This design comes from an exercise in tuning for small area and few clock cycles per item on the open sky130 flow, not from production work. RTL that was checked went through simulation tests only; none was proved equivalent to the original. The series may have gaps, and a smaller design here may also do less where the tests do not look. Function not checked in run 12: the RTL went through the layout flow alone.

==> design.v <==
module split_0( output wire [  3 : 0 ] r0,
                output wire [  3 : 0 ] r1,
                output wire [  3 : 0 ] r2,
                output wire [  3 : 0 ] r3,
                output wire [  3 : 0 ] r4,
                output wire [  3 : 0 ] r5,
                output wire [  3 : 0 ] r6,
                output wire [  3 : 0 ] r7,
		output wire [  3 : 0 ] r8,
                output wire [  3 : 0 ] r9,
                output wire [  3 : 0 ] rA,
                output wire [  3 : 0 ] rB,
                output wire [  3 : 0 ] rC,
                output wire [  3 : 0 ] rD,
                output wire [  3 : 0 ] rE,
                output wire [  3 : 0 ] rF,
                 input wire [ 63 : 0 ]  x );
  assign { rF, rE, rD, rC, rB, rA, r9, r8,
           r7, r6, r5, r4, r3, r2, r1, r0 } = x;
endmodule
module merge_0( output wire [ 63 : 0 ]  r,
                 input wire [  3 : 0 ] x0,
                 input wire [  3 : 0 ] x1,
                 input wire [  3 : 0 ] x2,
                 input wire [  3 : 0 ] x3,
                 input wire [  3 : 0 ] x4,
                 input wire [  3 : 0 ] x5,
                 input wire [  3 : 0 ] x6,
                 input wire [  3 : 0 ] x7,
                 input wire [  3 : 0 ] x8,
                 input wire [  3 : 0 ] x9,
                 input wire [  3 : 0 ] xA,
                 input wire [  3 : 0 ] xB,
                 input wire [  3 : 0 ] xC,
                 input wire [  3 : 0 ] xD,
                 input wire [  3 : 0 ] xE,
                 input wire [  3 : 0 ] xF );
  assign r = { xF, xE, xD, xC, xB, xA, x9, x8,
               x7, x6, x5, x4, x3, x2, x1, x0 };
endmodule
module key_addition( output wire [ 63 : 0 ] r,
		      input wire [ 63 : 0 ] x,
		      input wire [ 79 : 0 ] k );
  assign r = x ^ k[ 79 : 16 ];
endmodule
module perm( output wire [ 63 : 0 ] r,
              input wire [ 63 : 0 ] x );
  assign r = { x[ 63 ], x[ 59 ], x[ 55 ], x[ 51 ], 
               x[ 47 ], x[ 43 ], x[ 39 ], x[ 35 ],
               x[ 31 ], x[ 27 ], x[ 23 ], x[ 19 ],
               x[ 15 ], x[ 11 ], x[  7 ], x[  3 ], 
               x[ 62 ], x[ 58 ], x[ 54 ], x[ 50 ], 
               x[ 46 ], x[ 42 ], x[ 38 ], x[ 34 ], 
               x[ 30 ], x[ 26 ], x[ 22 ], x[ 18 ], 
               x[ 14 ], x[ 10 ], x[  6 ], x[  2 ], 
               x[ 61 ], x[ 57 ], x[ 53 ], x[ 49 ], 
               x[ 45 ], x[ 41 ], x[ 37 ], x[ 33 ], 
               x[ 29 ], x[ 25 ], x[ 21 ], x[ 17 ], 
               x[ 13 ], x[  9 ], x[  5 ], x[  1 ], 
               x[ 60 ], x[ 56 ], x[ 52 ], x[ 48 ], 
               x[ 44 ], x[ 40 ], x[ 36 ], x[ 32 ], 
               x[ 28 ], x[ 24 ], x[ 20 ], x[ 16 ], 
               x[ 12 ], x[  8 ], x[  4 ], x[  0 ] };
endmodule
module sbox( output wire [ 3 : 0 ] r,
              input wire [ 3 : 0 ] x );
  assign r[3] = (~x [ 3 ] & ~x [ 1 ] & ~x [ 0 ]) | (~x [ 3 ] & x [ 1 ] & x [ 0 ]) | 
                (~x [ 3 ] & x [ 2 ] & x [ 1 ]) | (x [ 3 ] & ~x [ 2 ] & x [ 1 ]) | 
                (x [ 3 ] & ~x [ 2 ] & x [ 0 ]);
  assign r[2] = (~x [ 3 ] & ~x [ 2 ] & ~x [ 1 ]) | (~x [ 2 ] & x [ 1 ] & ~x [ 0 ]) | 
                (x [ 3 ] & x [ 2 ] & ~x [ 1 ]) | (x [ 3 ] & ~x [ 1 ] & x [ 0 ]) | 
                (~x [ 3 ] & x [ 2 ] & x [ 1 ] & x [ 0 ]);             
  assign r[1] = (~x [ 3 ] & ~x [ 2 ] & x [ 1 ]) | (~x [ 3 ] & x [ 1 ] & ~x [ 0 ]) | 
                (x [ 3 ] & x [ 2 ] & x [ 0 ]) | (x [ 3 ] & ~x [ 2 ] & ~x [ 1 ]) | 
                (~x [ 2 ] & x [ 1 ] & ~x [ 0 ]);            
  assign r[0] = (~x [ 3 ] & ~x [ 2 ] & x [ 0 ]) | (~x [ 3 ] & x [ 1 ] & x [ 0 ]) | 
                (x [ 3 ] & x [ 2 ] & ~x [ 1 ] & x [ 0 ]) | (x [ 3 ] & ~x [ 2 ] & ~x [ 1 ] & ~x [ 0 ]) | 
                (~x [ 3 ] & x [ 2 ] & ~x [ 1 ] & ~x [ 0 ]) | (x [ 3 ] & x [ 1 ] & ~x [ 0 ]);  
endmodule
module round( output wire [ 63 : 0 ] r, 
               input wire [ 63 : 0 ] x, 
               input wire [ 79 : 0 ] k );
  wire [ 63 : 0 ] k1;   
  wire [  3 : 0 ] sl0;   
  wire [  3 : 0 ] sl1;   
  wire [  3 : 0 ] sl2;   
  wire [  3 : 0 ] sl3;   
  wire [  3 : 0 ] sl4;   
  wire [  3 : 0 ] sl5;   
  wire [  3 : 0 ] sl6;   
  wire [  3 : 0 ] sl7;   
  wire [  3 : 0 ] sl8;   
  wire [  3 : 0 ] sl9;   
  wire [  3 : 0 ] slA;   
  wire [  3 : 0 ] slB;   
  wire [  3 : 0 ] slC;   
  wire [  3 : 0 ] slD;   
  wire [  3 : 0 ] slE;   
  wire [  3 : 0 ] slF;   
  wire [  3 : 0 ] x0;   
  wire [  3 : 0 ] x1;   
  wire [  3 : 0 ] x2;   
  wire [  3 : 0 ] x3;   
  wire [  3 : 0 ] x4;   
  wire [  3 : 0 ] x5;   
  wire [  3 : 0 ] x6;   
  wire [  3 : 0 ] x7;   
  wire [  3 : 0 ] x8;   
  wire [  3 : 0 ] x9;   
  wire [  3 : 0 ] xA;   
  wire [  3 : 0 ] xB;   
  wire [  3 : 0 ] xC;   
  wire [  3 : 0 ] xD;   
  wire [  3 : 0 ] xE;   
  wire [  3 : 0 ] xF;   
  wire [ 63 : 0 ] m1;    
  key_addition ka( .r( k1 ), .x( x ), .k( k ) );    
  split_0 sl( .r0( sl0 ), .r1( sl1 ), .r2( sl2 ), .r3( sl3 ), .r4( sl4 ), .r5( sl5 ),
              .r6( sl6 ), .r7( sl7 ), .r8( sl8 ), .r9( sl9 ), .rA( slA ), .rB( slB ),
              .rC( slC ), .rD( slD ), .rE( slE ), .rF( slF ), .x( k1 ) );    
  sbox s0( .x( sl0 ), .r( x0 ) );   
  sbox s1( .x( sl1 ), .r( x1 ) );   
  sbox s2( .x( sl2 ), .r( x2 ) );   
  sbox s3( .x( sl3 ), .r( x3 ) );   
  sbox s4( .x( sl4 ), .r( x4 ) );   
  sbox s5( .x( sl5 ), .r( x5 ) );   
  sbox s6( .x( sl6 ), .r( x6 ) );   
  sbox s7( .x( sl7 ), .r( x7 ) );   
  sbox s8( .x( sl8 ), .r( x8 ) );   
  sbox s9( .x( sl9 ), .r( x9 ) );   
  sbox sA( .x( slA ), .r( xA ) );   
  sbox sB( .x( slB ), .r( xB ) );   
  sbox sC( .x( slC ), .r( xC ) );   
  sbox sD( .x( slD ), .r( xD ) );   
  sbox sE( .x( slE ), .r( xE ) );   
  sbox sF( .x( slF ), .r( xF ) );    
  merge_0 m( .r( m1 ), .x0( x0 ), .x1( x1 ), .x2( x2 ), .x3( x3 ), .x4( x4 ),
             .x5( x5 ), .x6( x6 ), .x7( x7 ), .x8( x8 ), .x9( x9 ), .xA( xA ),
             .xB( xB ), .xC( xC ), .xD( xD ), .xE( xE ), .xF( xF ) );    
  perm p( .r( r ), .x( m1 ) );
endmodule
module key_schedule( output wire [ 79 : 0 ] r,
                      input wire [ 79 : 0 ] x,
                      input wire [  4 : 0 ] i );
  wire [ 79 : 0 ] t0, t1;   
  wire [ 3 : 0 ] sOut;    
  assign t0 = { x [ 18 : 0 ], x [ 79 : 19 ] };    
  sbox s( .x( t0 [ 79 : 76 ] ), .r( sOut ) );   
  assign t1 = { sOut, t0 [ 75 : 0 ] };    
  assign r = { t1 [ 79 : 20 ], t1 [ 19 : 15 ]^i, t1 [ 14 : 0 ] };
endmodule
module encrypt_v2(  input wire [ 80 - 1 : 0 ]   k,
                    input wire [ 64 - 1 : 0 ]   m,
                   output wire [ 64 - 1 : 0 ]   c,
                    input wire                  clk,
                    input wire                  req,
                   output wire                  ack );
  reg [ 63 : 0 ] current_r;        
  reg [ 79 : 0 ] current_key;      
  reg [ 4 : 0 ] round_counter;     
  reg [ 1 : 0 ] state, nextstate; 
  parameter S0 = 2'b00; 
  parameter S1 = 2'b01; 
  parameter S2 = 2'b10; 
  always @( posedge clk ) begin 
    if ( req == 0 ) 
      state <= S0; 
    else 
      state <= nextstate; 
  end 
  always @( * ) begin 
    if ( req == 1 ) begin 
      case ( state ) 
        S0: nextstate = S1; 
        S1: nextstate = ( round_counter == 31 ) ? S2 : S1; 
        S2: nextstate = S2; 
        default: nextstate = S0; 
      endcase 
    end 
    else
      nextstate = S0; 
  end 
  wire [ 63 : 0 ] rd_output;       
  wire [ 79 : 0 ] key_output;      
  wire [ 63 : 0 ] final_result;
  always @( posedge clk ) begin
    case ( state )
      S0: begin
        round_counter <= 1;
        current_r <= m;            
        current_key <= k;          
      end
      S1: begin
        current_r <= rd_output;           
        current_key <= key_output;        
        round_counter <= round_counter + 1;
      end
      default: ;
  endcase
  end
  key_addition ka( .r( final_result ),
                   .x( current_r ),
                   .k( current_key ) );
  round rd( .r( rd_output ),
            .x( current_r ),
            .k( current_key ) );
  key_schedule ks( .r( key_output ),             
                   .x( current_key ),
                   .i( round_counter ) );
  assign ack = ( state == S2 ) ? 1'b1 : 1'b0;       
  assign c = ( state == S2 ) ? final_result : 64'b0;
endmodule
==> run.sh <==
#!/bin/bash
# synth_recipe.tcl (not shown) runs the flow's synth.tcl, then flattens the netlist and writes it again
# the make line also repeats each setting of config.mk as NAME=value (left out here)
make -C /OpenROAD-flow-scripts/flow DESIGN_CONFIG=/design/flow/config.mk WORK_HOME=/design/flow/orfs CLKGATE_MAP_FILE= SYNTH_SCRIPT=/design/flow/synth_recipe.tcl finish
==> config.mk <==
export PLATFORM = sky130hd
export DESIGN_NAME = encrypt_v2
export DESIGN_NICKNAME = encrypt_v2
export VERILOG_FILES = /design/flow/design.v
export SDC_FILE = /design/flow/constraint.sdc
export NUM_CORES = 4
export LEC_CHECK = 0
export CAP_MARGIN = 20
export CORE_MARGIN = 2
export CORE_UTILIZATION = 40
export PLACE_DENSITY = 0.6
export SLEW_MARGIN = 20
==> constraint.sdc <==
create_clock -name core_clock -period 5.0 [get_ports {clk}]
set_input_delay 1.0000 -clock core_clock [delete_from_list [all_inputs] [get_ports {clk}]]
set_output_delay 1.0000 -clock core_clock [all_outputs]
set_load 0.01 [all_outputs]
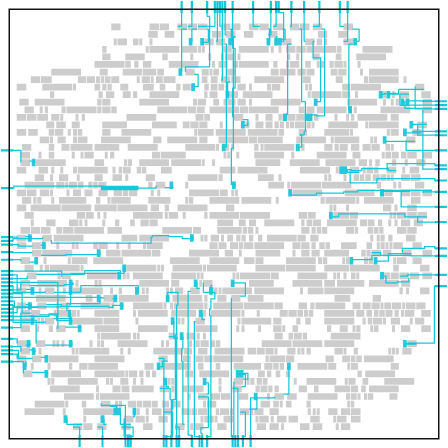
*Nets reached from selected ports, run 1*
| color | port | bits | direction | edge | end cells | buffers | wire |
|---|---|---|---|---|---|---|---|
| cyan | `k` | 80 | input | 27 left, 19 bottom, 18 top, 16 right | 80 | 80 | 2420 µm |
# IOs: 211
IO Port Bufs: 210

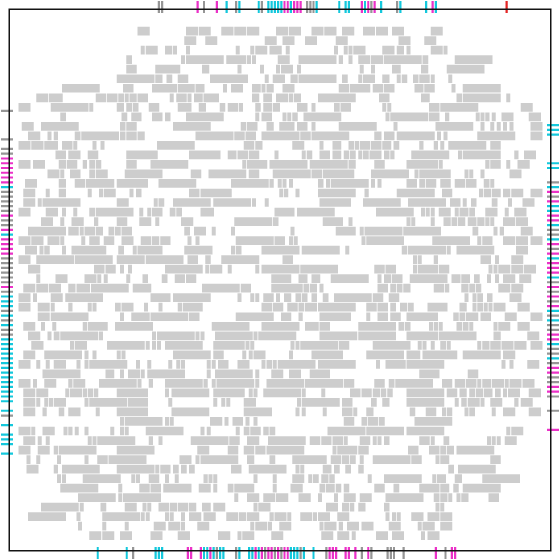
*I/O pins on the die edge, run 1*
Pins as bars across the die edge, other pins in gray.
| color | port | pins | direction | edge |
|---|---|---|---|---|
| magenta | `c` | 64 | output | 21 bottom, 19 right, 13 left, 11 top |
| cyan | `k` | 80 | input | 27 left, 19 bottom, 18 top, 16 right |
| red | `clk` | 1 | input | top |
all pins by edge: 63 left, 55 bottom, 53 right, 40 top
Die W: 154 µm
Die Height: 154 µm

==> summary.txt, run 1 <==
Post-Synthesis Cells -> 945
Met3 wire length -> 1860 µm
Mux contribution to synthesized area -> 2.62%
Root buf cell -> clkbuf_16
Worst-path clk slew -> 70 ps
Hold_sp -> current_key[6]
Compound-gate portion of the synthesized area -> 10.1%
Met1 usage -> 30.7%
Max reg flops -> 80
DRT iter0 DRCs -> 527
Ant. Diodes -> 1
Gr usage total -> 21.8%
Outcome -> timing/DRC/antenna clean
Post-synth EDFFs -> 149
Net Count, Synth -> 1093
CTS buffer count -> 17
Library cells used by synthesis -> 51
Placed Cells -> 1399
Peak Freq -> 271 MHz
Post-route non-filler standard cell count -> 1433
Non-clock buffer count -> 216
CTS tree -> built
Synthesis-to-layout area growth -> 32.9%
Worst setup SP type -> flip-flop
CP delay by family, top -> buffers and inverters
Reg-to-Reg Start -> state[1]
Ys async rst share -> 0%
Largest family of logic cells by synthesized area -> simple AND/OR/NAND/NOR gates
Number of global-route vias before repair -> 6897
Multi-input gates -> 750
Maxcap violations -> 0
Setup repair bufs after CTS -> 0
Fin. Hold Viols -> 0
# clock sinks -> 151
DR DRC count -> 0
Final Max Slew Viols -> 0
R2R cell count -> 5
Largest area contributor in the netlist -> edfxtp_1
Number of vias per cell -> 5.15
Initial Util -> 41.0%
Reg2reg setup slack -> 2470 ps
Worst setup endpoint -> c[55]
Yosys Warn Count -> 1
RSZ-0062 raised after global routing -> false
Die Area -> 23800 µm²
Final setup viols -> 0
DR vias -> 7375
CTS H-tree depth -> 4
Adder-cell share of the synthesized area -> 0.277%
Crit path cell chain -> nand2b_2 -> buf_4 -> nor2b_1 -> clkdlybuf4s50_1
Rel. slew slack -> 31.5%
Non-clock buffer share -> 18.2%
Met3 Use GR -> 4.99%
Dominant kind of cell -> sequential cells
Sequential cell count -> 151
Synth area leaders -> edfxtp_1 (50%), nand2_1 (12%), xnor2_1 (6.4%), xor2_1 (4.2%), nor2_1 (3.7%)
Wire length on met1 -> 12100 µm
First-pass DRT Iterations -> 5
Grt ovf -> 0
Required @ worst endpoint -> 4000 ps
Slack of the critical path -> 1310 ps
Worst path bufs/invs -> 2
Tmin final -> 3690 ps
Yosys reg bits -> 151
Testbench counts for the RTL of run 1, summed over its fixed seeds: cycles 16,888, items 512.
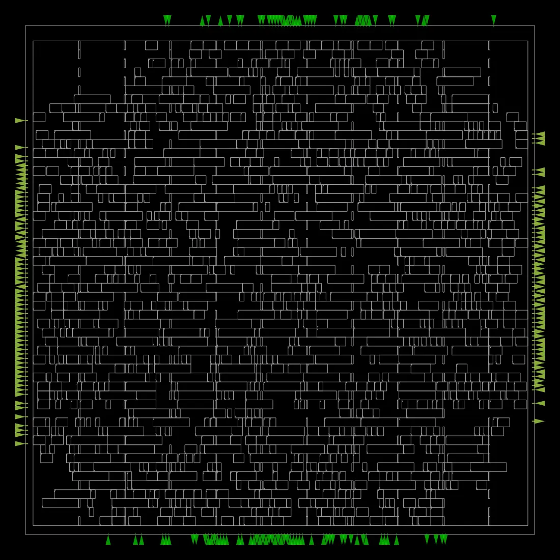
*Cell outlines without signal wires, run 1*
Core Footprint: 22000 µm²
fill cell count: 2007

==> run 2: changes to the inputs <==
==> design.v (replaced) <==
module perm( output wire [ 63 : 0 ] r,
              input wire [ 63 : 0 ] x );
  genvar j;
  generate
    for ( j = 0; j < 63; j = j + 1 ) begin : g
      assign r[ ( 16 * j ) % 63 ] = x[ j ];
    end
  endgenerate
  assign r[ 63 ] = x[ 63 ];
endmodule
module sbox( output wire [ 3 : 0 ] r,
              input wire [ 3 : 0 ] x );
  assign r[3] = (~x [ 3 ] & ~x [ 1 ] & ~x [ 0 ]) | (~x [ 3 ] & x [ 1 ] & x [ 0 ]) | 
                (~x [ 3 ] & x [ 2 ] & x [ 1 ]) | (x [ 3 ] & ~x [ 2 ] & x [ 1 ]) | 
                (x [ 3 ] & ~x [ 2 ] & x [ 0 ]);
  assign r[2] = (~x [ 3 ] & ~x [ 2 ] & ~x [ 1 ]) | (~x [ 2 ] & x [ 1 ] & ~x [ 0 ]) | 
                (x [ 3 ] & x [ 2 ] & ~x [ 1 ]) | (x [ 3 ] & ~x [ 1 ] & x [ 0 ]) | 
                (~x [ 3 ] & x [ 2 ] & x [ 1 ] & x [ 0 ]);             
  assign r[1] = (~x [ 3 ] & ~x [ 2 ] & x [ 1 ]) | (~x [ 3 ] & x [ 1 ] & ~x [ 0 ]) | 
                (x [ 3 ] & x [ 2 ] & x [ 0 ]) | (x [ 3 ] & ~x [ 2 ] & ~x [ 1 ]) | 
                (~x [ 2 ] & x [ 1 ] & ~x [ 0 ]);            
  assign r[0] = (~x [ 3 ] & ~x [ 2 ] & x [ 0 ]) | (~x [ 3 ] & x [ 1 ] & x [ 0 ]) | 
                (x [ 3 ] & x [ 2 ] & ~x [ 1 ] & x [ 0 ]) | (x [ 3 ] & ~x [ 2 ] & ~x [ 1 ] & ~x [ 0 ]) | 
                (~x [ 3 ] & x [ 2 ] & ~x [ 1 ] & ~x [ 0 ]) | (x [ 3 ] & x [ 1 ] & ~x [ 0 ]);  
endmodule
module sp_layer( output wire [ 63 : 0 ] r,
                  input wire [ 63 : 0 ] x );
  wire [ 63 : 0 ] s;
  genvar j;
  generate
    for ( j = 0; j < 16; j = j + 1 ) begin : g
      sbox sb( .r( s[ 4 * j +: 4 ] ), .x( x[ 4 * j +: 4 ] ) );
    end
  endgenerate
  perm p( .r( r ), .x( s ) );
endmodule
module key_schedule( output wire [ 79 : 0 ] r,
                      input wire [ 79 : 0 ] x,
                      input wire [  4 : 0 ] i );
  wire [ 79 : 0 ] t0;
  wire [  3 : 0 ] s;
  assign t0 = { x[ 18 : 0 ], x[ 79 : 19 ] };
  sbox sb( .r( s ), .x( t0[ 79 : 76 ] ) );
  assign r = { s, t0[ 75 : 20 ], t0[ 19 : 15 ] ^ i, t0[ 14 : 0 ] };
endmodule
module encrypt_v2(  input wire [ 80 - 1 : 0 ]   k,
                    input wire [ 64 - 1 : 0 ]   m,
                   output wire [ 64 - 1 : 0 ]   c,
                    input wire                  clk,
                    input wire                  req,
                   output wire                  ack );
  localparam LR = 2;             
  localparam R  = 1 << LR;
  localparam PW = 5 - LR;        
  reg [ 63 : 0 ]     state;      
  reg [ 79 : 0 ]     key;        
  reg [ PW - 1 : 0 ] phase;      
  reg                done;
  reg                load;       
  wire [ 79 : 0 ] kc [ 0 : R ];
  wire [ 63 : 0 ] xs [ 1 : R ];
  wire [ 63 : 0 ] sp0;
  wire [ PW - 1 : 0 ] phase_n = phase + 1'b1;
  assign kc[ 0 ] = load ? k : key;
  sp_layer sp( .r( sp0 ), .x( state ) );
  assign xs[ 1 ] = ( load ? m : sp0 ) ^ kc[ 0 ][ 79 : 16 ];
  genvar j;
  generate
    for ( j = 1; j < R; j = j + 1 ) begin : stage
      wire [ 63 : 0 ] t;
      key_schedule ks( .r( kc[ j ] ), .x( kc[ j - 1 ] ), .i( { phase, j[ LR - 1 : 0 ] } ) );
      sp_layer sp( .r( t ), .x( xs[ j ] ) );
      assign xs[ j + 1 ] = t ^ kc[ j ][ 79 : 16 ];
    end
  endgenerate
  key_schedule ksl( .r( kc[ R ] ), .x( kc[ R - 1 ] ), .i( { phase_n, { LR { 1'b0 } } } ) );
  always @( posedge clk ) begin
    if ( !done )
      state <= xs[ R ];
    key  <= kc[ R ];
    load <= !req;
    if ( !req ) begin
      phase <= 0;
      done  <= 1'b0;
    end else if ( !done ) begin
      phase <= phase_n;
      done  <= ( phase == { PW { 1'b1 } } );
    end
  end
  assign ack = done;
  assign c   = state;
endmodule
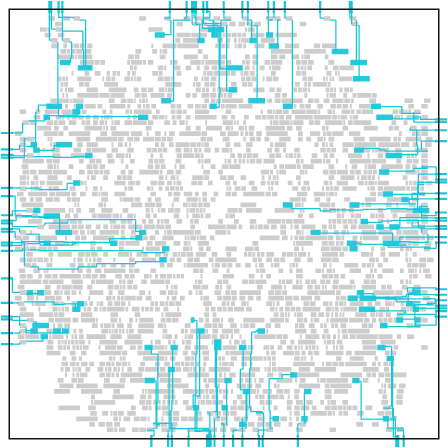
*Nets reached from selected ports, run 2*
| color | port | bits | direction | edge | end cells | buffers | wire |
|---|---|---|---|---|---|---|---|
| cyan | `k` | 80 | input | 23 right, 20 top, 20 left, 17 bottom | 98 | 81 | 3250 µm |

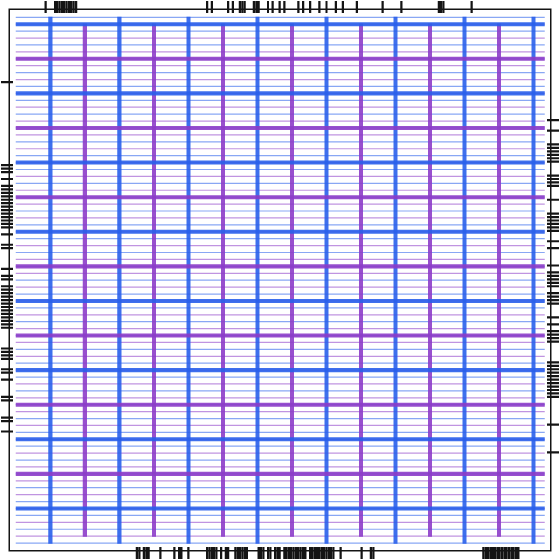
*Supply network, run 2*
Pins as bars on the die edge.
| color | net |
|---|---|
| blue | VSS |
| purple | VDD |
met5 straps: 15
met4 straps: 15
rows: 76
signal pins: 211
met1 rails: 77
Die Height: 212 µm
Die W: 212 µm
Core Footprint: 43000 µm²

==> summary.txt, run 2 <==
Cell area after synthesis -> 17400 µm²
Non-clock buffer share -> 17.9% (-0.29 points)
Rows -> 76
DR DRC count -> 0 (unchanged)
First-pass DRT Iterations -> 5 (unchanged)
Fin nets -> 2439
Peak Freq -> 212 MHz (-22%)
DRT iter0 DRCs -> 1212 (+130%)
Rel. slew slack -> 44.9% (+13 points)
Grt ovf -> 0 (unchanged)
Sequential area share after synthesis -> 20.9%
Routed Antenna Nets -> 0
Critical path launch point -> state[0]
Fill cell count -> 4028 (+100%)
Met3 Use GR -> 3.22% (-1.8 points)
WHS Endpoint -> key[12]
Top cells by count, synth -> xnor2_1 (277), nor2_1 (150), mux2i_1 (106), nand2_1 (99), inv_1 (87)
Wire length on met1 -> 29200 µm (+140%)
Synthesis-to-layout area growth -> 28.3%
Reg-to-Reg Start -> state[0]
Most used cell along the critical path -> buf_4
Main synth FF type -> dfxtp_1
Library cells used by synthesis -> 114 (+120%)
Compound-gate portion of the synthesized area -> 19.2% (+9.1 points)
RR Endpoint -> state[50]
TNS Setup -> 0 ps
Met3 wire length -> 4210 µm (+130%)
Worst slew pin tran -> 821 ps
First-pass GRT wire length -> 94000 µm
Setup crit end kind -> flip-flop
Die Area -> 45100 µm² (+89%)
Slack of the critical path -> 278 ps (-1030 ps)
Fin. Hold Viols -> 0 (unchanged)
Biggest regs -> key x80, state x64, phase x3
Mux contribution to synthesized area -> 11.0% (+8.4 points)
Post-Synthesis Cells -> 1871 (+98%)
DR vias -> 16000 (+120%)
CTS tree -> built
Net Count, Synth -> 2019 (+85%)
CP delay by family, top -> XOR/XNOR gates
Required @ worst endpoint -> 5200 ps (+1200 ps)
Final core occ -> 51.8%
Final setup viols -> 0 (unchanged)
Yosys top cell area share -> 14.0%
# clock sinks -> 149 (-1.3%)
Hold-fix buffers, CTS -> 0
Setup CP Type -> reg2reg
Multi-input gates -> 1576 (+110%)
Post-synthesis xor/xnor area fraction -> 27.1%
Final Max Slew Viols -> 0 (unchanged)
# IOs -> 211 (unchanged)
Root buf cell -> clkbuf_16
Worst path bufs/invs -> 5 (+3)
Simple-gate share of the synthesized area -> 17.3%
Largest family of logic cells by synthesized area -> XOR/XNOR gates
GPL Wtd Cong -> 0.947
Most frequent cells in the layout -> xnor2_1 (276), buf_4 (238), clkdlybuf4s50_1 (210)
Outcome -> timing/DRC/antenna clean
IO Port Bufs -> 210 (unchanged)
Post-synth EDFFs -> 64 (-57%)
Non-clock buffer count -> 452 (+110%)
Inverters, non-clock -> 95
Maxcap violations -> 0 (unchanged)
Clock buffers -> 18
Crit path cell chain -> buf_4 -> and3_1 -> o31a_1 -> xnor2_1 -> a21oi_1 -> o32ai_2 -> buf_4 -> xnor2_1 -> xnor3_1 -> xnor2_1 -> buf_4 -> buf_4 -> nor3_1 -> a211oi_1 -> a21oi_1 -> buf_4 -> xnor2_1
Setup repair bufs after CTS -> 0 (unchanged)
CTS H-tree depth -> 4 (unchanged)
Maximum fanout along the worst path -> 7
Ys async rst share -> 0% (unchanged)
Ant. Diodes -> 0 (-1)
Placed Area -> 21600 µm²
Post-cts sizing count -> 0
Wire length per cell after detailed routing -> 22.7 µm
R2R cell count -> 17 (+12)
CP Depth -> 17
Dpl hpwl -> 54300 µm
Largest net degree at the start of global routing -> 60
Sequential cell count -> 149 (-1.3%)
Register area -> 3630 µm²
Antenna violations before repair -> 1
Biggest register -> key
Gr usage total -> 29.0% (+7.3 points)
Worst setup SP type -> flip-flop
Hold depth -> 2
Post-route non-filler standard cell count -> 2889 (+100%)
Most common cell in the netlist -> xnor2_1
Number of vias per cell -> 5.55 (+7.9%)
Hold_sp -> key[8]
Syn avg cell area -> 9.28 µm²
Initial Util -> 40.4% (-0.63 points)
Worst slack at placement -> -95.4 ps
Tmin final -> 4720 ps (+1030 ps)
Adder-cell share of the synthesized area -> 0.144% (-0.13 points)
Yosys Warn Count -> 1 (unchanged)
Max clock buf depth -> 2
Largest area contributor in the netlist -> xnor2_1
RSZ-0062 raised after global routing -> false
Met2 GRT Util -> 46.2%
Reg2reg setup slack -> 280 ps (-2190 ps)
CP max stage cell -> edfxtp_1
Met1 usage -> 39.9% (+9.2 points)
Arr. time, crit path -> 4930 ps
Max reg flops -> 80 (unchanged)
Clock skew -> 14.6 ps
Seq/total area -> 16.3%
Fraction of area in multi-input gates -> 58.2%
Dominant kind of cell -> multi-input combinational cells
Slowest stage delay, CP -> 580 ps
Tap Count -> 585
Placed Cells -> 2854 (+100%)
Number of global-route vias before repair -> 14800 (+110%)
Layer with the highest usage -> met2
CTS buffer count -> 17 (unchanged)
Worst-path clk slew -> 70 ps (about the same)
Worst setup endpoint -> state[50]
Synth area leaders -> xnor2_1 (14%), edfxtp_1 (11%), dfxtp_1 (9.8%), mux2i_1 (6.1%), xnor2_2 (5.7%)
Clock network contribution to total cell area -> 2.71%
Yosys reg bits -> 149 (-1.3%)
Testbench counts for the RTL of run 2, summed over its fixed seeds: cycles 4,600, items 512.
==> run 3: changes to the inputs <==
==> flow/run.sh (new file) <==
#!/bin/bash
# Layout flow: the standard synthesis, then the combinational logic between the
# registers is re-mapped by ABC for area (the registers, their names and cell types stay
# as the standard synthesis made them), then the standard layout with 1x port buffers.
set -euo pipefail
W=$(pwd)
F=$W/flow
YOSYS=yosys
if [[ -x $FLOW_HOME/../tools/install/yosys/bin/yosys ]]; then
  YOSYS=$FLOW_HOME/../tools/install/yosys/bin/yosys
fi
LIB=$FLOW_HOME/platforms/$FLOW_PLATFORM/lib/sky130_fd_sc_hd__tt_025C_1v80.lib
R=$W/orfs/results/$FLOW_PLATFORM/encrypt_v2/base

bash standard.sh synth > $W/synth.log 2>&1
cp $R/1_2_yosys.v $W/standard_synth.v

# flip-flop cell types in the standard netlist stay black boxes
FFS=$(grep -oE 'sky130_fd_sc_hd__(dfxtp|edfxtp|dfrtp|dfstp|dfbbp|sdfxtp|dlxtp|conb)[a-z0-9_]*' $W/standard_synth.v | sort -u | tr '\n' ' ')
printf 'set_driving_cell sky130_fd_sc_hd__buf_1\nset_load 5\n' > $W/abc.constr
cat > $W/resyn.ys <<EOT
read_liberty -ignore_miss_func $LIB
setattr -mod -set keep_hierarchy 1 $FFS
read_verilog $W/standard_synth.v
hierarchy -top $FLOW_TOP
flatten
opt_clean
abc -script $F/resyn.abc -liberty $LIB -D 4000 -constr $W/abc.constr -dont_use sky130_fd_sc_hd__probe_p_8 -dont_use sky130_fd_sc_hd__probec_p_8 -dont_use sky130_fd_sc_hd__lpflow_*
opt_clean -purge
hierarchy -top $FLOW_TOP
stat -liberty $LIB
write_verilog -noattr -noexpr -nohex -nodec -selected $W/resyn_all.v
EOT
$YOSYS -s $W/resyn.ys > $W/resyn.log 2>&1
awk -v top="$FLOW_TOP" '$1=="module" && $2 ~ "^"top"\\(" {p=1} p{print} p && /^endmodule/{p=0}' $W/resyn_all.v > $W/resyn.v
grep -q "^module $FLOW_TOP(" $W/resyn.v
cp $W/resyn.v $R/1_2_yosys.v

bash standard.sh finish "BUFFER_PORTS_ARGS=-buffer_cell sky130_fd_sc_hd__buf_1" > $W/layout.log 2>&1
==> flow/resyn.abc (new file) <==
strash
&get -n
&st
&dch
&nf -R 1000
&st
&dch
&nf -R 1000
&put
topo
stime -c
buffer -c
upsize -c
dnsize -c
==> standard.sh (new file) <==
#!/bin/bash
# synth_recipe.tcl (not shown) runs the flow's synth.tcl, then flattens the netlist and writes it again
# the make line also repeats each setting of config.mk as NAME=value (left out here)
make -C /OpenROAD-flow-scripts/flow DESIGN_CONFIG=/design/flow/config.mk WORK_HOME=/design/flow/orfs CLKGATE_MAP_FILE= SYNTH_SCRIPT=/design/flow/synth_recipe.tcl "${@:-finish}"
removed: run.sh
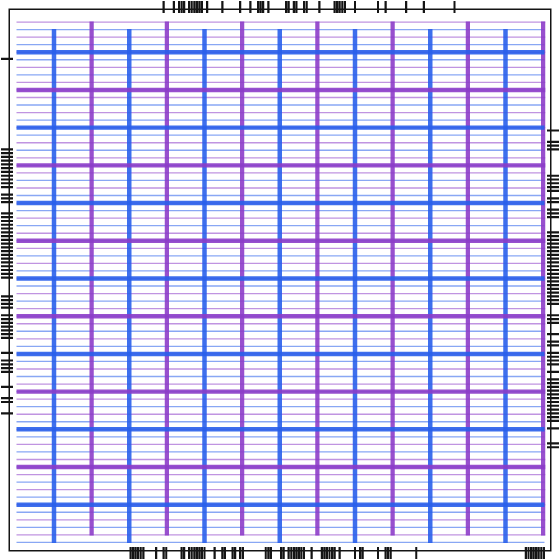
*Supply network, run 3*
Pins as bars on the die edge.
| color | net |
|---|---|
| purple | VDD |
| blue | VSS |
met5 straps: 13
met1 rails: 70
met4 straps: 14
signal pins: 211
Die Height: 195 µm
Die W: 195 µm

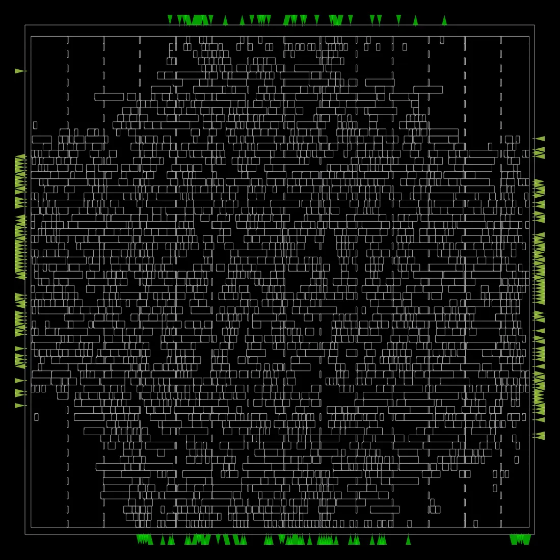
*Cell outlines without signal wires, run 3*
Rows: 69
sequential cell count: 149
post-route non-filler standard cell count: 2659
Seq/total area: 20.6%

==> summary.txt, run 3 <==
Tmin final -> 4760 ps (+40.8 ps)
Rel. slew slack -> 40.8% (-4.1 points)
Register area -> 3630 µm² (unchanged)
Reg-to-Reg Start -> load
Die Area -> 37900 µm² (-16%)
Outcome -> timing/DRC/antenna clean
Final core occ -> 49.4% (-2.4 points)
Peak Freq -> 210 MHz (-0.86%)
Arr. time, crit path -> 4940 ps (about the same)
Required @ worst endpoint -> 5180 ps (-20 ps)
Slowest stage delay, CP -> 490 ps (-90 ps)
Cell area after synthesis -> 14600 µm² (-16%)
RSZ-0062 raised after global routing -> false
Non-clock buffer count -> 376 (-17%)
Fraction of area in multi-input gates -> 58.2% (-0.072 points)
Net Count, Synth -> 1969 (-2.5%)
Met2 GRT Util -> 45.8% (-0.44 points)
Gr usage total -> 28.7% (-0.30 points)
DRT iter0 DRCs -> 1374 (+13%)
Placed Cells -> 2627 (-8.0%)
CTS buffer count -> 17 (unchanged)
Synthesis-to-layout area growth -> 21.2%
Worst slew pin tran -> 879 ps (+57.7 ps)
Routed Antenna Nets -> 0 (unchanged)
Fill cell count -> 3491 (-13%)
GPL Wtd Cong -> 1.01 (+7.0%)
Fin nets -> 2331 (-4.4%)
Final Max Slew Viols -> 0 (unchanged)
Number of vias per cell -> 5.49 (-1.2%)
Hold-fix buffers, CTS -> 0 (unchanged)
R2R cell count -> 16 (-1)
Post-Synthesis Cells -> 1823 (-2.6%)
TNS Setup -> 0 ps (unchanged)
Wire length on met1 -> 25300 µm (-14%)
First-pass DRT Iterations -> 6 (+1)
Critical path launch point -> load
CP Depth -> 16 (-1)
Worst slack at placement -> 215 ps (+310 ps)
Core Footprint -> 35700 µm² (-17%)
Clock skew -> 18.5 ps (+3.92 ps)
# clock sinks -> 149 (unchanged)
Non-clock buffer share -> 11.8% (-6.0 points)
# IOs -> 211 (unchanged)
CTS H-tree depth -> 4 (unchanged)
Maximum fanout along the worst path -> 58 (+51)
Yosys Warn Count -> 1 (unchanged)
Hold_sp -> done
Slack of the critical path -> 237 ps (-40.8 ps)
Wire length per cell after detailed routing -> 21.0 µm (-7.8%)
Most frequent cells in the layout -> xnor2_1 (355), buf_1 (210), nor2_1 (183)
Crit path cell chain -> buf_12 -> buf_12 -> mux2i_1 -> inv_1 -> xnor2_1 -> nand2_1 -> xnor2_1 -> xnor2_2 -> or4_1 -> o21ai_0 -> a21oi_1 -> xnor2_1 -> nor2_1 -> o211ai_1 -> o21ai_0 -> xnor2_1
Clock buffers -> 19 (+1)
Worst setup SP type -> flip-flop
Largest net degree at the start of global routing -> 59 (-1.7%)
Biggest register -> key
Number of global-route vias before repair -> 13200 (-11%)
Inverters, non-clock -> 127 (+34%)
Ant. Diodes -> 0 (unchanged)
RR Endpoint -> state[60]
Worst path bufs/invs -> 3 (-2)
WHS Endpoint -> phase[0]
Tap Count -> 461 (-21%)
Hold depth -> 1 (-1)
==> run 4: changes to the inputs <==
--- a/design.v
+++ b/design.v
@@ -56,14 +56,17 @@
   reg [ 79 : 0 ]     key;        
   reg [ PW - 1 : 0 ] phase;      
   reg                done;
-  reg                load;       
+  reg                load_s;     
+  reg                load_k0;    
+  reg                load_k1;    
   wire [ 79 : 0 ] kc [ 0 : R ];
   wire [ 63 : 0 ] xs [ 1 : R ];
   wire [ 63 : 0 ] sp0;
   wire [ PW - 1 : 0 ] phase_n = phase + 1'b1;
-  assign kc[ 0 ] = load ? k : key;
+  assign kc[ 0 ] = { load_k0 ? k[ 79 : 40 ] : key[ 79 : 40 ],
+                     load_k1 ? k[ 39 :  0 ] : key[ 39 :  0 ] };
   sp_layer sp( .r( sp0 ), .x( state ) );
-  assign xs[ 1 ] = ( load ? m : sp0 ) ^ kc[ 0 ][ 79 : 16 ];
+  assign xs[ 1 ] = ( load_s ? m : sp0 ) ^ kc[ 0 ][ 79 : 16 ];
   genvar j;
   generate
     for ( j = 1; j < R; j = j + 1 ) begin : stage
@@ -78,7 +81,9 @@
     if ( !done )
       state <= xs[ R ];
     key  <= kc[ R ];
-    load <= !req;
+    load_s  <= !req;
+    load_k0 <= !req | done;
+    load_k1 <= !req | ( phase == { PW { 1'b1 } } );
     if ( !req ) begin
       phase <= 0;
       done  <= 1'b0;
==> flow/run.sh (replaced) <==
#!/bin/bash
# Layout flow: the standard synthesis, then the combinational logic between the
# registers is re-mapped by ABC for area (the registers, their names and cell types stay
# as the standard synthesis made them), then the standard layout with 1x port buffers.
set -euo pipefail
W=$(pwd)
F=$W/flow
YOSYS=yosys
if [[ -x $FLOW_HOME/../tools/install/yosys/bin/yosys ]]; then
  YOSYS=$FLOW_HOME/../tools/install/yosys/bin/yosys
fi
LIB=$FLOW_HOME/platforms/$FLOW_PLATFORM/lib/sky130_fd_sc_hd__tt_025C_1v80.lib
R=$W/orfs/results/$FLOW_PLATFORM/encrypt_v2/base
EXTRA=${EXTRA_MAKE_VARS:-}

bash standard.sh synth > $W/synth.log 2>&1
cp $R/1_2_yosys.v $W/standard_synth.v

# flip-flop cell types in the standard netlist stay black boxes
FFS=$(grep -oE 'sky130_fd_sc_hd__(dfxtp|edfxtp|dfrtp|dfstp|dfbbp|sdfxtp|dlxtp|conb)[a-z0-9_]*' $W/standard_synth.v | sort -u | tr '\n' ' ')
printf 'set_driving_cell sky130_fd_sc_hd__buf_1\nset_load 5\n' > $W/abc.constr

# resyn IN OUT SCRIPT: one ABC pass over the combinational logic of netlist IN
resyn() {
  local in=$1 out=$2 script=$3
  cat > $out.ys <<EOT
read_liberty -ignore_miss_func $LIB
setattr -mod -set keep_hierarchy 1 $FFS
read_verilog $in
hierarchy -top $FLOW_TOP
flatten
opt_clean
abc -script $F/$script.abc -liberty $LIB -D 4000 -constr $W/abc.constr -dont_use sky130_fd_sc_hd__probe_p_8 -dont_use sky130_fd_sc_hd__probec_p_8 -dont_use sky130_fd_sc_hd__lpflow_*
opt_clean -purge
hierarchy -top $FLOW_TOP
tee -o $out.area stat -liberty $LIB
write_verilog -noattr -noexpr -nohex -nodec -selected $out.all
EOT
  $YOSYS -s $out.ys > $out.log 2>&1
  awk -v top="$FLOW_TOP" '$1=="module" && $2 ~ "^"top"\\(" {p=1} p{print} p && /^endmodule/{p=0}' $out.all > $out
  grep -q "^module $FLOW_TOP(" $out
}
area() { grep "Chip area for top module" $1.area | awk '{print $NF}'; }

# pick the smallest of several ABC scripts, twice
best=$W/standard_synth.v
for round in 1 2; do
  if [[ $round == 1 ]]; then scripts="b1 d2 c2 a2"; else scripts="d2 e1 e4"; fi
  for s in $scripts; do resyn $best $W/resyn_${round}_$s.v $s & done
  wait
  cand=$best; carea=1e12
  [[ $round == 2 ]] && carea=$(area $best)
  for s in $scripts; do
    a=$(area $W/resyn_${round}_$s.v)
    echo "round $round script $s area $a" >> $W/resyn_choice.log
    if awk -v a=$a -v b=$carea 'BEGIN{exit !(a<b)}'; then cand=$W/resyn_${round}_$s.v; carea=$a; fi
  done
  best=$cand
  echo "round $round best $best $carea" >> $W/resyn_choice.log
done
cp $best $W/resyn.v
cp $W/resyn.v $R/1_2_yosys.v

bash standard.sh finish "BUFFER_PORTS_ARGS=-buffer_cell sky130_fd_sc_hd__buf_1" $EXTRA > $W/layout.log 2>&1
==> flow/a2.abc (new file) <==
strash
&get -n
&st
&dch
&nf -R 1000
&put
topo
stime -c
buffer -c
upsize -c
dnsize -c
==> flow/b1.abc (new file) <==
strash
&get -n
&st
&dch
&nf -R 1000
&st
&dch
&nf -R 1000
&put
topo
stime -c
buffer -c
upsize -c
dnsize -c
==> flow/c2.abc (new file) <==
strash
&get -n
&st
&dch -x
&nf -R 2000 -E 3
&st
&dch -x
&nf -R 2000 -E 3
&st
&dch -x
&nf -R 2000 -E 3
&put
topo
stime -c
buffer -c
upsize -c
dnsize -c
==> flow/d2.abc (new file) <==
strash
&get -n
&st
&dch
&nf -R 1000
&put
strash
dch -f
amap
topo
stime -c
buffer -c
upsize -c
dnsize -c
==> flow/e1.abc (new file) <==
strash
dch -f
amap
strash
dch -f
amap
topo
stime -c
buffer -c
upsize -c
dnsize -c
==> flow/e4.abc (new file) <==
strash
&get -n
&st
&dch
&nf -R 1000
&put
strash
dch -f
amap -m
topo
stime -c
buffer -c
upsize -c
dnsize -c
removed: flow/resyn.abc
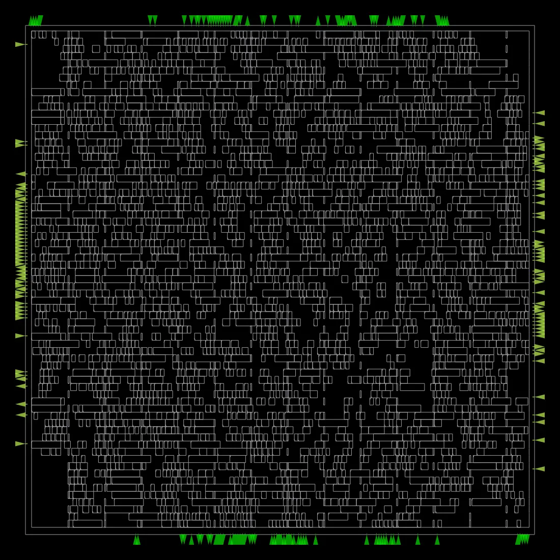
*Cell outlines without signal wires, run 4*
Core Footprint: 35300 µm²
sequential cell count: 151
fill cell count: 3687
Seq/total area: 19.7%

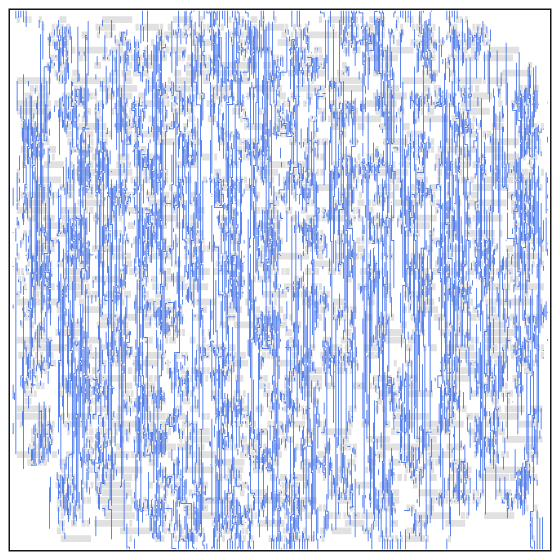
*Metal 2, run 4*
main direction: vertical
nets with wire on the layer: 2387
share of all routed wire: 43%

==> summary.txt, run 4 <==
CTS tree -> built
Biggest register -> key
Die Height -> 192 µm (-1.2%)
Peak Freq -> 210 MHz (about the same)
Placed Area -> 17700 µm²
Wire length per cell after detailed routing -> 21.0 µm (+0.43%)
Dominant kind of cell -> multi-input combinational cells
Met3 wire length -> 5900 µm
Final worst-path cycle share -> 95.2%
Post-Synthesis Cells -> 2261 (+24%)
Critical path launch point -> state[15]
Tap Count -> 461 (unchanged)
Worst setup endpoint -> state[42]
Antenna violations before repair -> 2
Maximum fanout along the worst path -> 6 (-90%)
CP delay by family, top -> compound AO/OA/AOI/OAI gates
Fin nets -> 2917 (+25%)
Multi-input logic area -> 9380 µm²
Net Count, Synth -> 2407 (+22%)
Met1 usage -> 47.3%
Setup repair bufs after CTS -> 0
Fraction of area in multi-input gates -> 50.5% (-7.7 points)
Slowest stage delay, CP -> 500 ps (about the same)
Clock buffers -> 21 (+2)
Post-Route WL -> 68300 µm
Crit path cell chain -> inv_1 -> nand2_1 -> o21ai_1 -> nor2_1 -> a21oi_1 -> nor2_1 -> a21oi_1 -> nor2_1 -> a21oi_2 -> inv_1 -> nor2_1 -> inv_1 -> a32oi_1 -> a21oi_1 -> buf_4 -> o21ai_0 -> a21oi_1 -> o21ai_0 -> buf_4 -> inv_1 -> nor3_2 -> buf_4 -> a211oi_1 -> o21ai_0
CTS H-tree depth -> 4 (unchanged)
RSZ-0062 raised after global routing -> true
Worst setup SP type -> flip-flop
Initial Util -> 40.2%
Arr. time, crit path -> 5030 ps (+90 ps)
Clock network contribution to total cell area -> 3.11%
Worst slew pin tran -> 855 ps (-23.0 ps)
Final setup viols -> 0
Yosys Warn Count -> 1 (unchanged)
Number of vias per cell -> 5.68 (+3.4%)
CP Depth -> 24 (+8)
Post-cts sizing count -> 0
First-pass GRT wire length -> 96500 µm
Non-clock buffer share -> 17.2% (+5.4 points)
Die Area -> 37000 µm² (-2.3%)
Tmin final -> 4760 ps (-1.65 ps)
DRT iter0 DRCs -> 1699 (+24%)
Inverters, non-clock -> 315 (+150%)
Post-route cell area -> 18600 µm²
CP max stage cell -> edfxtp_1
Final Max Slew Viols -> 0 (unchanged)
Number of global-route vias before repair -> 16000 (+21%)
R2R cell count -> 24 (+8)
# clock sinks -> 151 (+1.3%)
Required @ worst endpoint -> 5260 ps (+80 ps)
Outcome -> timing/DRC/antenna clean
Dpl hpwl -> 56800 µm
Largest net degree at the start of global routing -> 37 (-37%)
TNS Setup -> 0 ps (unchanged)
Most frequent cells in the layout -> nor2_1 (527), buf_4 (308), inv_1 (276)
Worst-path clk slew -> 70 ps
Placed Cells -> 3200 (+22%)
Worst Hold Class -> reg2reg
Routed Antenna Nets -> 0 (unchanged)
Final core occ -> 52.6% (+3.3 points)
Biggest regs -> key x80, state x64, phase x3
Grt ovf -> 0
Max clock buf depth -> 2
Maxcap violations -> 0
Synthesis-to-layout area growth -> 30.8%
Layer with the highest usage -> met2
GPL Wtd Cong -> 0.999 (-1.4%)
Max reg flops -> 80
Clock skew -> 15.6 ps (-2.90 ps)
Non-clock buffer count -> 523 (+39%)
Post-route non-filler standard cell count -> 3245 (+22%)
Ant. Diodes -> 0 (unchanged)
Fraction of layout cells with a size suffix above 1 -> 18.3%
Top sig layer -> met4
Hold depth -> 2 (+1)
Wire length on met1 -> 29000 µm (+15%)
Slack of the critical path -> 239 ps (+1.65 ps)
DR WL met2 -> 29200 µm
Die W -> 192 µm (-1.2%)
Register area -> 3670 µm² (+1.1%)
Worst path bufs/invs -> 7 (+4)
# IOs -> 211 (unchanged)
WHS Endpoint -> key[28]
DR vias -> 18400
IO Port Bufs -> 210
Met2 GRT Util -> 55.9% (+10 points)
Gr usage total -> 36.0% (+7.3 points)
WHS -> 535 ps
Reg-to-Reg Start -> state[15]
RR Endpoint -> state[42]
Syn avg cell area -> 6.28 µm²
Most common cell after layout, fill and taps aside -> nor2_1
CTS buffer count -> 17 (unchanged)
Met3 Use GR -> 5.73%
Hold-fix buffers, CTS -> 0 (unchanged)
Rel. slew slack -> 42.2% (+1.4 points)
Cell area after synthesis -> 14200 µm² (-2.4%)
Fin. Hold Viols -> 0
Setup CP Type -> reg2reg
Multi-input gates -> 1763
Rows -> 69 (unchanged)
Hold_sp -> key[24]
Clk Latency, worst-skew pair -> 460 ps
Worst slack at placement -> 15.5 ps (-199 ps)
First-pass DRT Iterations -> 8 (+2)
Setup crit end kind -> flip-flop
DR DRC count -> 0
Testbench counts for the RTL of run 4, summed over its fixed seeds: cycles 4,600, items 512.
==> run 5: changes to the inputs <==
--- a/flow/run.sh
+++ b/flow/run.sh
@@ -11,7 +11,7 @@
 fi
 LIB=$FLOW_HOME/platforms/$FLOW_PLATFORM/lib/sky130_fd_sc_hd__tt_025C_1v80.lib
 R=$W/orfs/results/$FLOW_PLATFORM/encrypt_v2/base
-EXTRA=${EXTRA_MAKE_VARS:-}
+EXTRA="GPL_KEEP_OVERFLOW=0"
 
 bash standard.sh synth > $W/synth.log 2>&1
 cp $R/1_2_yosys.v $W/standard_synth.v
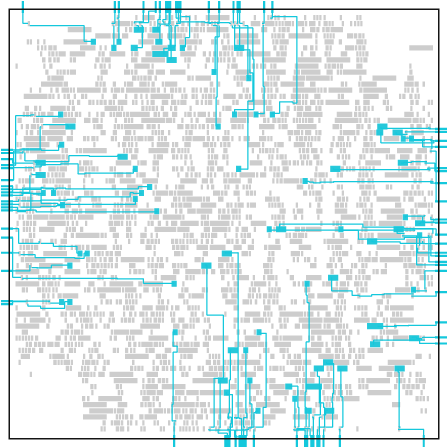
*Nets reached from selected ports, run 5*
| color | port | bits | direction | edge | end cells | buffers | wire |
|---|---|---|---|---|---|---|---|
| cyan | `k` | 80 | input | 21 right, 20 left, 20 bottom, 19 top | 80 | 80 | 3120 µm |

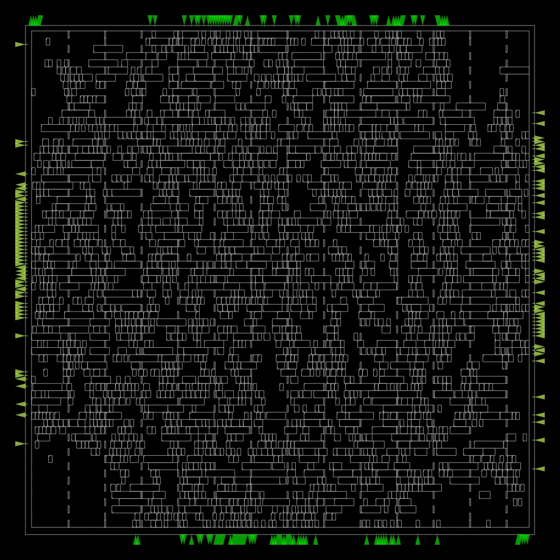
*Cell outlines without signal wires, run 5*
post-route non-filler standard cell count: 2980
final core occ: 49.7%

==> summary.txt, run 5 <==
Met2 GRT Util -> 54.0% (-2.0 points)
WHS -> 544 ps (+9.71 ps)
IO Port Bufs -> 210 (unchanged)
Register area -> 3670 µm² (+0.24%)
Cell area after synthesis -> 14200 µm² (unchanged)
Met3 Use GR -> 4.76% (-0.96 points)
Clock network contribution to total cell area -> 3.81% (+0.70 points)
Non-clock buffer count -> 257 (-51%)
Sequential cell count -> 151 (unchanged)
Max reg flops -> 80 (unchanged)
CTS tree -> built
Wire length on met1 -> 28300 µm (-2.3%)
Post-route cell area -> 17600 µm² (-5.6%)
Worst setup endpoint -> state[42]
Biggest register -> key
Slowest stage delay, CP -> 500 ps (about the same)
Largest net degree at the start of global routing -> 58 (+57%)
CP delay by family, top -> compound AO/OA/AOI/OAI gates
Met3 wire length -> 6230 µm (+5.5%)
Die Height -> 192 µm (unchanged)
Tap Count -> 461 (unchanged)
Dominant kind of cell -> multi-input combinational cells
Biggest regs -> key x80, state x64, phase x3
Fraction of layout cells with a size suffix above 1 -> 14.6% (-3.7 points)
Net Count, Synth -> 2407 (unchanged)
Worst setup SP type -> flip-flop
Tmin final -> 4800 ps (+41.3 ps)
First-pass DRT Iterations -> 8 (unchanged)
Ant. Diodes -> 0 (unchanged)
Maximum fanout along the worst path -> 40 (+34)
CP max stage cell -> dfxtp_4
Post-Synthesis Cells -> 2261 (unchanged)
Clock buffers -> 19 (-9.5%)
WHS Endpoint -> key[67]
Non-clock buffer share -> 7.22% (-10 points)
Antenna violations before repair -> 0 (-2)
Wire length per cell after detailed routing -> 22.6 µm (+7.5%)
Final Max Slew Viols -> 0 (unchanged)
Die Area -> 37000 µm² (unchanged)
Outcome -> timing/DRC/antenna clean
Clk Latency, worst-skew pair -> 460 ps (about the same)
Peak Freq -> 208 MHz (-0.86%)
Max clock buf depth -> 2 (unchanged)
Routed Antenna Nets -> 0 (unchanged)
Yosys Warn Count -> 1 (unchanged)
First-pass GRT wire length -> 92000 µm (-4.7%)
Worst Hold Class -> reg2reg
DR WL met2 -> 29100 µm (-0.21%)
Inverters, non-clock -> 316 (+0.32%)
Arr. time, crit path -> 4990 ps (-40 ps)
R2R cell count -> 20 (-17%)
Rows -> 69 (unchanged)
RSZ-0062 raised after global routing -> true
Hold depth -> 2 (unchanged)
Setup repair bufs after CTS -> 11 (+11)
DRT iter0 DRCs -> 1938 (+14%)
Number of vias per cell -> 5.89 (+3.7%)
Final setup viols -> 0 (unchanged)
RR Endpoint -> state[42]
Most frequent cells in the layout -> nor2_1 (526), inv_1 (276), nand2_1 (228)
DR vias -> 17500 (-4.8%)
Layer with the highest usage -> met2
TNS Setup -> 0 ps (unchanged)
Worst-path clk slew -> 80 ps (about the same)
Worst slew pin tran -> 1200 ps (+347 ps)
Hold_sp -> key[63]
DR DRC count -> 0 (unchanged)
CP Depth -> 20 (-17%)
Met1 usage -> 46.6% (-0.67 points)
Final worst-path cycle share -> 96.0% (+0.83 points)
Crit path cell chain -> buf_16 -> inv_8 -> o22ai_1 -> inv_1 -> o21ai_1 -> inv_1 -> nor2_1 -> nor2_1 -> o21ai_0 -> nor2_1 -> a21oi_2 -> nor2_1 -> o32ai_4 -> nor2_1 -> a21oi_2 -> inv_1 -> nor2_1 -> nor2_1 -> a211oi_1 -> o21ai_0
CTS H-tree depth -> 4 (unchanged)
Slack of the critical path -> 198 ps (-41.3 ps)
Setup CP Type -> reg2reg
Number of global-route vias before repair -> 14700 (-8.3%)
Clock skew -> 18.9 ps (+3.31 ps)
Worst path bufs/invs -> 5 (-2)
Seq/total area -> 20.9% (+1.2 points)
Top sig layer -> met4
Placed Cells -> 2904 (-9.3%)
Required @ worst endpoint -> 5190 ps (-70 ps)
Initial Util -> 40.2% (unchanged)
Post-cts sizing count -> 65 (+65)
Syn avg cell area -> 6.28 µm² (unchanged)
Die W -> 192 µm (unchanged)
GPL Wtd Cong -> 1.01 (+0.76%)
Rel. slew slack -> 19.6% (-23 points)
# IOs -> 211 (unchanged)
Core Footprint -> 35300 µm² (unchanged)
Synthesis-to-layout area growth -> 23.5%
Fraction of area in multi-input gates -> 57.7% (+7.2 points)
Dpl hpwl -> 52000 µm (-8.5%)
==> run 6: changes to the inputs <==
--- a/config.mk
+++ b/config.mk
@@ -7,6 +7,6 @@
 export LEC_CHECK = 0
 export CAP_MARGIN = 20
 export CORE_MARGIN = 2
-export CORE_UTILIZATION = 40
-export PLACE_DENSITY = 0.6
+export CORE_UTILIZATION = 70
+export PLACE_DENSITY = 0.85
 export SLEW_MARGIN = 20
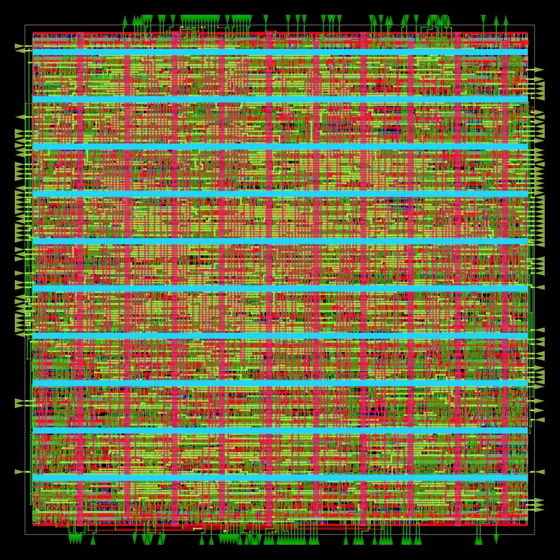
*Top view of the die, run 6*
final core occ: 84.3%
Rows: 52
Die Height: 146 µm

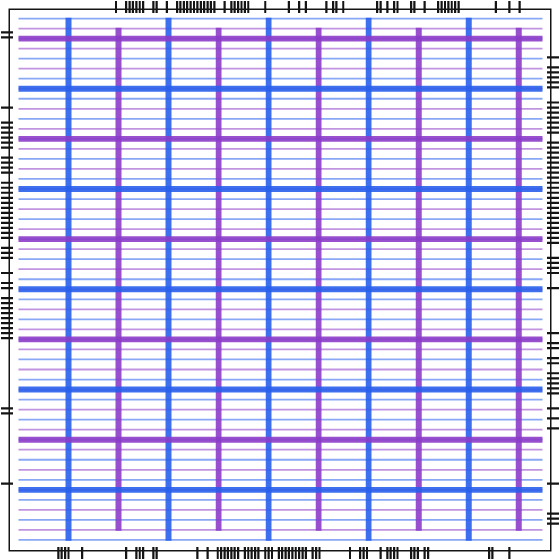
*Supply network, run 6*
Pins as bars on the die edge.
| color | net |
|---|---|
| blue | VSS |
| purple | VDD |
met1 rails: 53
met5 straps: 10
rows: 52
signal pins: 211
met4 straps: 10
Core Footprint: 20100 µm²

==> summary.txt, run 6 <==
Non-clock buffer count -> 243 (-5.4%)
RR Endpoint -> state[44]
Worst-path clk slew -> 70 ps (about the same)
Maximum fanout along the worst path -> 40 (unchanged)
DR DRC count -> 0 (unchanged)
IO Port Bufs -> 210 (unchanged)
Dominant kind of cell -> multi-input combinational cells
Met1 usage -> 62.4% (+16 points)
First-pass DRT Iterations -> 17 (+9)
Worst Hold Class -> reg2reg
Rel. slew slack -> 12.5% (-7.1 points)
Seq/total area -> 21.7% (+0.75 points)
Max reg flops -> 80 (unchanged)
DRT iter0 DRCs -> 3067 (+58%)
Slack of the critical path -> -68.8 ps (-267 ps)
Synthesis-to-layout area growth -> 19.2%
Initial Util -> 70.7% (+30 points)
Biggest register -> key
Yosys Warn Count -> 1 (unchanged)
Syn avg cell area -> 6.28 µm² (unchanged)
Clock buffers -> 20 (+1)
# IOs -> 211 (unchanged)
Non-clock buffer share -> 6.62% (-0.60 points)
R2R cell count -> 20 (unchanged)
Register area -> 3670 µm² (unchanged)
WHS -> 571 ps (+26.5 ps)
Hold depth -> 2 (unchanged)
Arr. time, crit path -> 5200 ps (+210 ps)
Met2 GRT Util -> 78.9% (+25 points)
Post-route non-filler standard cell count -> 2775 (-6.9%)
Met3 wire length -> 10500 µm (+68%)
Routed Antenna Nets -> 0 (unchanged)
Fraction of area in multi-input gates -> 58.9% (+1.2 points)
Die Area -> 21500 µm² (-42%)
Tmin final -> 5070 ps (+267 ps)
Worst setup SP type -> flip-flop
Clock skew -> 17.5 ps (-1.38 ps)
Antenna violations before repair -> 2 (+2)
RSZ-0062 raised after global routing -> true
Final Max Slew Viols -> 0 (unchanged)
Post-cts sizing count -> 43 (-34%)
Clock network contribution to total cell area -> 3.62% (-0.20 points)
Placed Cells -> 2713 (-6.6%)
Final setup viols -> 4 (+4)
Wire length per cell after detailed routing -> 22.3 µm (-1.4%)
Largest net degree at the start of global routing -> 58 (unchanged)
Worst slew pin tran -> 1310 ps (+111 ps)
DR WL met2 -> 25000 µm (-14%)
WHS Endpoint -> key[67]
Biggest regs -> key x80, state x64, phase x3
Setup repair bufs after CTS -> 3 (-8)
Number of vias per cell -> 6.80 (+16%)
CTS H-tree depth -> 4 (unchanged)
Max clock buf depth -> 2 (unchanged)
Outcome -> finished with violations
CTS tree -> built
Layer with the highest usage -> met2
Number of global-route vias before repair -> 16200 (+11%)
Layout check faults -> setup timing
CP delay by family, top -> compound AO/OA/AOI/OAI gates
Worst setup endpoint -> state[44]
First-pass GRT wire length -> 86500 µm (-5.9%)
GPL Wtd Cong -> 1.13 (+12%)
Inverters, non-clock -> 315 (-0.32%)
Wire length on met1 -> 19800 µm (-30%)
Clk Latency, worst-skew pair -> 460 ps (about the same)
Dpl hpwl -> 45000 µm (-13%)
CP max stage cell -> o32ai_1
Tap Count -> 270 (-41%)
==> run 7: changes to the inputs <==
--- a/config.mk
+++ b/config.mk
@@ -7,6 +7,7 @@
 export LEC_CHECK = 0
 export CAP_MARGIN = 20
 export CORE_MARGIN = 2
-export CORE_UTILIZATION = 70
-export PLACE_DENSITY = 0.85
+export CORE_UTILIZATION = 60
+export CTS_CLUSTER_SIZE = 30
+export PLACE_DENSITY = 0.75
 export SLEW_MARGIN = 20
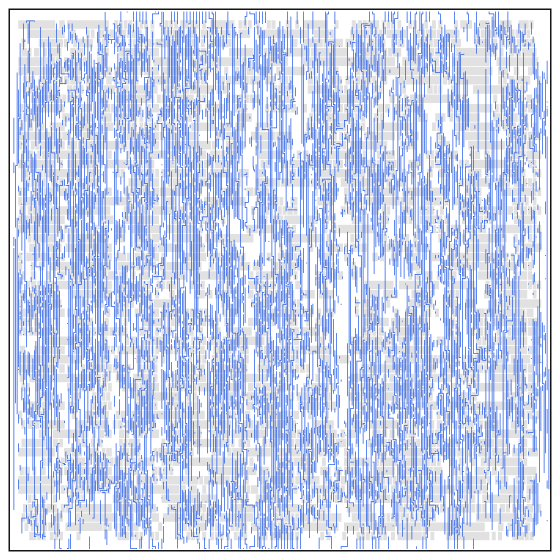
*Metal 2, run 7*
main direction: vertical
longest straight run: 76.5 µm
wire length on this layer: 25.6 mm
share of all routed wire: 43%
nets with wire on the layer: 2255
DR vias: 18200
Post-Route WL: 60100 µm
met2 GRT Util: 69.3%

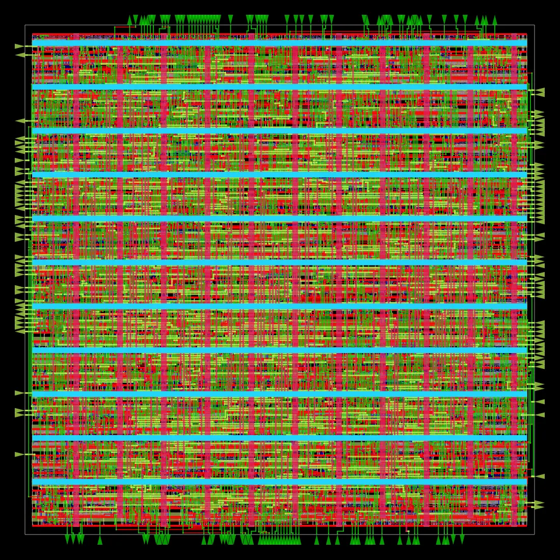
*Top view of the die, run 7*
post-route cell area: 17100 µm²
post-route non-filler standard cell count: 2828
Die Area: 24900 µm²
final core occ: 73.2%
Die Height: 158 µm

==> summary.txt, run 7 <==
CTS tree -> built
Worst-path clk slew -> 70 ps (about the same)
Worst slew pin tran -> 1100 ps (-214 ps)
Sequential cell count -> 151
Cell area after synthesis -> 14200 µm²
Placed Cells -> 2762 (+1.8%)
Seq/total area -> 21.5% (-0.18 points)
GPL Wtd Cong -> 1.04 (-7.3%)
Core Footprint -> 23300 µm² (+16%)
Most used cell along the critical path -> nor2_1
Arr. time, crit path -> 4990 ps (-210 ps)
Dominant kind of cell -> multi-input combinational cells
Outcome -> timing/DRC/antenna clean
Worst Hold Class -> reg2reg
WHS -> 574 ps (+2.80 ps)
Clock skew -> 13.8 ps (-3.78 ps)
Initial Util -> 60.9% (-9.8 points)
Synthesis-to-layout area growth -> 20.2%
Critical path launch point -> state[7]
Clk Latency, worst-skew pair -> 440 ps (-20 ps)
Final Max Slew Viols -> 0 (unchanged)
Clock network contribution to total cell area -> 3.26% (-0.36 points)
Slack of the critical path -> 169 ps (+238 ps)
Root buf cell -> clkbuf_16
Tmin final -> 4830 ps (-238 ps)
Number of global-route vias before repair -> 14900 (-8.4%)
Post-cts sizing count -> 39 (-9.3%)
Routed Antenna Nets -> 0 (unchanged)
Worst slack at placement -> -792 ps
Final setup viols -> 0 (-4)
Met1 usage -> 56.9% (-5.5 points)
Gr usage total -> 45.2%
Final worst-path cycle share -> 96.6%
Number of vias per cell -> 6.43 (-5.4%)
Die W -> 158 µm
CTS buffer count -> 17
Hold_sp -> key[24]
Net Count, Synth -> 2407
Max reg flops -> 80 (unchanged)
CP max stage cell -> o32ai_1
DR WL met2 -> 25600 µm (+2.5%)
Worst setup SP type -> flip-flop
Setup CP Type -> reg2reg
IO Port Bufs -> 210 (unchanged)
Top sig layer -> met4
TNS Setup -> 0 ps
Inverters, non-clock -> 315 (unchanged)
R2R cell count -> 18 (-10%)
Worst path bufs/invs -> 3
Maximum fanout along the worst path -> 5 (-88%)
Layer with the highest usage -> met2
WHS Endpoint -> key[28]
Antenna violations before repair -> 2 (unchanged)
First-pass DRT Iterations -> 7 (-10)
Peak Freq -> 207 MHz
Multi-input gates -> 1763
Syn avg cell area -> 6.28 µm² (unchanged)
Rows -> 56 (+7.7%)
Required @ worst endpoint -> 5160 ps
Crit path cell chain -> inv_1 -> a22oi_2 -> nor2_1 -> a21oi_2 -> o22ai_1 -> a21oi_2 -> inv_1 -> nor2_1 -> a21oi_1 -> o21ai_0 -> nor2_1 -> o32ai_1 -> nor2_1 -> a21oi_1 -> nor2_1 -> a222oi_1 -> buf_4 -> o21ai_0
Reg2reg setup slack -> 170 ps
Biggest regs -> key x80, state x64, phase x3
First-pass GRT wire length -> 83400 µm (-3.6%)
Most frequent cells in the layout -> nor2_1 (524), inv_1 (277), nand2_1 (228)
Wire length per cell after detailed routing -> 21.2 µm (-4.7%)
CP Depth -> 18
Fraction of area in multi-input gates -> 59.0% (+0.10 points)
RR Endpoint -> state[52]
Clock buffers -> 20 (unchanged)
Fin. Hold Viols -> 0
CTS H-tree depth -> 4 (unchanged)
Hold depth -> 2 (unchanged)
Post-Synthesis Cells -> 2261
Slowest stage delay, CP -> 610 ps
DR DRC count -> 0 (unchanged)
Largest net degree at the start of global routing -> 58 (unchanged)
# IOs -> 211 (unchanged)
Fraction of layout cells with a size suffix above 1 -> 13.9%
Max clock buf depth -> 2 (unchanged)
Dpl hpwl -> 46400 µm (+3.1%)
RSZ-0062 raised after global routing -> true
Wire length on met1 -> 21800 µm (+10%)
DRT iter0 DRCs -> 2531 (-17%)
Tap Count -> 319 (+18%)
# clock sinks -> 151
Maxcap violations -> 0
Most common cell after layout, fill and taps aside -> nor2_1
Reg-to-Reg Start -> state[7]
Setup crit end kind -> flip-flop
Ant. Diodes -> 0
Grt ovf -> 0
Fill cell count -> 1937
Setup repair bufs after CTS -> 3 (unchanged)
Yosys Warn Count -> 1 (unchanged)
Hold-fix buffers, CTS -> 0
CP delay by family, top -> compound AO/OA/AOI/OAI gates
Met3 Use GR -> 9.91%
Non-clock buffer count -> 248 (+2.1%)
Worst setup endpoint -> state[52]
Met3 wire length -> 7910 µm (-24%)
Placed Area -> 15300 µm²
Fin nets -> 2642
Biggest register -> key
Register area -> 3670 µm² (unchanged)
Rel. slew slack -> 26.5% (+14 points)
Non-clock buffer share -> 6.78% (+0.16 points)
Multi-input logic area -> 10100 µm²
==> run 8: changes to the inputs <==
--- a/config.mk
+++ b/config.mk
@@ -8,6 +8,5 @@
 export CAP_MARGIN = 20
 export CORE_MARGIN = 2
 export CORE_UTILIZATION = 60
-export CTS_CLUSTER_SIZE = 30
 export PLACE_DENSITY = 0.75
 export SLEW_MARGIN = 20
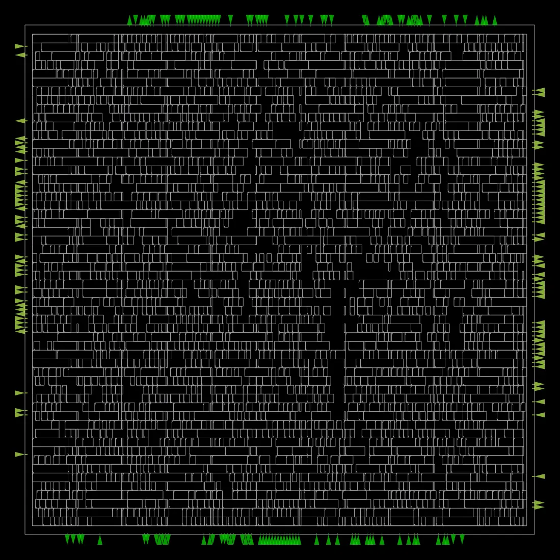
*Cell outlines without signal wires, run 8*
fill cell count: 1937
Tap Count: 319
Rows: 56
Core Footprint: 23300 µm²

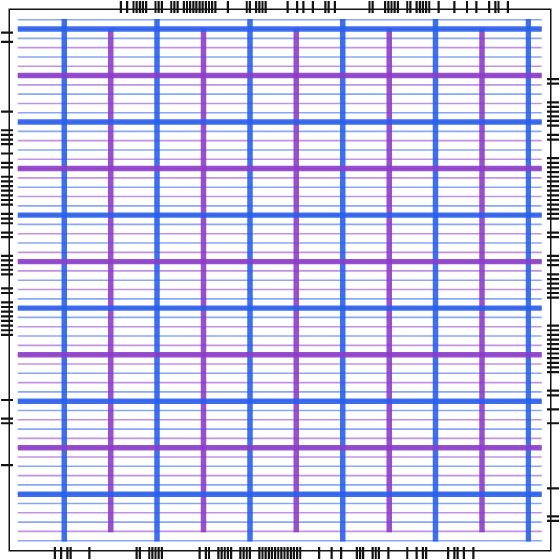
*Supply network, run 8*
Pins as bars on the die edge.
| color | net |
|---|---|
| purple | VDD |
| blue | VSS |
signal pins: 211
met1 rails: 57
rows: 56
Die W: 158 µm

==> summary.txt, run 8 <==
Outcome -> timing/DRC/antenna clean
IO Port Bufs -> 210 (unchanged)
Reg-to-Reg Start -> state[7]
Yosys Warn Count -> 1 (unchanged)
Most common cell after layout, fill and taps aside -> nor2_1
Clk Latency, worst-skew pair -> 440 ps (about the same)
Wire length per cell after detailed routing -> 21.2 µm (unchanged)
Synthesis-to-layout area growth -> 20.2% (unchanged)
DRT iter0 DRCs -> 2531 (unchanged)
Net Count, Synth -> 2407 (unchanged)
Worst slack at placement -> -792 ps (unchanged)
GPL Wtd Cong -> 1.04 (unchanged)
# IOs -> 211 (unchanged)
Placed Cells -> 2762 (unchanged)
Maximum fanout along the worst path -> 5 (unchanged)
Die Area -> 24900 µm² (unchanged)
Worst-path clk slew -> 70 ps (about the same)
Final Max Slew Viols -> 0 (unchanged)
Clock buffers -> 20 (unchanged)
CP Depth -> 18 (unchanged)
First-pass DRT Iterations -> 7 (unchanged)
Post-Route WL -> 60100 µm (unchanged)
Grt ovf -> 0 (unchanged)
WHS Endpoint -> key[28]
Multi-input gates -> 1763 (unchanged)
Setup repair bufs after CTS -> 3 (unchanged)
Post-route cell area -> 17100 µm² (unchanged)
Seq/total area -> 21.5% (unchanged)
Syn avg cell area -> 6.28 µm² (unchanged)
Most frequent cells in the layout -> nor2_1 (524), inv_1 (277), nand2_1 (228)
Met1 usage -> 56.9% (unchanged)
Met3 Use GR -> 9.91% (unchanged)
Number of global-route vias before repair -> 14900 (unchanged)
Post-cts sizing count -> 39 (unchanged)
Non-clock buffer share -> 6.78% (unchanged)
Met2 GRT Util -> 69.3% (unchanged)
Cell area after synthesis -> 14200 µm² (unchanged)
CTS buffer count -> 17 (unchanged)
Fin nets -> 2642 (unchanged)
Root buf cell -> clkbuf_16
Fraction of layout cells with a size suffix above 1 -> 13.9% (unchanged)
CTS tree -> built
Worst setup endpoint -> state[52]
Number of vias per cell -> 6.43 (unchanged)
Setup crit end kind -> flip-flop
Inverters, non-clock -> 315 (unchanged)
Routed Antenna Nets -> 0 (unchanged)
Register area -> 3670 µm² (unchanged)
Biggest regs -> key x80, state x64, phase x3
Worst path bufs/invs -> 3 (unchanged)
Most used cell along the critical path -> nor2_1
DR DRC count -> 0 (unchanged)
Top sig layer -> met4
Post-route non-filler standard cell count -> 2828 (unchanged)
Final core occ -> 73.2% (unchanged)
Crit path cell chain -> inv_1 -> a22oi_2 -> nor2_1 -> a21oi_2 -> o22ai_1 -> a21oi_2 -> inv_1 -> nor2_1 -> a21oi_1 -> o21ai_0 -> nor2_1 -> o32ai_1 -> nor2_1 -> a21oi_1 -> nor2_1 -> a222oi_1 -> buf_4 -> o21ai_0
RR Endpoint -> state[52]
Slack of the critical path -> 169 ps (unchanged)
Fraction of area in multi-input gates -> 59.0% (unchanged)
First-pass GRT wire length -> 83400 µm (unchanged)
Hold depth -> 2 (unchanged)
Ant. Diodes -> 0 (unchanged)
Final setup viols -> 0 (unchanged)
CP delay by family, top -> compound AO/OA/AOI/OAI gates
TNS Setup -> 0 ps (unchanged)
Multi-input logic area -> 10100 µm² (unchanged)
Final worst-path cycle share -> 96.6% (unchanged)
Reg2reg setup slack -> 170 ps (about the same)
Peak Freq -> 207 MHz (unchanged)
Clock network contribution to total cell area -> 3.26% (unchanged)
==> run 9: changes to the inputs <==
--- a/flow/run.sh
+++ b/flow/run.sh
@@ -45,7 +45,7 @@
 # pick the smallest of several ABC scripts, twice
 best=$W/standard_synth.v
 for round in 1 2; do
-  if [[ $round == 1 ]]; then scripts="b1 d2 c2 a2"; else scripts="d2 e1 e4"; fi
+  if [[ $round == 1 ]]; then scripts="b1 d2 c2 a2"; else scripts="d2n e1n e4n"; fi
   for s in $scripts; do resyn $best $W/resyn_${round}_$s.v $s & done
   wait
   cand=$best; carea=1e12
==> flow/d2n.abc (new file) <==
strash
&get -n
&st
&dch
&nf -R 1000
&put
strash
dch -f
amap
topo
stime -c
topo
==> flow/e1n.abc (new file) <==
strash
dch -f
amap
strash
dch -f
amap
topo
stime -c
topo
==> flow/e4n.abc (new file) <==
strash
&get -n
&st
&dch
&nf -R 1000
&put
strash
dch -f
amap -m
topo
stime -c
topo
--- a/config.mk
+++ b/config.mk
@@ -8,5 +8,7 @@
 export CAP_MARGIN = 20
 export CORE_MARGIN = 2
 export CORE_UTILIZATION = 60
+export CTS_BUF_LIST = sky130_fd_sc_hd__clkbuf_8
 export PLACE_DENSITY = 0.75
+export SETUP_SLACK_MARGIN = 0.03
 export SLEW_MARGIN = 20
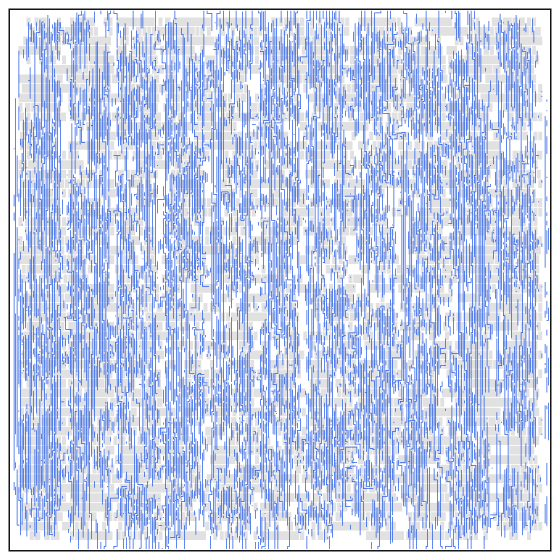
*Metal 2, run 9*
longest straight run: 73.1 µm
share of all routed wire: 40%
main direction: vertical
nets with wire on the layer: 2310

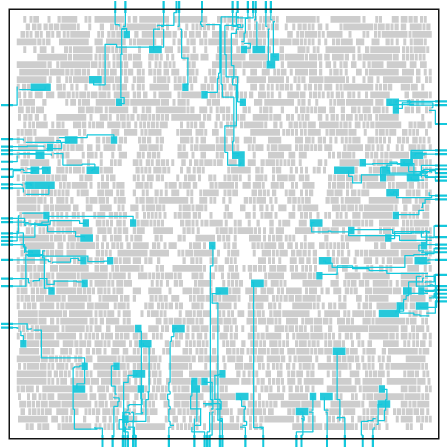
*Nets reached from selected ports, run 9*
| color | port | bits | direction | edge | end cells | buffers | wire |
|---|---|---|---|---|---|---|---|
| cyan | `k` | 80 | input | 24 right, 22 bottom, 21 left, 13 top | 80 | 80 | 2400 µm |

==> summary.txt, run 9 <==
Post-route non-filler standard cell count -> 2817 (-0.39%)
Post-cts sizing count -> 166 (+330%)
Hold depth -> 2 (unchanged)
First-pass GRT wire length -> 86100 µm (+3.3%)
Maximum fanout along the worst path -> 6 (+1)
Fill cell count -> 1774 (-8.4%)
Routed Antenna Nets -> 0 (unchanged)
CP delay by family, top -> compound AO/OA/AOI/OAI gates
Reg2reg setup slack -> -20 ps (-180 ps)
Ant. Diodes -> 2 (+2)
Cell area after synthesis -> 13600 µm² (-4.6%)
CTS buffer count -> 17 (unchanged)
Multi-input gates -> 1732 (-1.8%)
Crit path cell chain -> buf_4 -> buf_4 -> nor3_1 -> a2111oi_0 -> a211oi_1 -> buf_4 -> buf_4 -> a21oi_2 -> a21oi_2 -> nor2_1 -> o32ai_2 -> nor2_1 -> a21oi_1 -> clkinv_1 -> nor2_1 -> nor2_1 -> o32ai_2 -> nor2_1 -> a21oi_2 -> clkinv_1 -> nor2_2 -> o21ai_0 -> o22ai_1 -> o21ai_0
Most common cell after layout, fill and taps aside -> nor2_1
Final setup viols -> 1 (+1)
Met3 Use GR -> 10.5% (+0.54 points)
Post-Route WL -> 63900 µm (+6.4%)
Net Count, Synth -> 2356 (-2.1%)
Yosys Warn Count -> 1 (unchanged)
Setup repair bufs after CTS -> 17 (+14)
Biggest regs -> key x80, state x64, phase x3
Met2 GRT Util -> 70.4% (+1.1 points)
Setup crit end kind -> flip-flop
Worst setup endpoint -> state[61]
Seq/total area -> 21.0% (-0.46 points)
Final core occ -> 77.8% (+4.6 points)
Fin nets -> 2663 (+0.79%)
Clock network contribution to total cell area -> 2.22% (-1.0 points)
Most frequent cells in the layout -> nor2_1 (513), clkinv_1 (297), buf_1 (210)
Non-clock buffer share -> 8.44% (+1.7 points)
Wire length per cell after detailed routing -> 22.7 µm (+6.8%)
Final Max Slew Viols -> 0 (unchanged)
Register area -> 3670 µm² (unchanged)
Inverters, non-clock -> 327 (+3.8%)
DRT iter0 DRCs -> 2959 (+17%)
Placed Cells -> 2705 (-2.1%)
Worst-path clk slew -> 100 ps (+30 ps)
Fraction of area in multi-input gates -> 58.9% (-0.14 points)
Layout check faults -> setup timing
Fin. Hold Viols -> 0
Reg-to-Reg Start -> state[20]
Worst slack at placement -> -2320 ps (-1530 ps)
Most used cell along the critical path -> nor2_1
Number of vias per cell -> 6.70 (+4.2%)
Outcome -> finished with violations
Rel. slew slack -> 19.2%
Required @ worst endpoint -> 5170 ps
Die Area -> 23800 µm² (-4.5%)
Final worst-path cycle share -> 100% (+3.7 points)
Clock buffers -> 18 (-10%)
Core Footprint -> 22400 µm² (-3.9%)
Rows -> 55 (-1.8%)
Worst path bufs/invs -> 6 (+3)
Synthesis-to-layout area growth -> 28.8%
Slack of the critical path -> -15.7 ps (-184 ps)
Gr usage total -> 48.3%
CTS tree -> built
TNS Setup -> -15.7 ps (-15.7 ps)
Grt ovf -> 0 (unchanged)
Clk Latency, worst-skew pair -> 500 ps (+60 ps)
Tap Count -> 285 (-11%)
Non-clock buffer count -> 288
GPL Wtd Cong -> 1.05 (+0.99%)
Number of global-route vias before repair -> 15200 (+2.4%)
Die W -> 154 µm (-2.3%)
RR Endpoint -> state[61]
DR DRC count -> 0 (unchanged)
Max clock buf depth -> 2
Peak Freq -> 199 MHz (-3.7%)
Met1 usage -> 63.0% (+6.2 points)
Placed Area -> 14700 µm²
# IOs -> 211 (unchanged)
CP Depth -> 24 (+6)
Fraction of layout cells with a size suffix above 1 -> 17.3% (+3.4 points)
Largest net degree at the start of global routing -> 67
Maxcap violations -> 0
Critical path launch point -> state[20]
Post-route cell area -> 17500 µm² (+2.2%)
IO Port Bufs -> 210 (unchanged)
Root buf cell -> clkbuf_8
Top sig layer -> met4
First-pass DRT Iterations -> 9 (+2)
Syn avg cell area -> 6.14 µm² (-2.4%)
WHS Endpoint -> key[67]
Multi-input logic area -> 10300 µm² (+2.0%)
==> run 10: changes to the inputs <==
--- a/flow/run.sh
+++ b/flow/run.sh
@@ -44,12 +44,12 @@
 
 # pick the smallest of several ABC scripts, twice
 best=$W/standard_synth.v
-for round in 1 2; do
-  if [[ $round == 1 ]]; then scripts="b1 d2 c2 a2"; else scripts="d2n e1n e4n"; fi
+for round in 1 2 3; do
+  if [[ $round == 1 ]]; then scripts="b1 d2 c2 a2"; else scripts="d2 e4 g3 g4"; fi
   for s in $scripts; do resyn $best $W/resyn_${round}_$s.v $s & done
   wait
   cand=$best; carea=1e12
-  [[ $round == 2 ]] && carea=$(area $best)
+  [[ $round != 1 ]] && carea=$(area $best)
   for s in $scripts; do
     a=$(area $W/resyn_${round}_$s.v)
     echo "round $round script $s area $a" >> $W/resyn_choice.log
==> flow/g3.abc (new file) <==
strash
&get -n
&st
&synch2
&nf -R 1000
&put
strash
dch -f
amap
topo
stime -c
buffer -c
upsize -c
dnsize -c
==> flow/g4.abc (new file) <==
strash
&get -n
&st
&if -K 6
&mfs
&st
&dch
&nf -R 1000
&put
strash
dch -f
amap
topo
stime -c
buffer -c
upsize -c
dnsize -c
--- a/config.mk
+++ b/config.mk
@@ -8,7 +8,5 @@
 export CAP_MARGIN = 20
 export CORE_MARGIN = 2
 export CORE_UTILIZATION = 60
-export CTS_BUF_LIST = sky130_fd_sc_hd__clkbuf_8
 export PLACE_DENSITY = 0.75
-export SETUP_SLACK_MARGIN = 0.03
 export SLEW_MARGIN = 20
removed: flow/d2n.abc
removed: flow/e1n.abc
removed: flow/e4n.abc
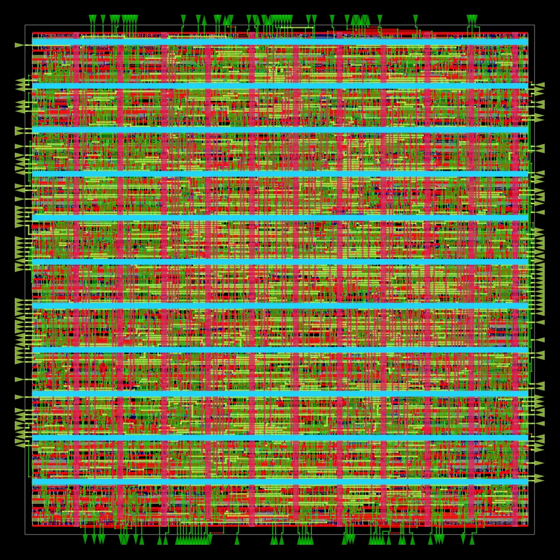
*Top view of the die, run 10*
post-route cell area: 17200 µm²
Die W: 158 µm
Post-Route WL: 61200 µm
Die Area: 24800 µm²

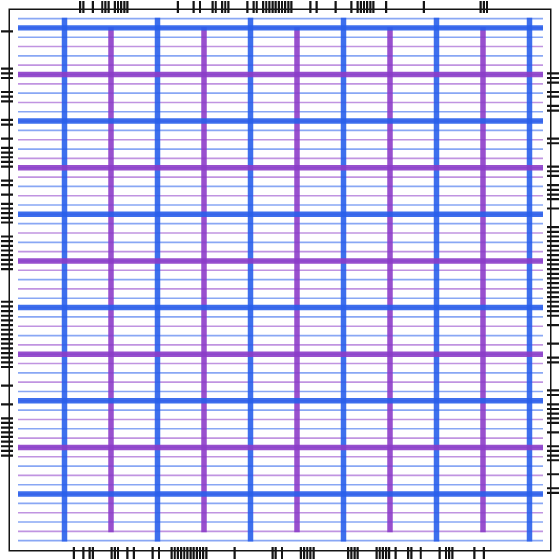
*Supply network, run 10*
Pins as bars on the die edge.
| color | net |
|---|---|
| purple | VDD |
| blue | VSS |
met4 straps: 11
rows: 56
met1 rails: 57
met5 straps: 11
signal pins: 211
Die Height: 158 µm

==> summary.txt, run 10 <==
Outcome -> finished with violations
Layout check faults -> setup timing
Required @ worst endpoint -> 5180 ps (about the same)
Final Max Slew Viols -> 0 (unchanged)
First-pass DRT Iterations -> 9 (unchanged)
DR DRC count -> 0 (unchanged)
Most frequent cells in the layout -> nor2_1 (515), inv_1 (246), buf_1 (210)
Biggest regs -> key x80, state x64, phase x3
First-pass GRT wire length -> 84600 µm (-1.8%)
Maxcap violations -> 0 (unchanged)
Most common cell after layout, fill and taps aside -> nor2_1
WHS Endpoint -> key[27]
Reg-to-Reg Start -> state[59]
Most used cell along the critical path -> nor2_1
Peak Freq -> 198 MHz (-0.49%)
GPL Wtd Cong -> 1.06 (+0.76%)
CP Depth -> 24 (unchanged)
CTS tree -> built
Critical path launch point -> state[59]
Worst setup endpoint -> state[51]
Tap Count -> 319 (+12%)
Number of global-route vias before repair -> 14900 (-2.0%)
Crit path cell chain -> inv_2 -> nor2_1 -> a21oi_1 -> o211ai_1 -> a21oi_1 -> nand2_1 -> o21ai_2 -> inv_2 -> nor2_1 -> nor2_1 -> o32ai_2 -> nor2_1 -> a21oi_2 -> inv_2 -> o22ai_1 -> nor2_1 -> a21oi_2 -> o21ai_1 -> o31ai_4 -> inv_1 -> o22ai_1 -> o22ai_1 -> a31oi_2 -> o21ai_0
Setup repair bufs after CTS -> 1 (-16)
Rows -> 56 (+1.8%)
Maximum fanout along the worst path -> 5 (-1)
Wire length per cell after detailed routing -> 21.9 µm (-3.6%)
Worst slack at placement -> -1070 ps (+1250 ps)
Yosys Warn Count -> 1 (unchanged)
Worst-path clk slew -> 80 ps (-20 ps)
Largest net degree at the start of global routing -> 63 (-6.0%)
Gr usage total -> 46.1% (-2.1 points)
Post-route non-filler standard cell count -> 2801 (-0.57%)
Ant. Diodes -> 1 (-1)
Rel. slew slack -> 28.7% (+9.5 points)
Multi-input logic area -> 10100 µm² (-1.7%)
Multi-input gates -> 1736 (+0.23%)
Fraction of area in multi-input gates -> 58.9% (about the same)
Routed Antenna Nets -> 0 (unchanged)
Post-cts sizing count -> 57 (-66%)
Seq/total area -> 21.4% (+0.37 points)
Final setup viols -> 1 (unchanged)
Final core occ -> 73.5% (-4.3 points)
Clock buffers -> 20 (+2)
Fin. Hold Viols -> 0 (unchanged)
Placed Area -> 15300 µm² (+3.7%)
Hold depth -> 1 (-1)
Met3 Use GR -> 9.06% (-1.4 points)
Final worst-path cycle share -> 101% (+0.49 points)
Grt ovf -> 0 (unchanged)
CTS buffer count -> 17 (unchanged)
Met2 GRT Util -> 69.6% (-0.74 points)
Non-clock buffer count -> 241 (-16%)
IO Port Bufs -> 210 (unchanged)
Clk Latency, worst-skew pair -> 460 ps (-40 ps)
Reg2reg setup slack -> -40 ps (-20 ps)
Number of vias per cell -> 6.51 (-3.0%)
Top sig layer -> met4
Worst path bufs/invs -> 4 (-2)
Syn avg cell area -> 6.32 µm² (+3.0%)
Met1 usage -> 60.1% (-2.9 points)
DRT iter0 DRCs -> 2497 (-16%)
Slack of the critical path -> -40.1 ps (-24.4 ps)
Core Footprint -> 23300 µm² (+4.0%)
Cell area after synthesis -> 14100 µm² (+4.3%)
Setup crit end kind -> flip-flop
Inverters, non-clock -> 321 (-1.8%)
==> run 11: changes to the inputs <==
--- a/design.v
+++ b/design.v
@@ -56,17 +56,14 @@
   reg [ 79 : 0 ]     key;        
   reg [ PW - 1 : 0 ] phase;      
   reg                done;
-  reg                load_s;     
-  reg                load_k0;    
-  reg                load_k1;    
+  reg                load;       
   wire [ 79 : 0 ] kc [ 0 : R ];
   wire [ 63 : 0 ] xs [ 1 : R ];
   wire [ 63 : 0 ] sp0;
   wire [ PW - 1 : 0 ] phase_n = phase + 1'b1;
-  assign kc[ 0 ] = { load_k0 ? k[ 79 : 40 ] : key[ 79 : 40 ],
-                     load_k1 ? k[ 39 :  0 ] : key[ 39 :  0 ] };
+  assign kc[ 0 ] = load ? k : key;
   sp_layer sp( .r( sp0 ), .x( state ) );
-  assign xs[ 1 ] = ( load_s ? m : sp0 ) ^ kc[ 0 ][ 79 : 16 ];
+  assign xs[ 1 ] = ( load ? m : sp0 ) ^ kc[ 0 ][ 79 : 16 ];
   genvar j;
   generate
     for ( j = 1; j < R; j = j + 1 ) begin : stage
@@ -81,9 +78,7 @@
     if ( !done )
       state <= xs[ R ];
     key  <= kc[ R ];
-    load_s  <= !req;
-    load_k0 <= !req | done;
-    load_k1 <= !req | ( phase == { PW { 1'b1 } } );
+    load <= !req;
     if ( !req ) begin
       phase <= 0;
       done  <= 1'b0;
--- a/flow/run.sh
+++ b/flow/run.sh
@@ -44,12 +44,12 @@
 
 # pick the smallest of several ABC scripts, twice
 best=$W/standard_synth.v
-for round in 1 2 3; do
-  if [[ $round == 1 ]]; then scripts="b1 d2 c2 a2"; else scripts="d2 e4 g3 g4"; fi
+for round in 1 2; do
+  if [[ $round == 1 ]]; then scripts="b1 d2 c2 a2"; else scripts="d2 e1 e4"; fi
   for s in $scripts; do resyn $best $W/resyn_${round}_$s.v $s & done
   wait
   cand=$best; carea=1e12
-  [[ $round != 1 ]] && carea=$(area $best)
+  [[ $round == 2 ]] && carea=$(area $best)
   for s in $scripts; do
     a=$(area $W/resyn_${round}_$s.v)
     echo "round $round script $s area $a" >> $W/resyn_choice.log
removed: flow/g3.abc
removed: flow/g4.abc
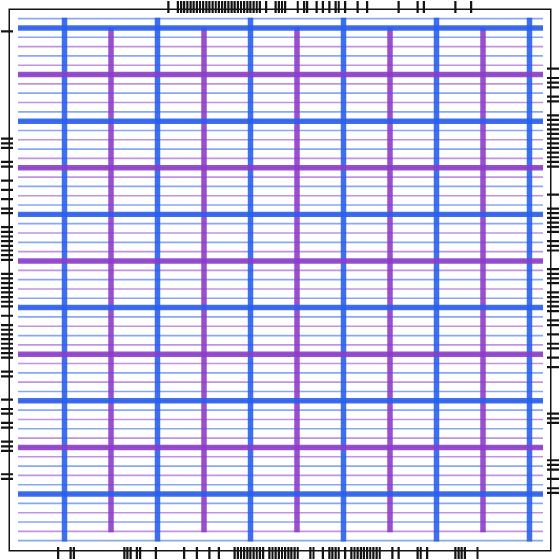
*Supply network, run 11*
Pins as bars on the die edge.
| color | net |
|---|---|
| blue | VSS |
| purple | VDD |
signal pins: 211
met5 straps: 11
rows: 56
met1 rails: 57

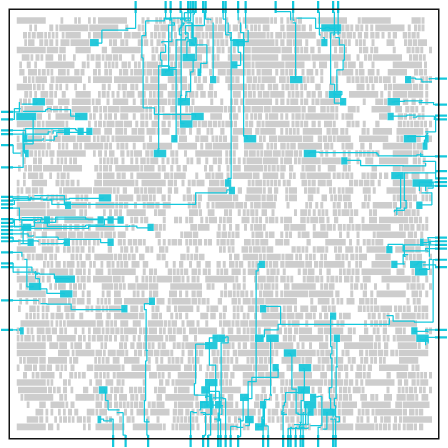
*Nets reached from selected ports, run 11*
| color | port | bits | direction | edge | end cells | buffers | wire |
|---|---|---|---|---|---|---|---|
| cyan | `k` | 80 | input | 22 bottom, 22 left, 19 top, 17 right | 98 | 80 | 2680 µm |

==> summary.txt, run 11 <==
Outcome -> finished with violations
Layout check faults -> setup timing
Tmin final -> 5140 ps
Wire length on met1 -> 22500 µm
Hold_sp -> done
DR WL met2 -> 26300 µm
Non-clock buffer share -> 8.33%
Syn avg cell area -> 6.21 µm² (-1.8%)
Maxcap violations -> 0 (unchanged)
CTS buffer count -> 17 (unchanged)
Reg-to-Reg Start -> load
First-pass DRT Iterations -> 10 (+1)
Met1 usage -> 61.5% (+1.4 points)
GPL Wtd Cong -> 1.02 (-3.9%)
Seq/total area -> 20.5% (-0.91 points)
Synthesis-to-layout area growth -> 25.0%
Slack of the critical path -> -143 ps (-102 ps)
Most common cell after layout, fill and taps aside -> nor2_1
WHS -> 606 ps
Met3 Use GR -> 13.0% (+4.0 points)
Root buf cell -> clkbuf_16
Arr. time, crit path -> 5320 ps
Initial Util -> 60.6%
Biggest regs -> key x80, state x64, phase x3
Multi-input gates -> 1759 (+1.3%)
TNS Setup -> -437 ps
Cell area after synthesis -> 14100 µm² (about the same)
Fin. Hold Viols -> 0 (unchanged)
Multi-input logic area -> 10200 µm² (+1.3%)
CP max stage cell -> a211oi_2
Clock skew -> 14.0 ps
Final core occ -> 75.8% (+2.3 points)
Die W -> 158 µm (about the same)
DRT iter0 DRCs -> 3222 (+29%)
Ant. Diodes -> 1 (unchanged)
Rows -> 56 (unchanged)
Worst-path clk slew -> 70 ps (about the same)
Top sig layer -> met4
Dpl hpwl -> 46400 µm
Post-route non-filler standard cell count -> 2869 (+2.4%)
Fraction of area in multi-input gates -> 57.9% (-1.0 points)
Fin nets -> 2682
Hold depth -> 2 (+1)
Clk Latency, worst-skew pair -> 450 ps (about the same)
Net Count, Synth -> 2425
Number of global-route vias before repair -> 15400 (+3.5%)
Largest net degree at the start of global routing -> 39 (-38%)
Reg2reg setup slack -> -140 ps (-100 ps)
RR Endpoint -> state[39]
Yosys Warn Count -> 1 (unchanged)
Worst setup SP type -> flip-flop
Fill cell count -> 1898
Max reg flops -> 80
Worst path bufs/invs -> 7 (+3)
Final setup viols -> 7 (+6)
Die Height -> 158 µm (about the same)
Worst Hold Class -> reg2reg
Most frequent cells in the layout -> nor2_1 (478), inv_1 (315), nand2_1 (231)
Rel. slew slack -> 26.6% (-2.0 points)
Setup repair bufs after CTS -> 10 (+9)
Post-route cell area -> 17700 µm² (+3.1%)
Peak Freq -> 194 MHz (-2.0%)
DR DRC count -> 0 (unchanged)
Non-clock buffer count -> 269 (+12%)
Setup CP Type -> reg2reg
CTS tree -> built
Clock network contribution to total cell area -> 3.53%
Setup crit end kind -> flip-flop
CP Depth -> 25 (+4.2%)
Worst slack at placement -> -1500 ps (-430 ps)
Routed Antenna Nets -> 0 (unchanged)
Final Max Slew Viols -> 0 (unchanged)
Inverters, non-clock -> 340 (+5.9%)
First-pass GRT wire length -> 88000 µm (+4.1%)
Met2 GRT Util -> 68.0% (-1.6 points)
Number of vias per cell -> 6.62 (+1.8%)
Clock buffers -> 20 (unchanged)
Placed Area -> 15200 µm² (-0.30%)
Post-Route WL -> 65200 µm (+6.5%)
Post-cts sizing count -> 90 (+58%)
Gr usage total -> 48.1% (+2.0 points)
Wire length per cell after detailed routing -> 22.7 µm (+4.0%)
Core Footprint -> 23300 µm² (unchanged)
Tap Count -> 319 (unchanged)
Biggest register -> key
Final worst-path cycle share -> 103% (+2.0 points)
CP delay by family, top -> compound AO/OA/AOI/OAI gates
DR vias -> 19000
Critical path launch point -> load
Worst setup endpoint -> state[39]
WHS Endpoint -> done
IO Port Bufs -> 210 (unchanged)
RSZ-0062 raised after global routing -> true
Maximum fanout along the worst path -> 16 (+11)
Die Area -> 24800 µm² (about the same)
Required @ worst endpoint -> 5180 ps (about the same)
Grt ovf -> 0 (unchanged)
Sequential cell count -> 149
Dominant kind of cell -> multi-input combinational cells
Testbench counts for the RTL of run 11, summed over its fixed seeds: cycles 4,600, items 512.
==> run 12: changes to the inputs <==
--- a/design.v
+++ b/design.v
@@ -56,14 +56,22 @@
   reg [ 79 : 0 ]     key;        
   reg [ PW - 1 : 0 ] phase;      
   reg                done;
-  reg                load;       
+  reg  [ 3 : 0 ]     ld_s;       
+  reg  [ 3 : 0 ]     ld_k;       
+  wire               last = ( phase == { PW { 1'b1 } } );
   wire [ 79 : 0 ] kc [ 0 : R ];
   wire [ 63 : 0 ] xs [ 1 : R ];
   wire [ 63 : 0 ] sp0;
   wire [ PW - 1 : 0 ] phase_n = phase + 1'b1;
-  assign kc[ 0 ] = load ? k : key;
+  genvar q;
+  generate
+    for ( q = 0; q < 4; q = q + 1 ) begin : ldmux
+      assign kc[ 0 ][ 20 * q +: 20 ] = ld_k[ q ] ? k[ 20 * q +: 20 ] : key[ 20 * q +: 20 ];
+      assign xs[ 1 ][ 16 * q +: 16 ] = ( ld_s[ q ] ? m[ 16 * q +: 16 ] : sp0[ 16 * q +: 16 ] )
+                                      ^ kc[ 0 ][ 16 + 16 * q +: 16 ];
+    end
+  endgenerate
   sp_layer sp( .r( sp0 ), .x( state ) );
-  assign xs[ 1 ] = ( load ? m : sp0 ) ^ kc[ 0 ][ 79 : 16 ];
   genvar j;
   generate
     for ( j = 1; j < R; j = j + 1 ) begin : stage
@@ -78,7 +86,8 @@
     if ( !done )
       state <= xs[ R ];
     key  <= kc[ R ];
-    load <= !req;
+    ld_s <= { !req | done | last, !req | last, !req | done, !req };
+    ld_k <= { !req | ( done & phase[ 2 ] ), !req | ( done & phase[ 1 ] ), !req | ( done & phase[ 0 ] ), !req | ( done & ~phase[ 0 ] ) };
     if ( !req ) begin
       phase <= 0;
       done  <= 1'b0;
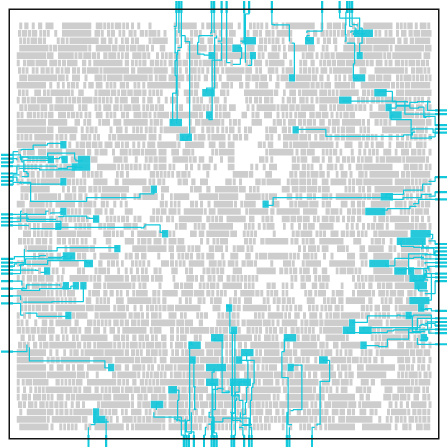
*Nets reached from selected ports, run 12*
| color | port | bits | direction | edge | end cells | buffers | wire |
|---|---|---|---|---|---|---|---|
| cyan | `k` | 80 | input | 25 right, 22 left, 18 bottom, 15 top | 80 | 80 | 2380 µm |

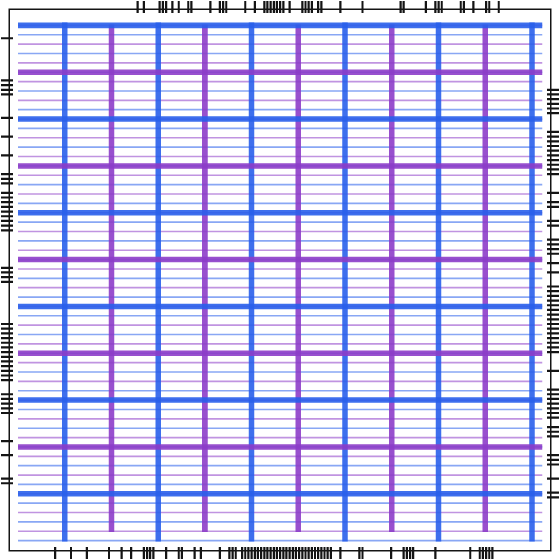
*Supply network, run 12*
Pins as bars on the die edge.
| color | net |
|---|---|
| purple | VDD |
| blue | VSS |
met1 rails: 56
signal pins: 211
met5 straps: 11
rows: 55
met4 straps: 11
Die Height: 157 µm
Die W: 157 µm

==> summary.txt, run 12 <==
Final core occ -> 81.6% (+5.8 points)
Tap Count -> 313 (-1.9%)
Maxcap violations -> 0 (unchanged)
Arr. time, crit path -> 5350 ps (+30 ps)
First-pass GRT wire length -> 91900 µm (+4.3%)
Met2 GRT Util -> 74.4% (+6.3 points)
Post-route non-filler standard cell count -> 2935 (+2.3%)
Number of global-route vias before repair -> 15900 (+3.2%)
Layout check faults -> setup timing
Met1 usage -> 62.5% (+0.94 points)
IO Port Bufs -> 210 (unchanged)
Worst slack at placement -> -1800 ps (-302 ps)
Slack of the critical path -> -147 ps (-4.09 ps)
Final setup viols -> 13 (+6)
Die Area -> 24600 µm² (-0.96%)
Most frequent cells in the layout -> nor2_1 (529), inv_1 (302), nand2_1 (212)
CP delay by family, top -> compound AO/OA/AOI/OAI gates
Top sig layer -> met4
GPL Wtd Cong -> 1.07 (+4.9%)
Final worst-path cycle share -> 103% (about the same)
TNS Setup -> -619 ps (-181 ps)
Sequential cell count -> 156 (+4.7%)
Clock buffers -> 18 (-10%)
Maximum fanout along the worst path -> 5 (-11)
CTS tree -> built
RSZ-0062 raised after global routing -> true
RR Endpoint -> state[41]
Most common cell after layout, fill and taps aside -> nor2_1
Clk Latency, worst-skew pair -> 460 ps (about the same)
Peak Freq -> 194 MHz (about the same)
Final Max Slew Viols -> 0 (unchanged)
Tmin final -> 5150 ps (+4.09 ps)
Reg2reg setup slack -> -150 ps (about the same)
DR WL met2 -> 27500 µm (+4.3%)
Wire length per cell after detailed routing -> 23.8 µm (+4.8%)
WHS -> 602 ps (-4.38 ps)
Yosys Warn Count -> 1 (unchanged)
Routed Antenna Nets -> 0 (unchanged)
Net Count, Synth -> 2433 (+0.33%)
Root buf cell -> clkbuf_16
Cell area after synthesis -> 14000 µm² (-0.99%)
Multi-input gates -> 1765 (+0.34%)
Rel. slew slack -> 32.5% (+5.9 points)
CP Depth -> 23 (-8.0%)
DRT iter0 DRCs -> 3500 (+8.6%)
Outcome -> finished with violations
Synthesis-to-layout area growth -> 32.7%
Hold depth -> 2 (unchanged)
Post-cts sizing count -> 152 (+69%)
Worst setup SP type -> flip-flop
Clock skew -> 18.5 ps (+4.44 ps)
Non-clock buffer share -> 9.02% (+0.69 points)
Syn avg cell area -> 6.12 µm² (-1.3%)
WHS Endpoint -> key[45]
Dominant kind of cell -> multi-input combinational cells
CTS buffer count -> 17 (unchanged)
Gr usage total -> 50.9% (+2.8 points)
Wire length on met1 -> 23100 µm (+2.8%)
Met3 Use GR -> 16.9% (+3.8 points)
Ant. Diodes -> 3 (+2)
Worst path bufs/invs -> 3 (-4)
Grt ovf -> 0 (unchanged)
Setup CP Type -> reg2reg

## port drivers added, routing unchanged
The results above use ideal ports. As a check the final layouts listed here were re-extracted and re-timed, cells and wires unchanged. Step 1, drivers: a clkbuf_16 drives clk and a buf_2 each remaining input, both assumed. Step 2 moves the port delays by t, midway between the first and last clock arrival at a register: inputs arrive t later, outputs are due t later. That takes back most of the time a late clock gives input paths. a / b / c = no drivers / after step 1 / after step 2; a / b = the first two.
run	t, ns	setup WS [ns]	hold WS [ns]	clock arrival spread, ns	worst register clock-pin slew, ns
run 1	0.466	1.306 / 1.257 / 1.723	0.509 / 0.509 / 0.509	0.009 / 0.010	0.07 / 0.07
run 2	0.508	0.278 / 0.278 / -0.141	0.498 / 0.498 / 0.498	0.015 / 0.014	0.07 / 0.07
run 3	0.506	0.237 / 0.237 / 0.170	0.528 / 0.528 / 0.528	0.019 / 0.019	0.08 / 0.08
run 4	0.508	0.239 / 0.239 / 0.062	0.535 / 0.535 / 0.535	0.016 / 0.016	0.07 / 0.07
run 5	0.510	0.198 / 0.198 / -0.033	0.544 / 0.544 / 0.544	0.019 / 0.019	0.08 / 0.08
run 6	0.502	-0.069 / -0.069 / -0.212	0.571 / 0.571 / 0.571	0.018 / 0.018	0.08 / 0.08
run 7	0.492	0.169 / 0.169 / -0.086	0.574 / 0.574 / 0.574	0.013 / 0.014	0.08 / 0.08
run 8	0.492	0.169 / 0.169 / -0.086	0.574 / 0.574 / 0.574	0.013 / 0.014	0.08 / 0.08
run 9	0.539	-0.016 / -0.016 / -0.274	0.572 / 0.572 / 0.572	0.020 / 0.020	0.11 / 0.11
run 10	0.500	-0.040 / -0.040 / -0.105	0.573 / 0.573 / 0.573	0.018 / 0.018	0.08 / 0.08
run 11	0.496	-0.143 / -0.143 / -0.250	0.606 / 0.606 / 0.606	0.014 / 0.014	0.08 / 0.08
run 12	0.510	-0.147 / -0.147 / -0.248	0.602 / 0.602 / 0.602	0.018 / 0.019	0.08 / 0.08
With both steps, setup timing fails in run 2, run 5, run 7 and run 8, where it was met with ideal ports. For run 2, which loses most, drivers alone change the setup slack by 0.000 ns; drivers and shift together by -0.419 ns.
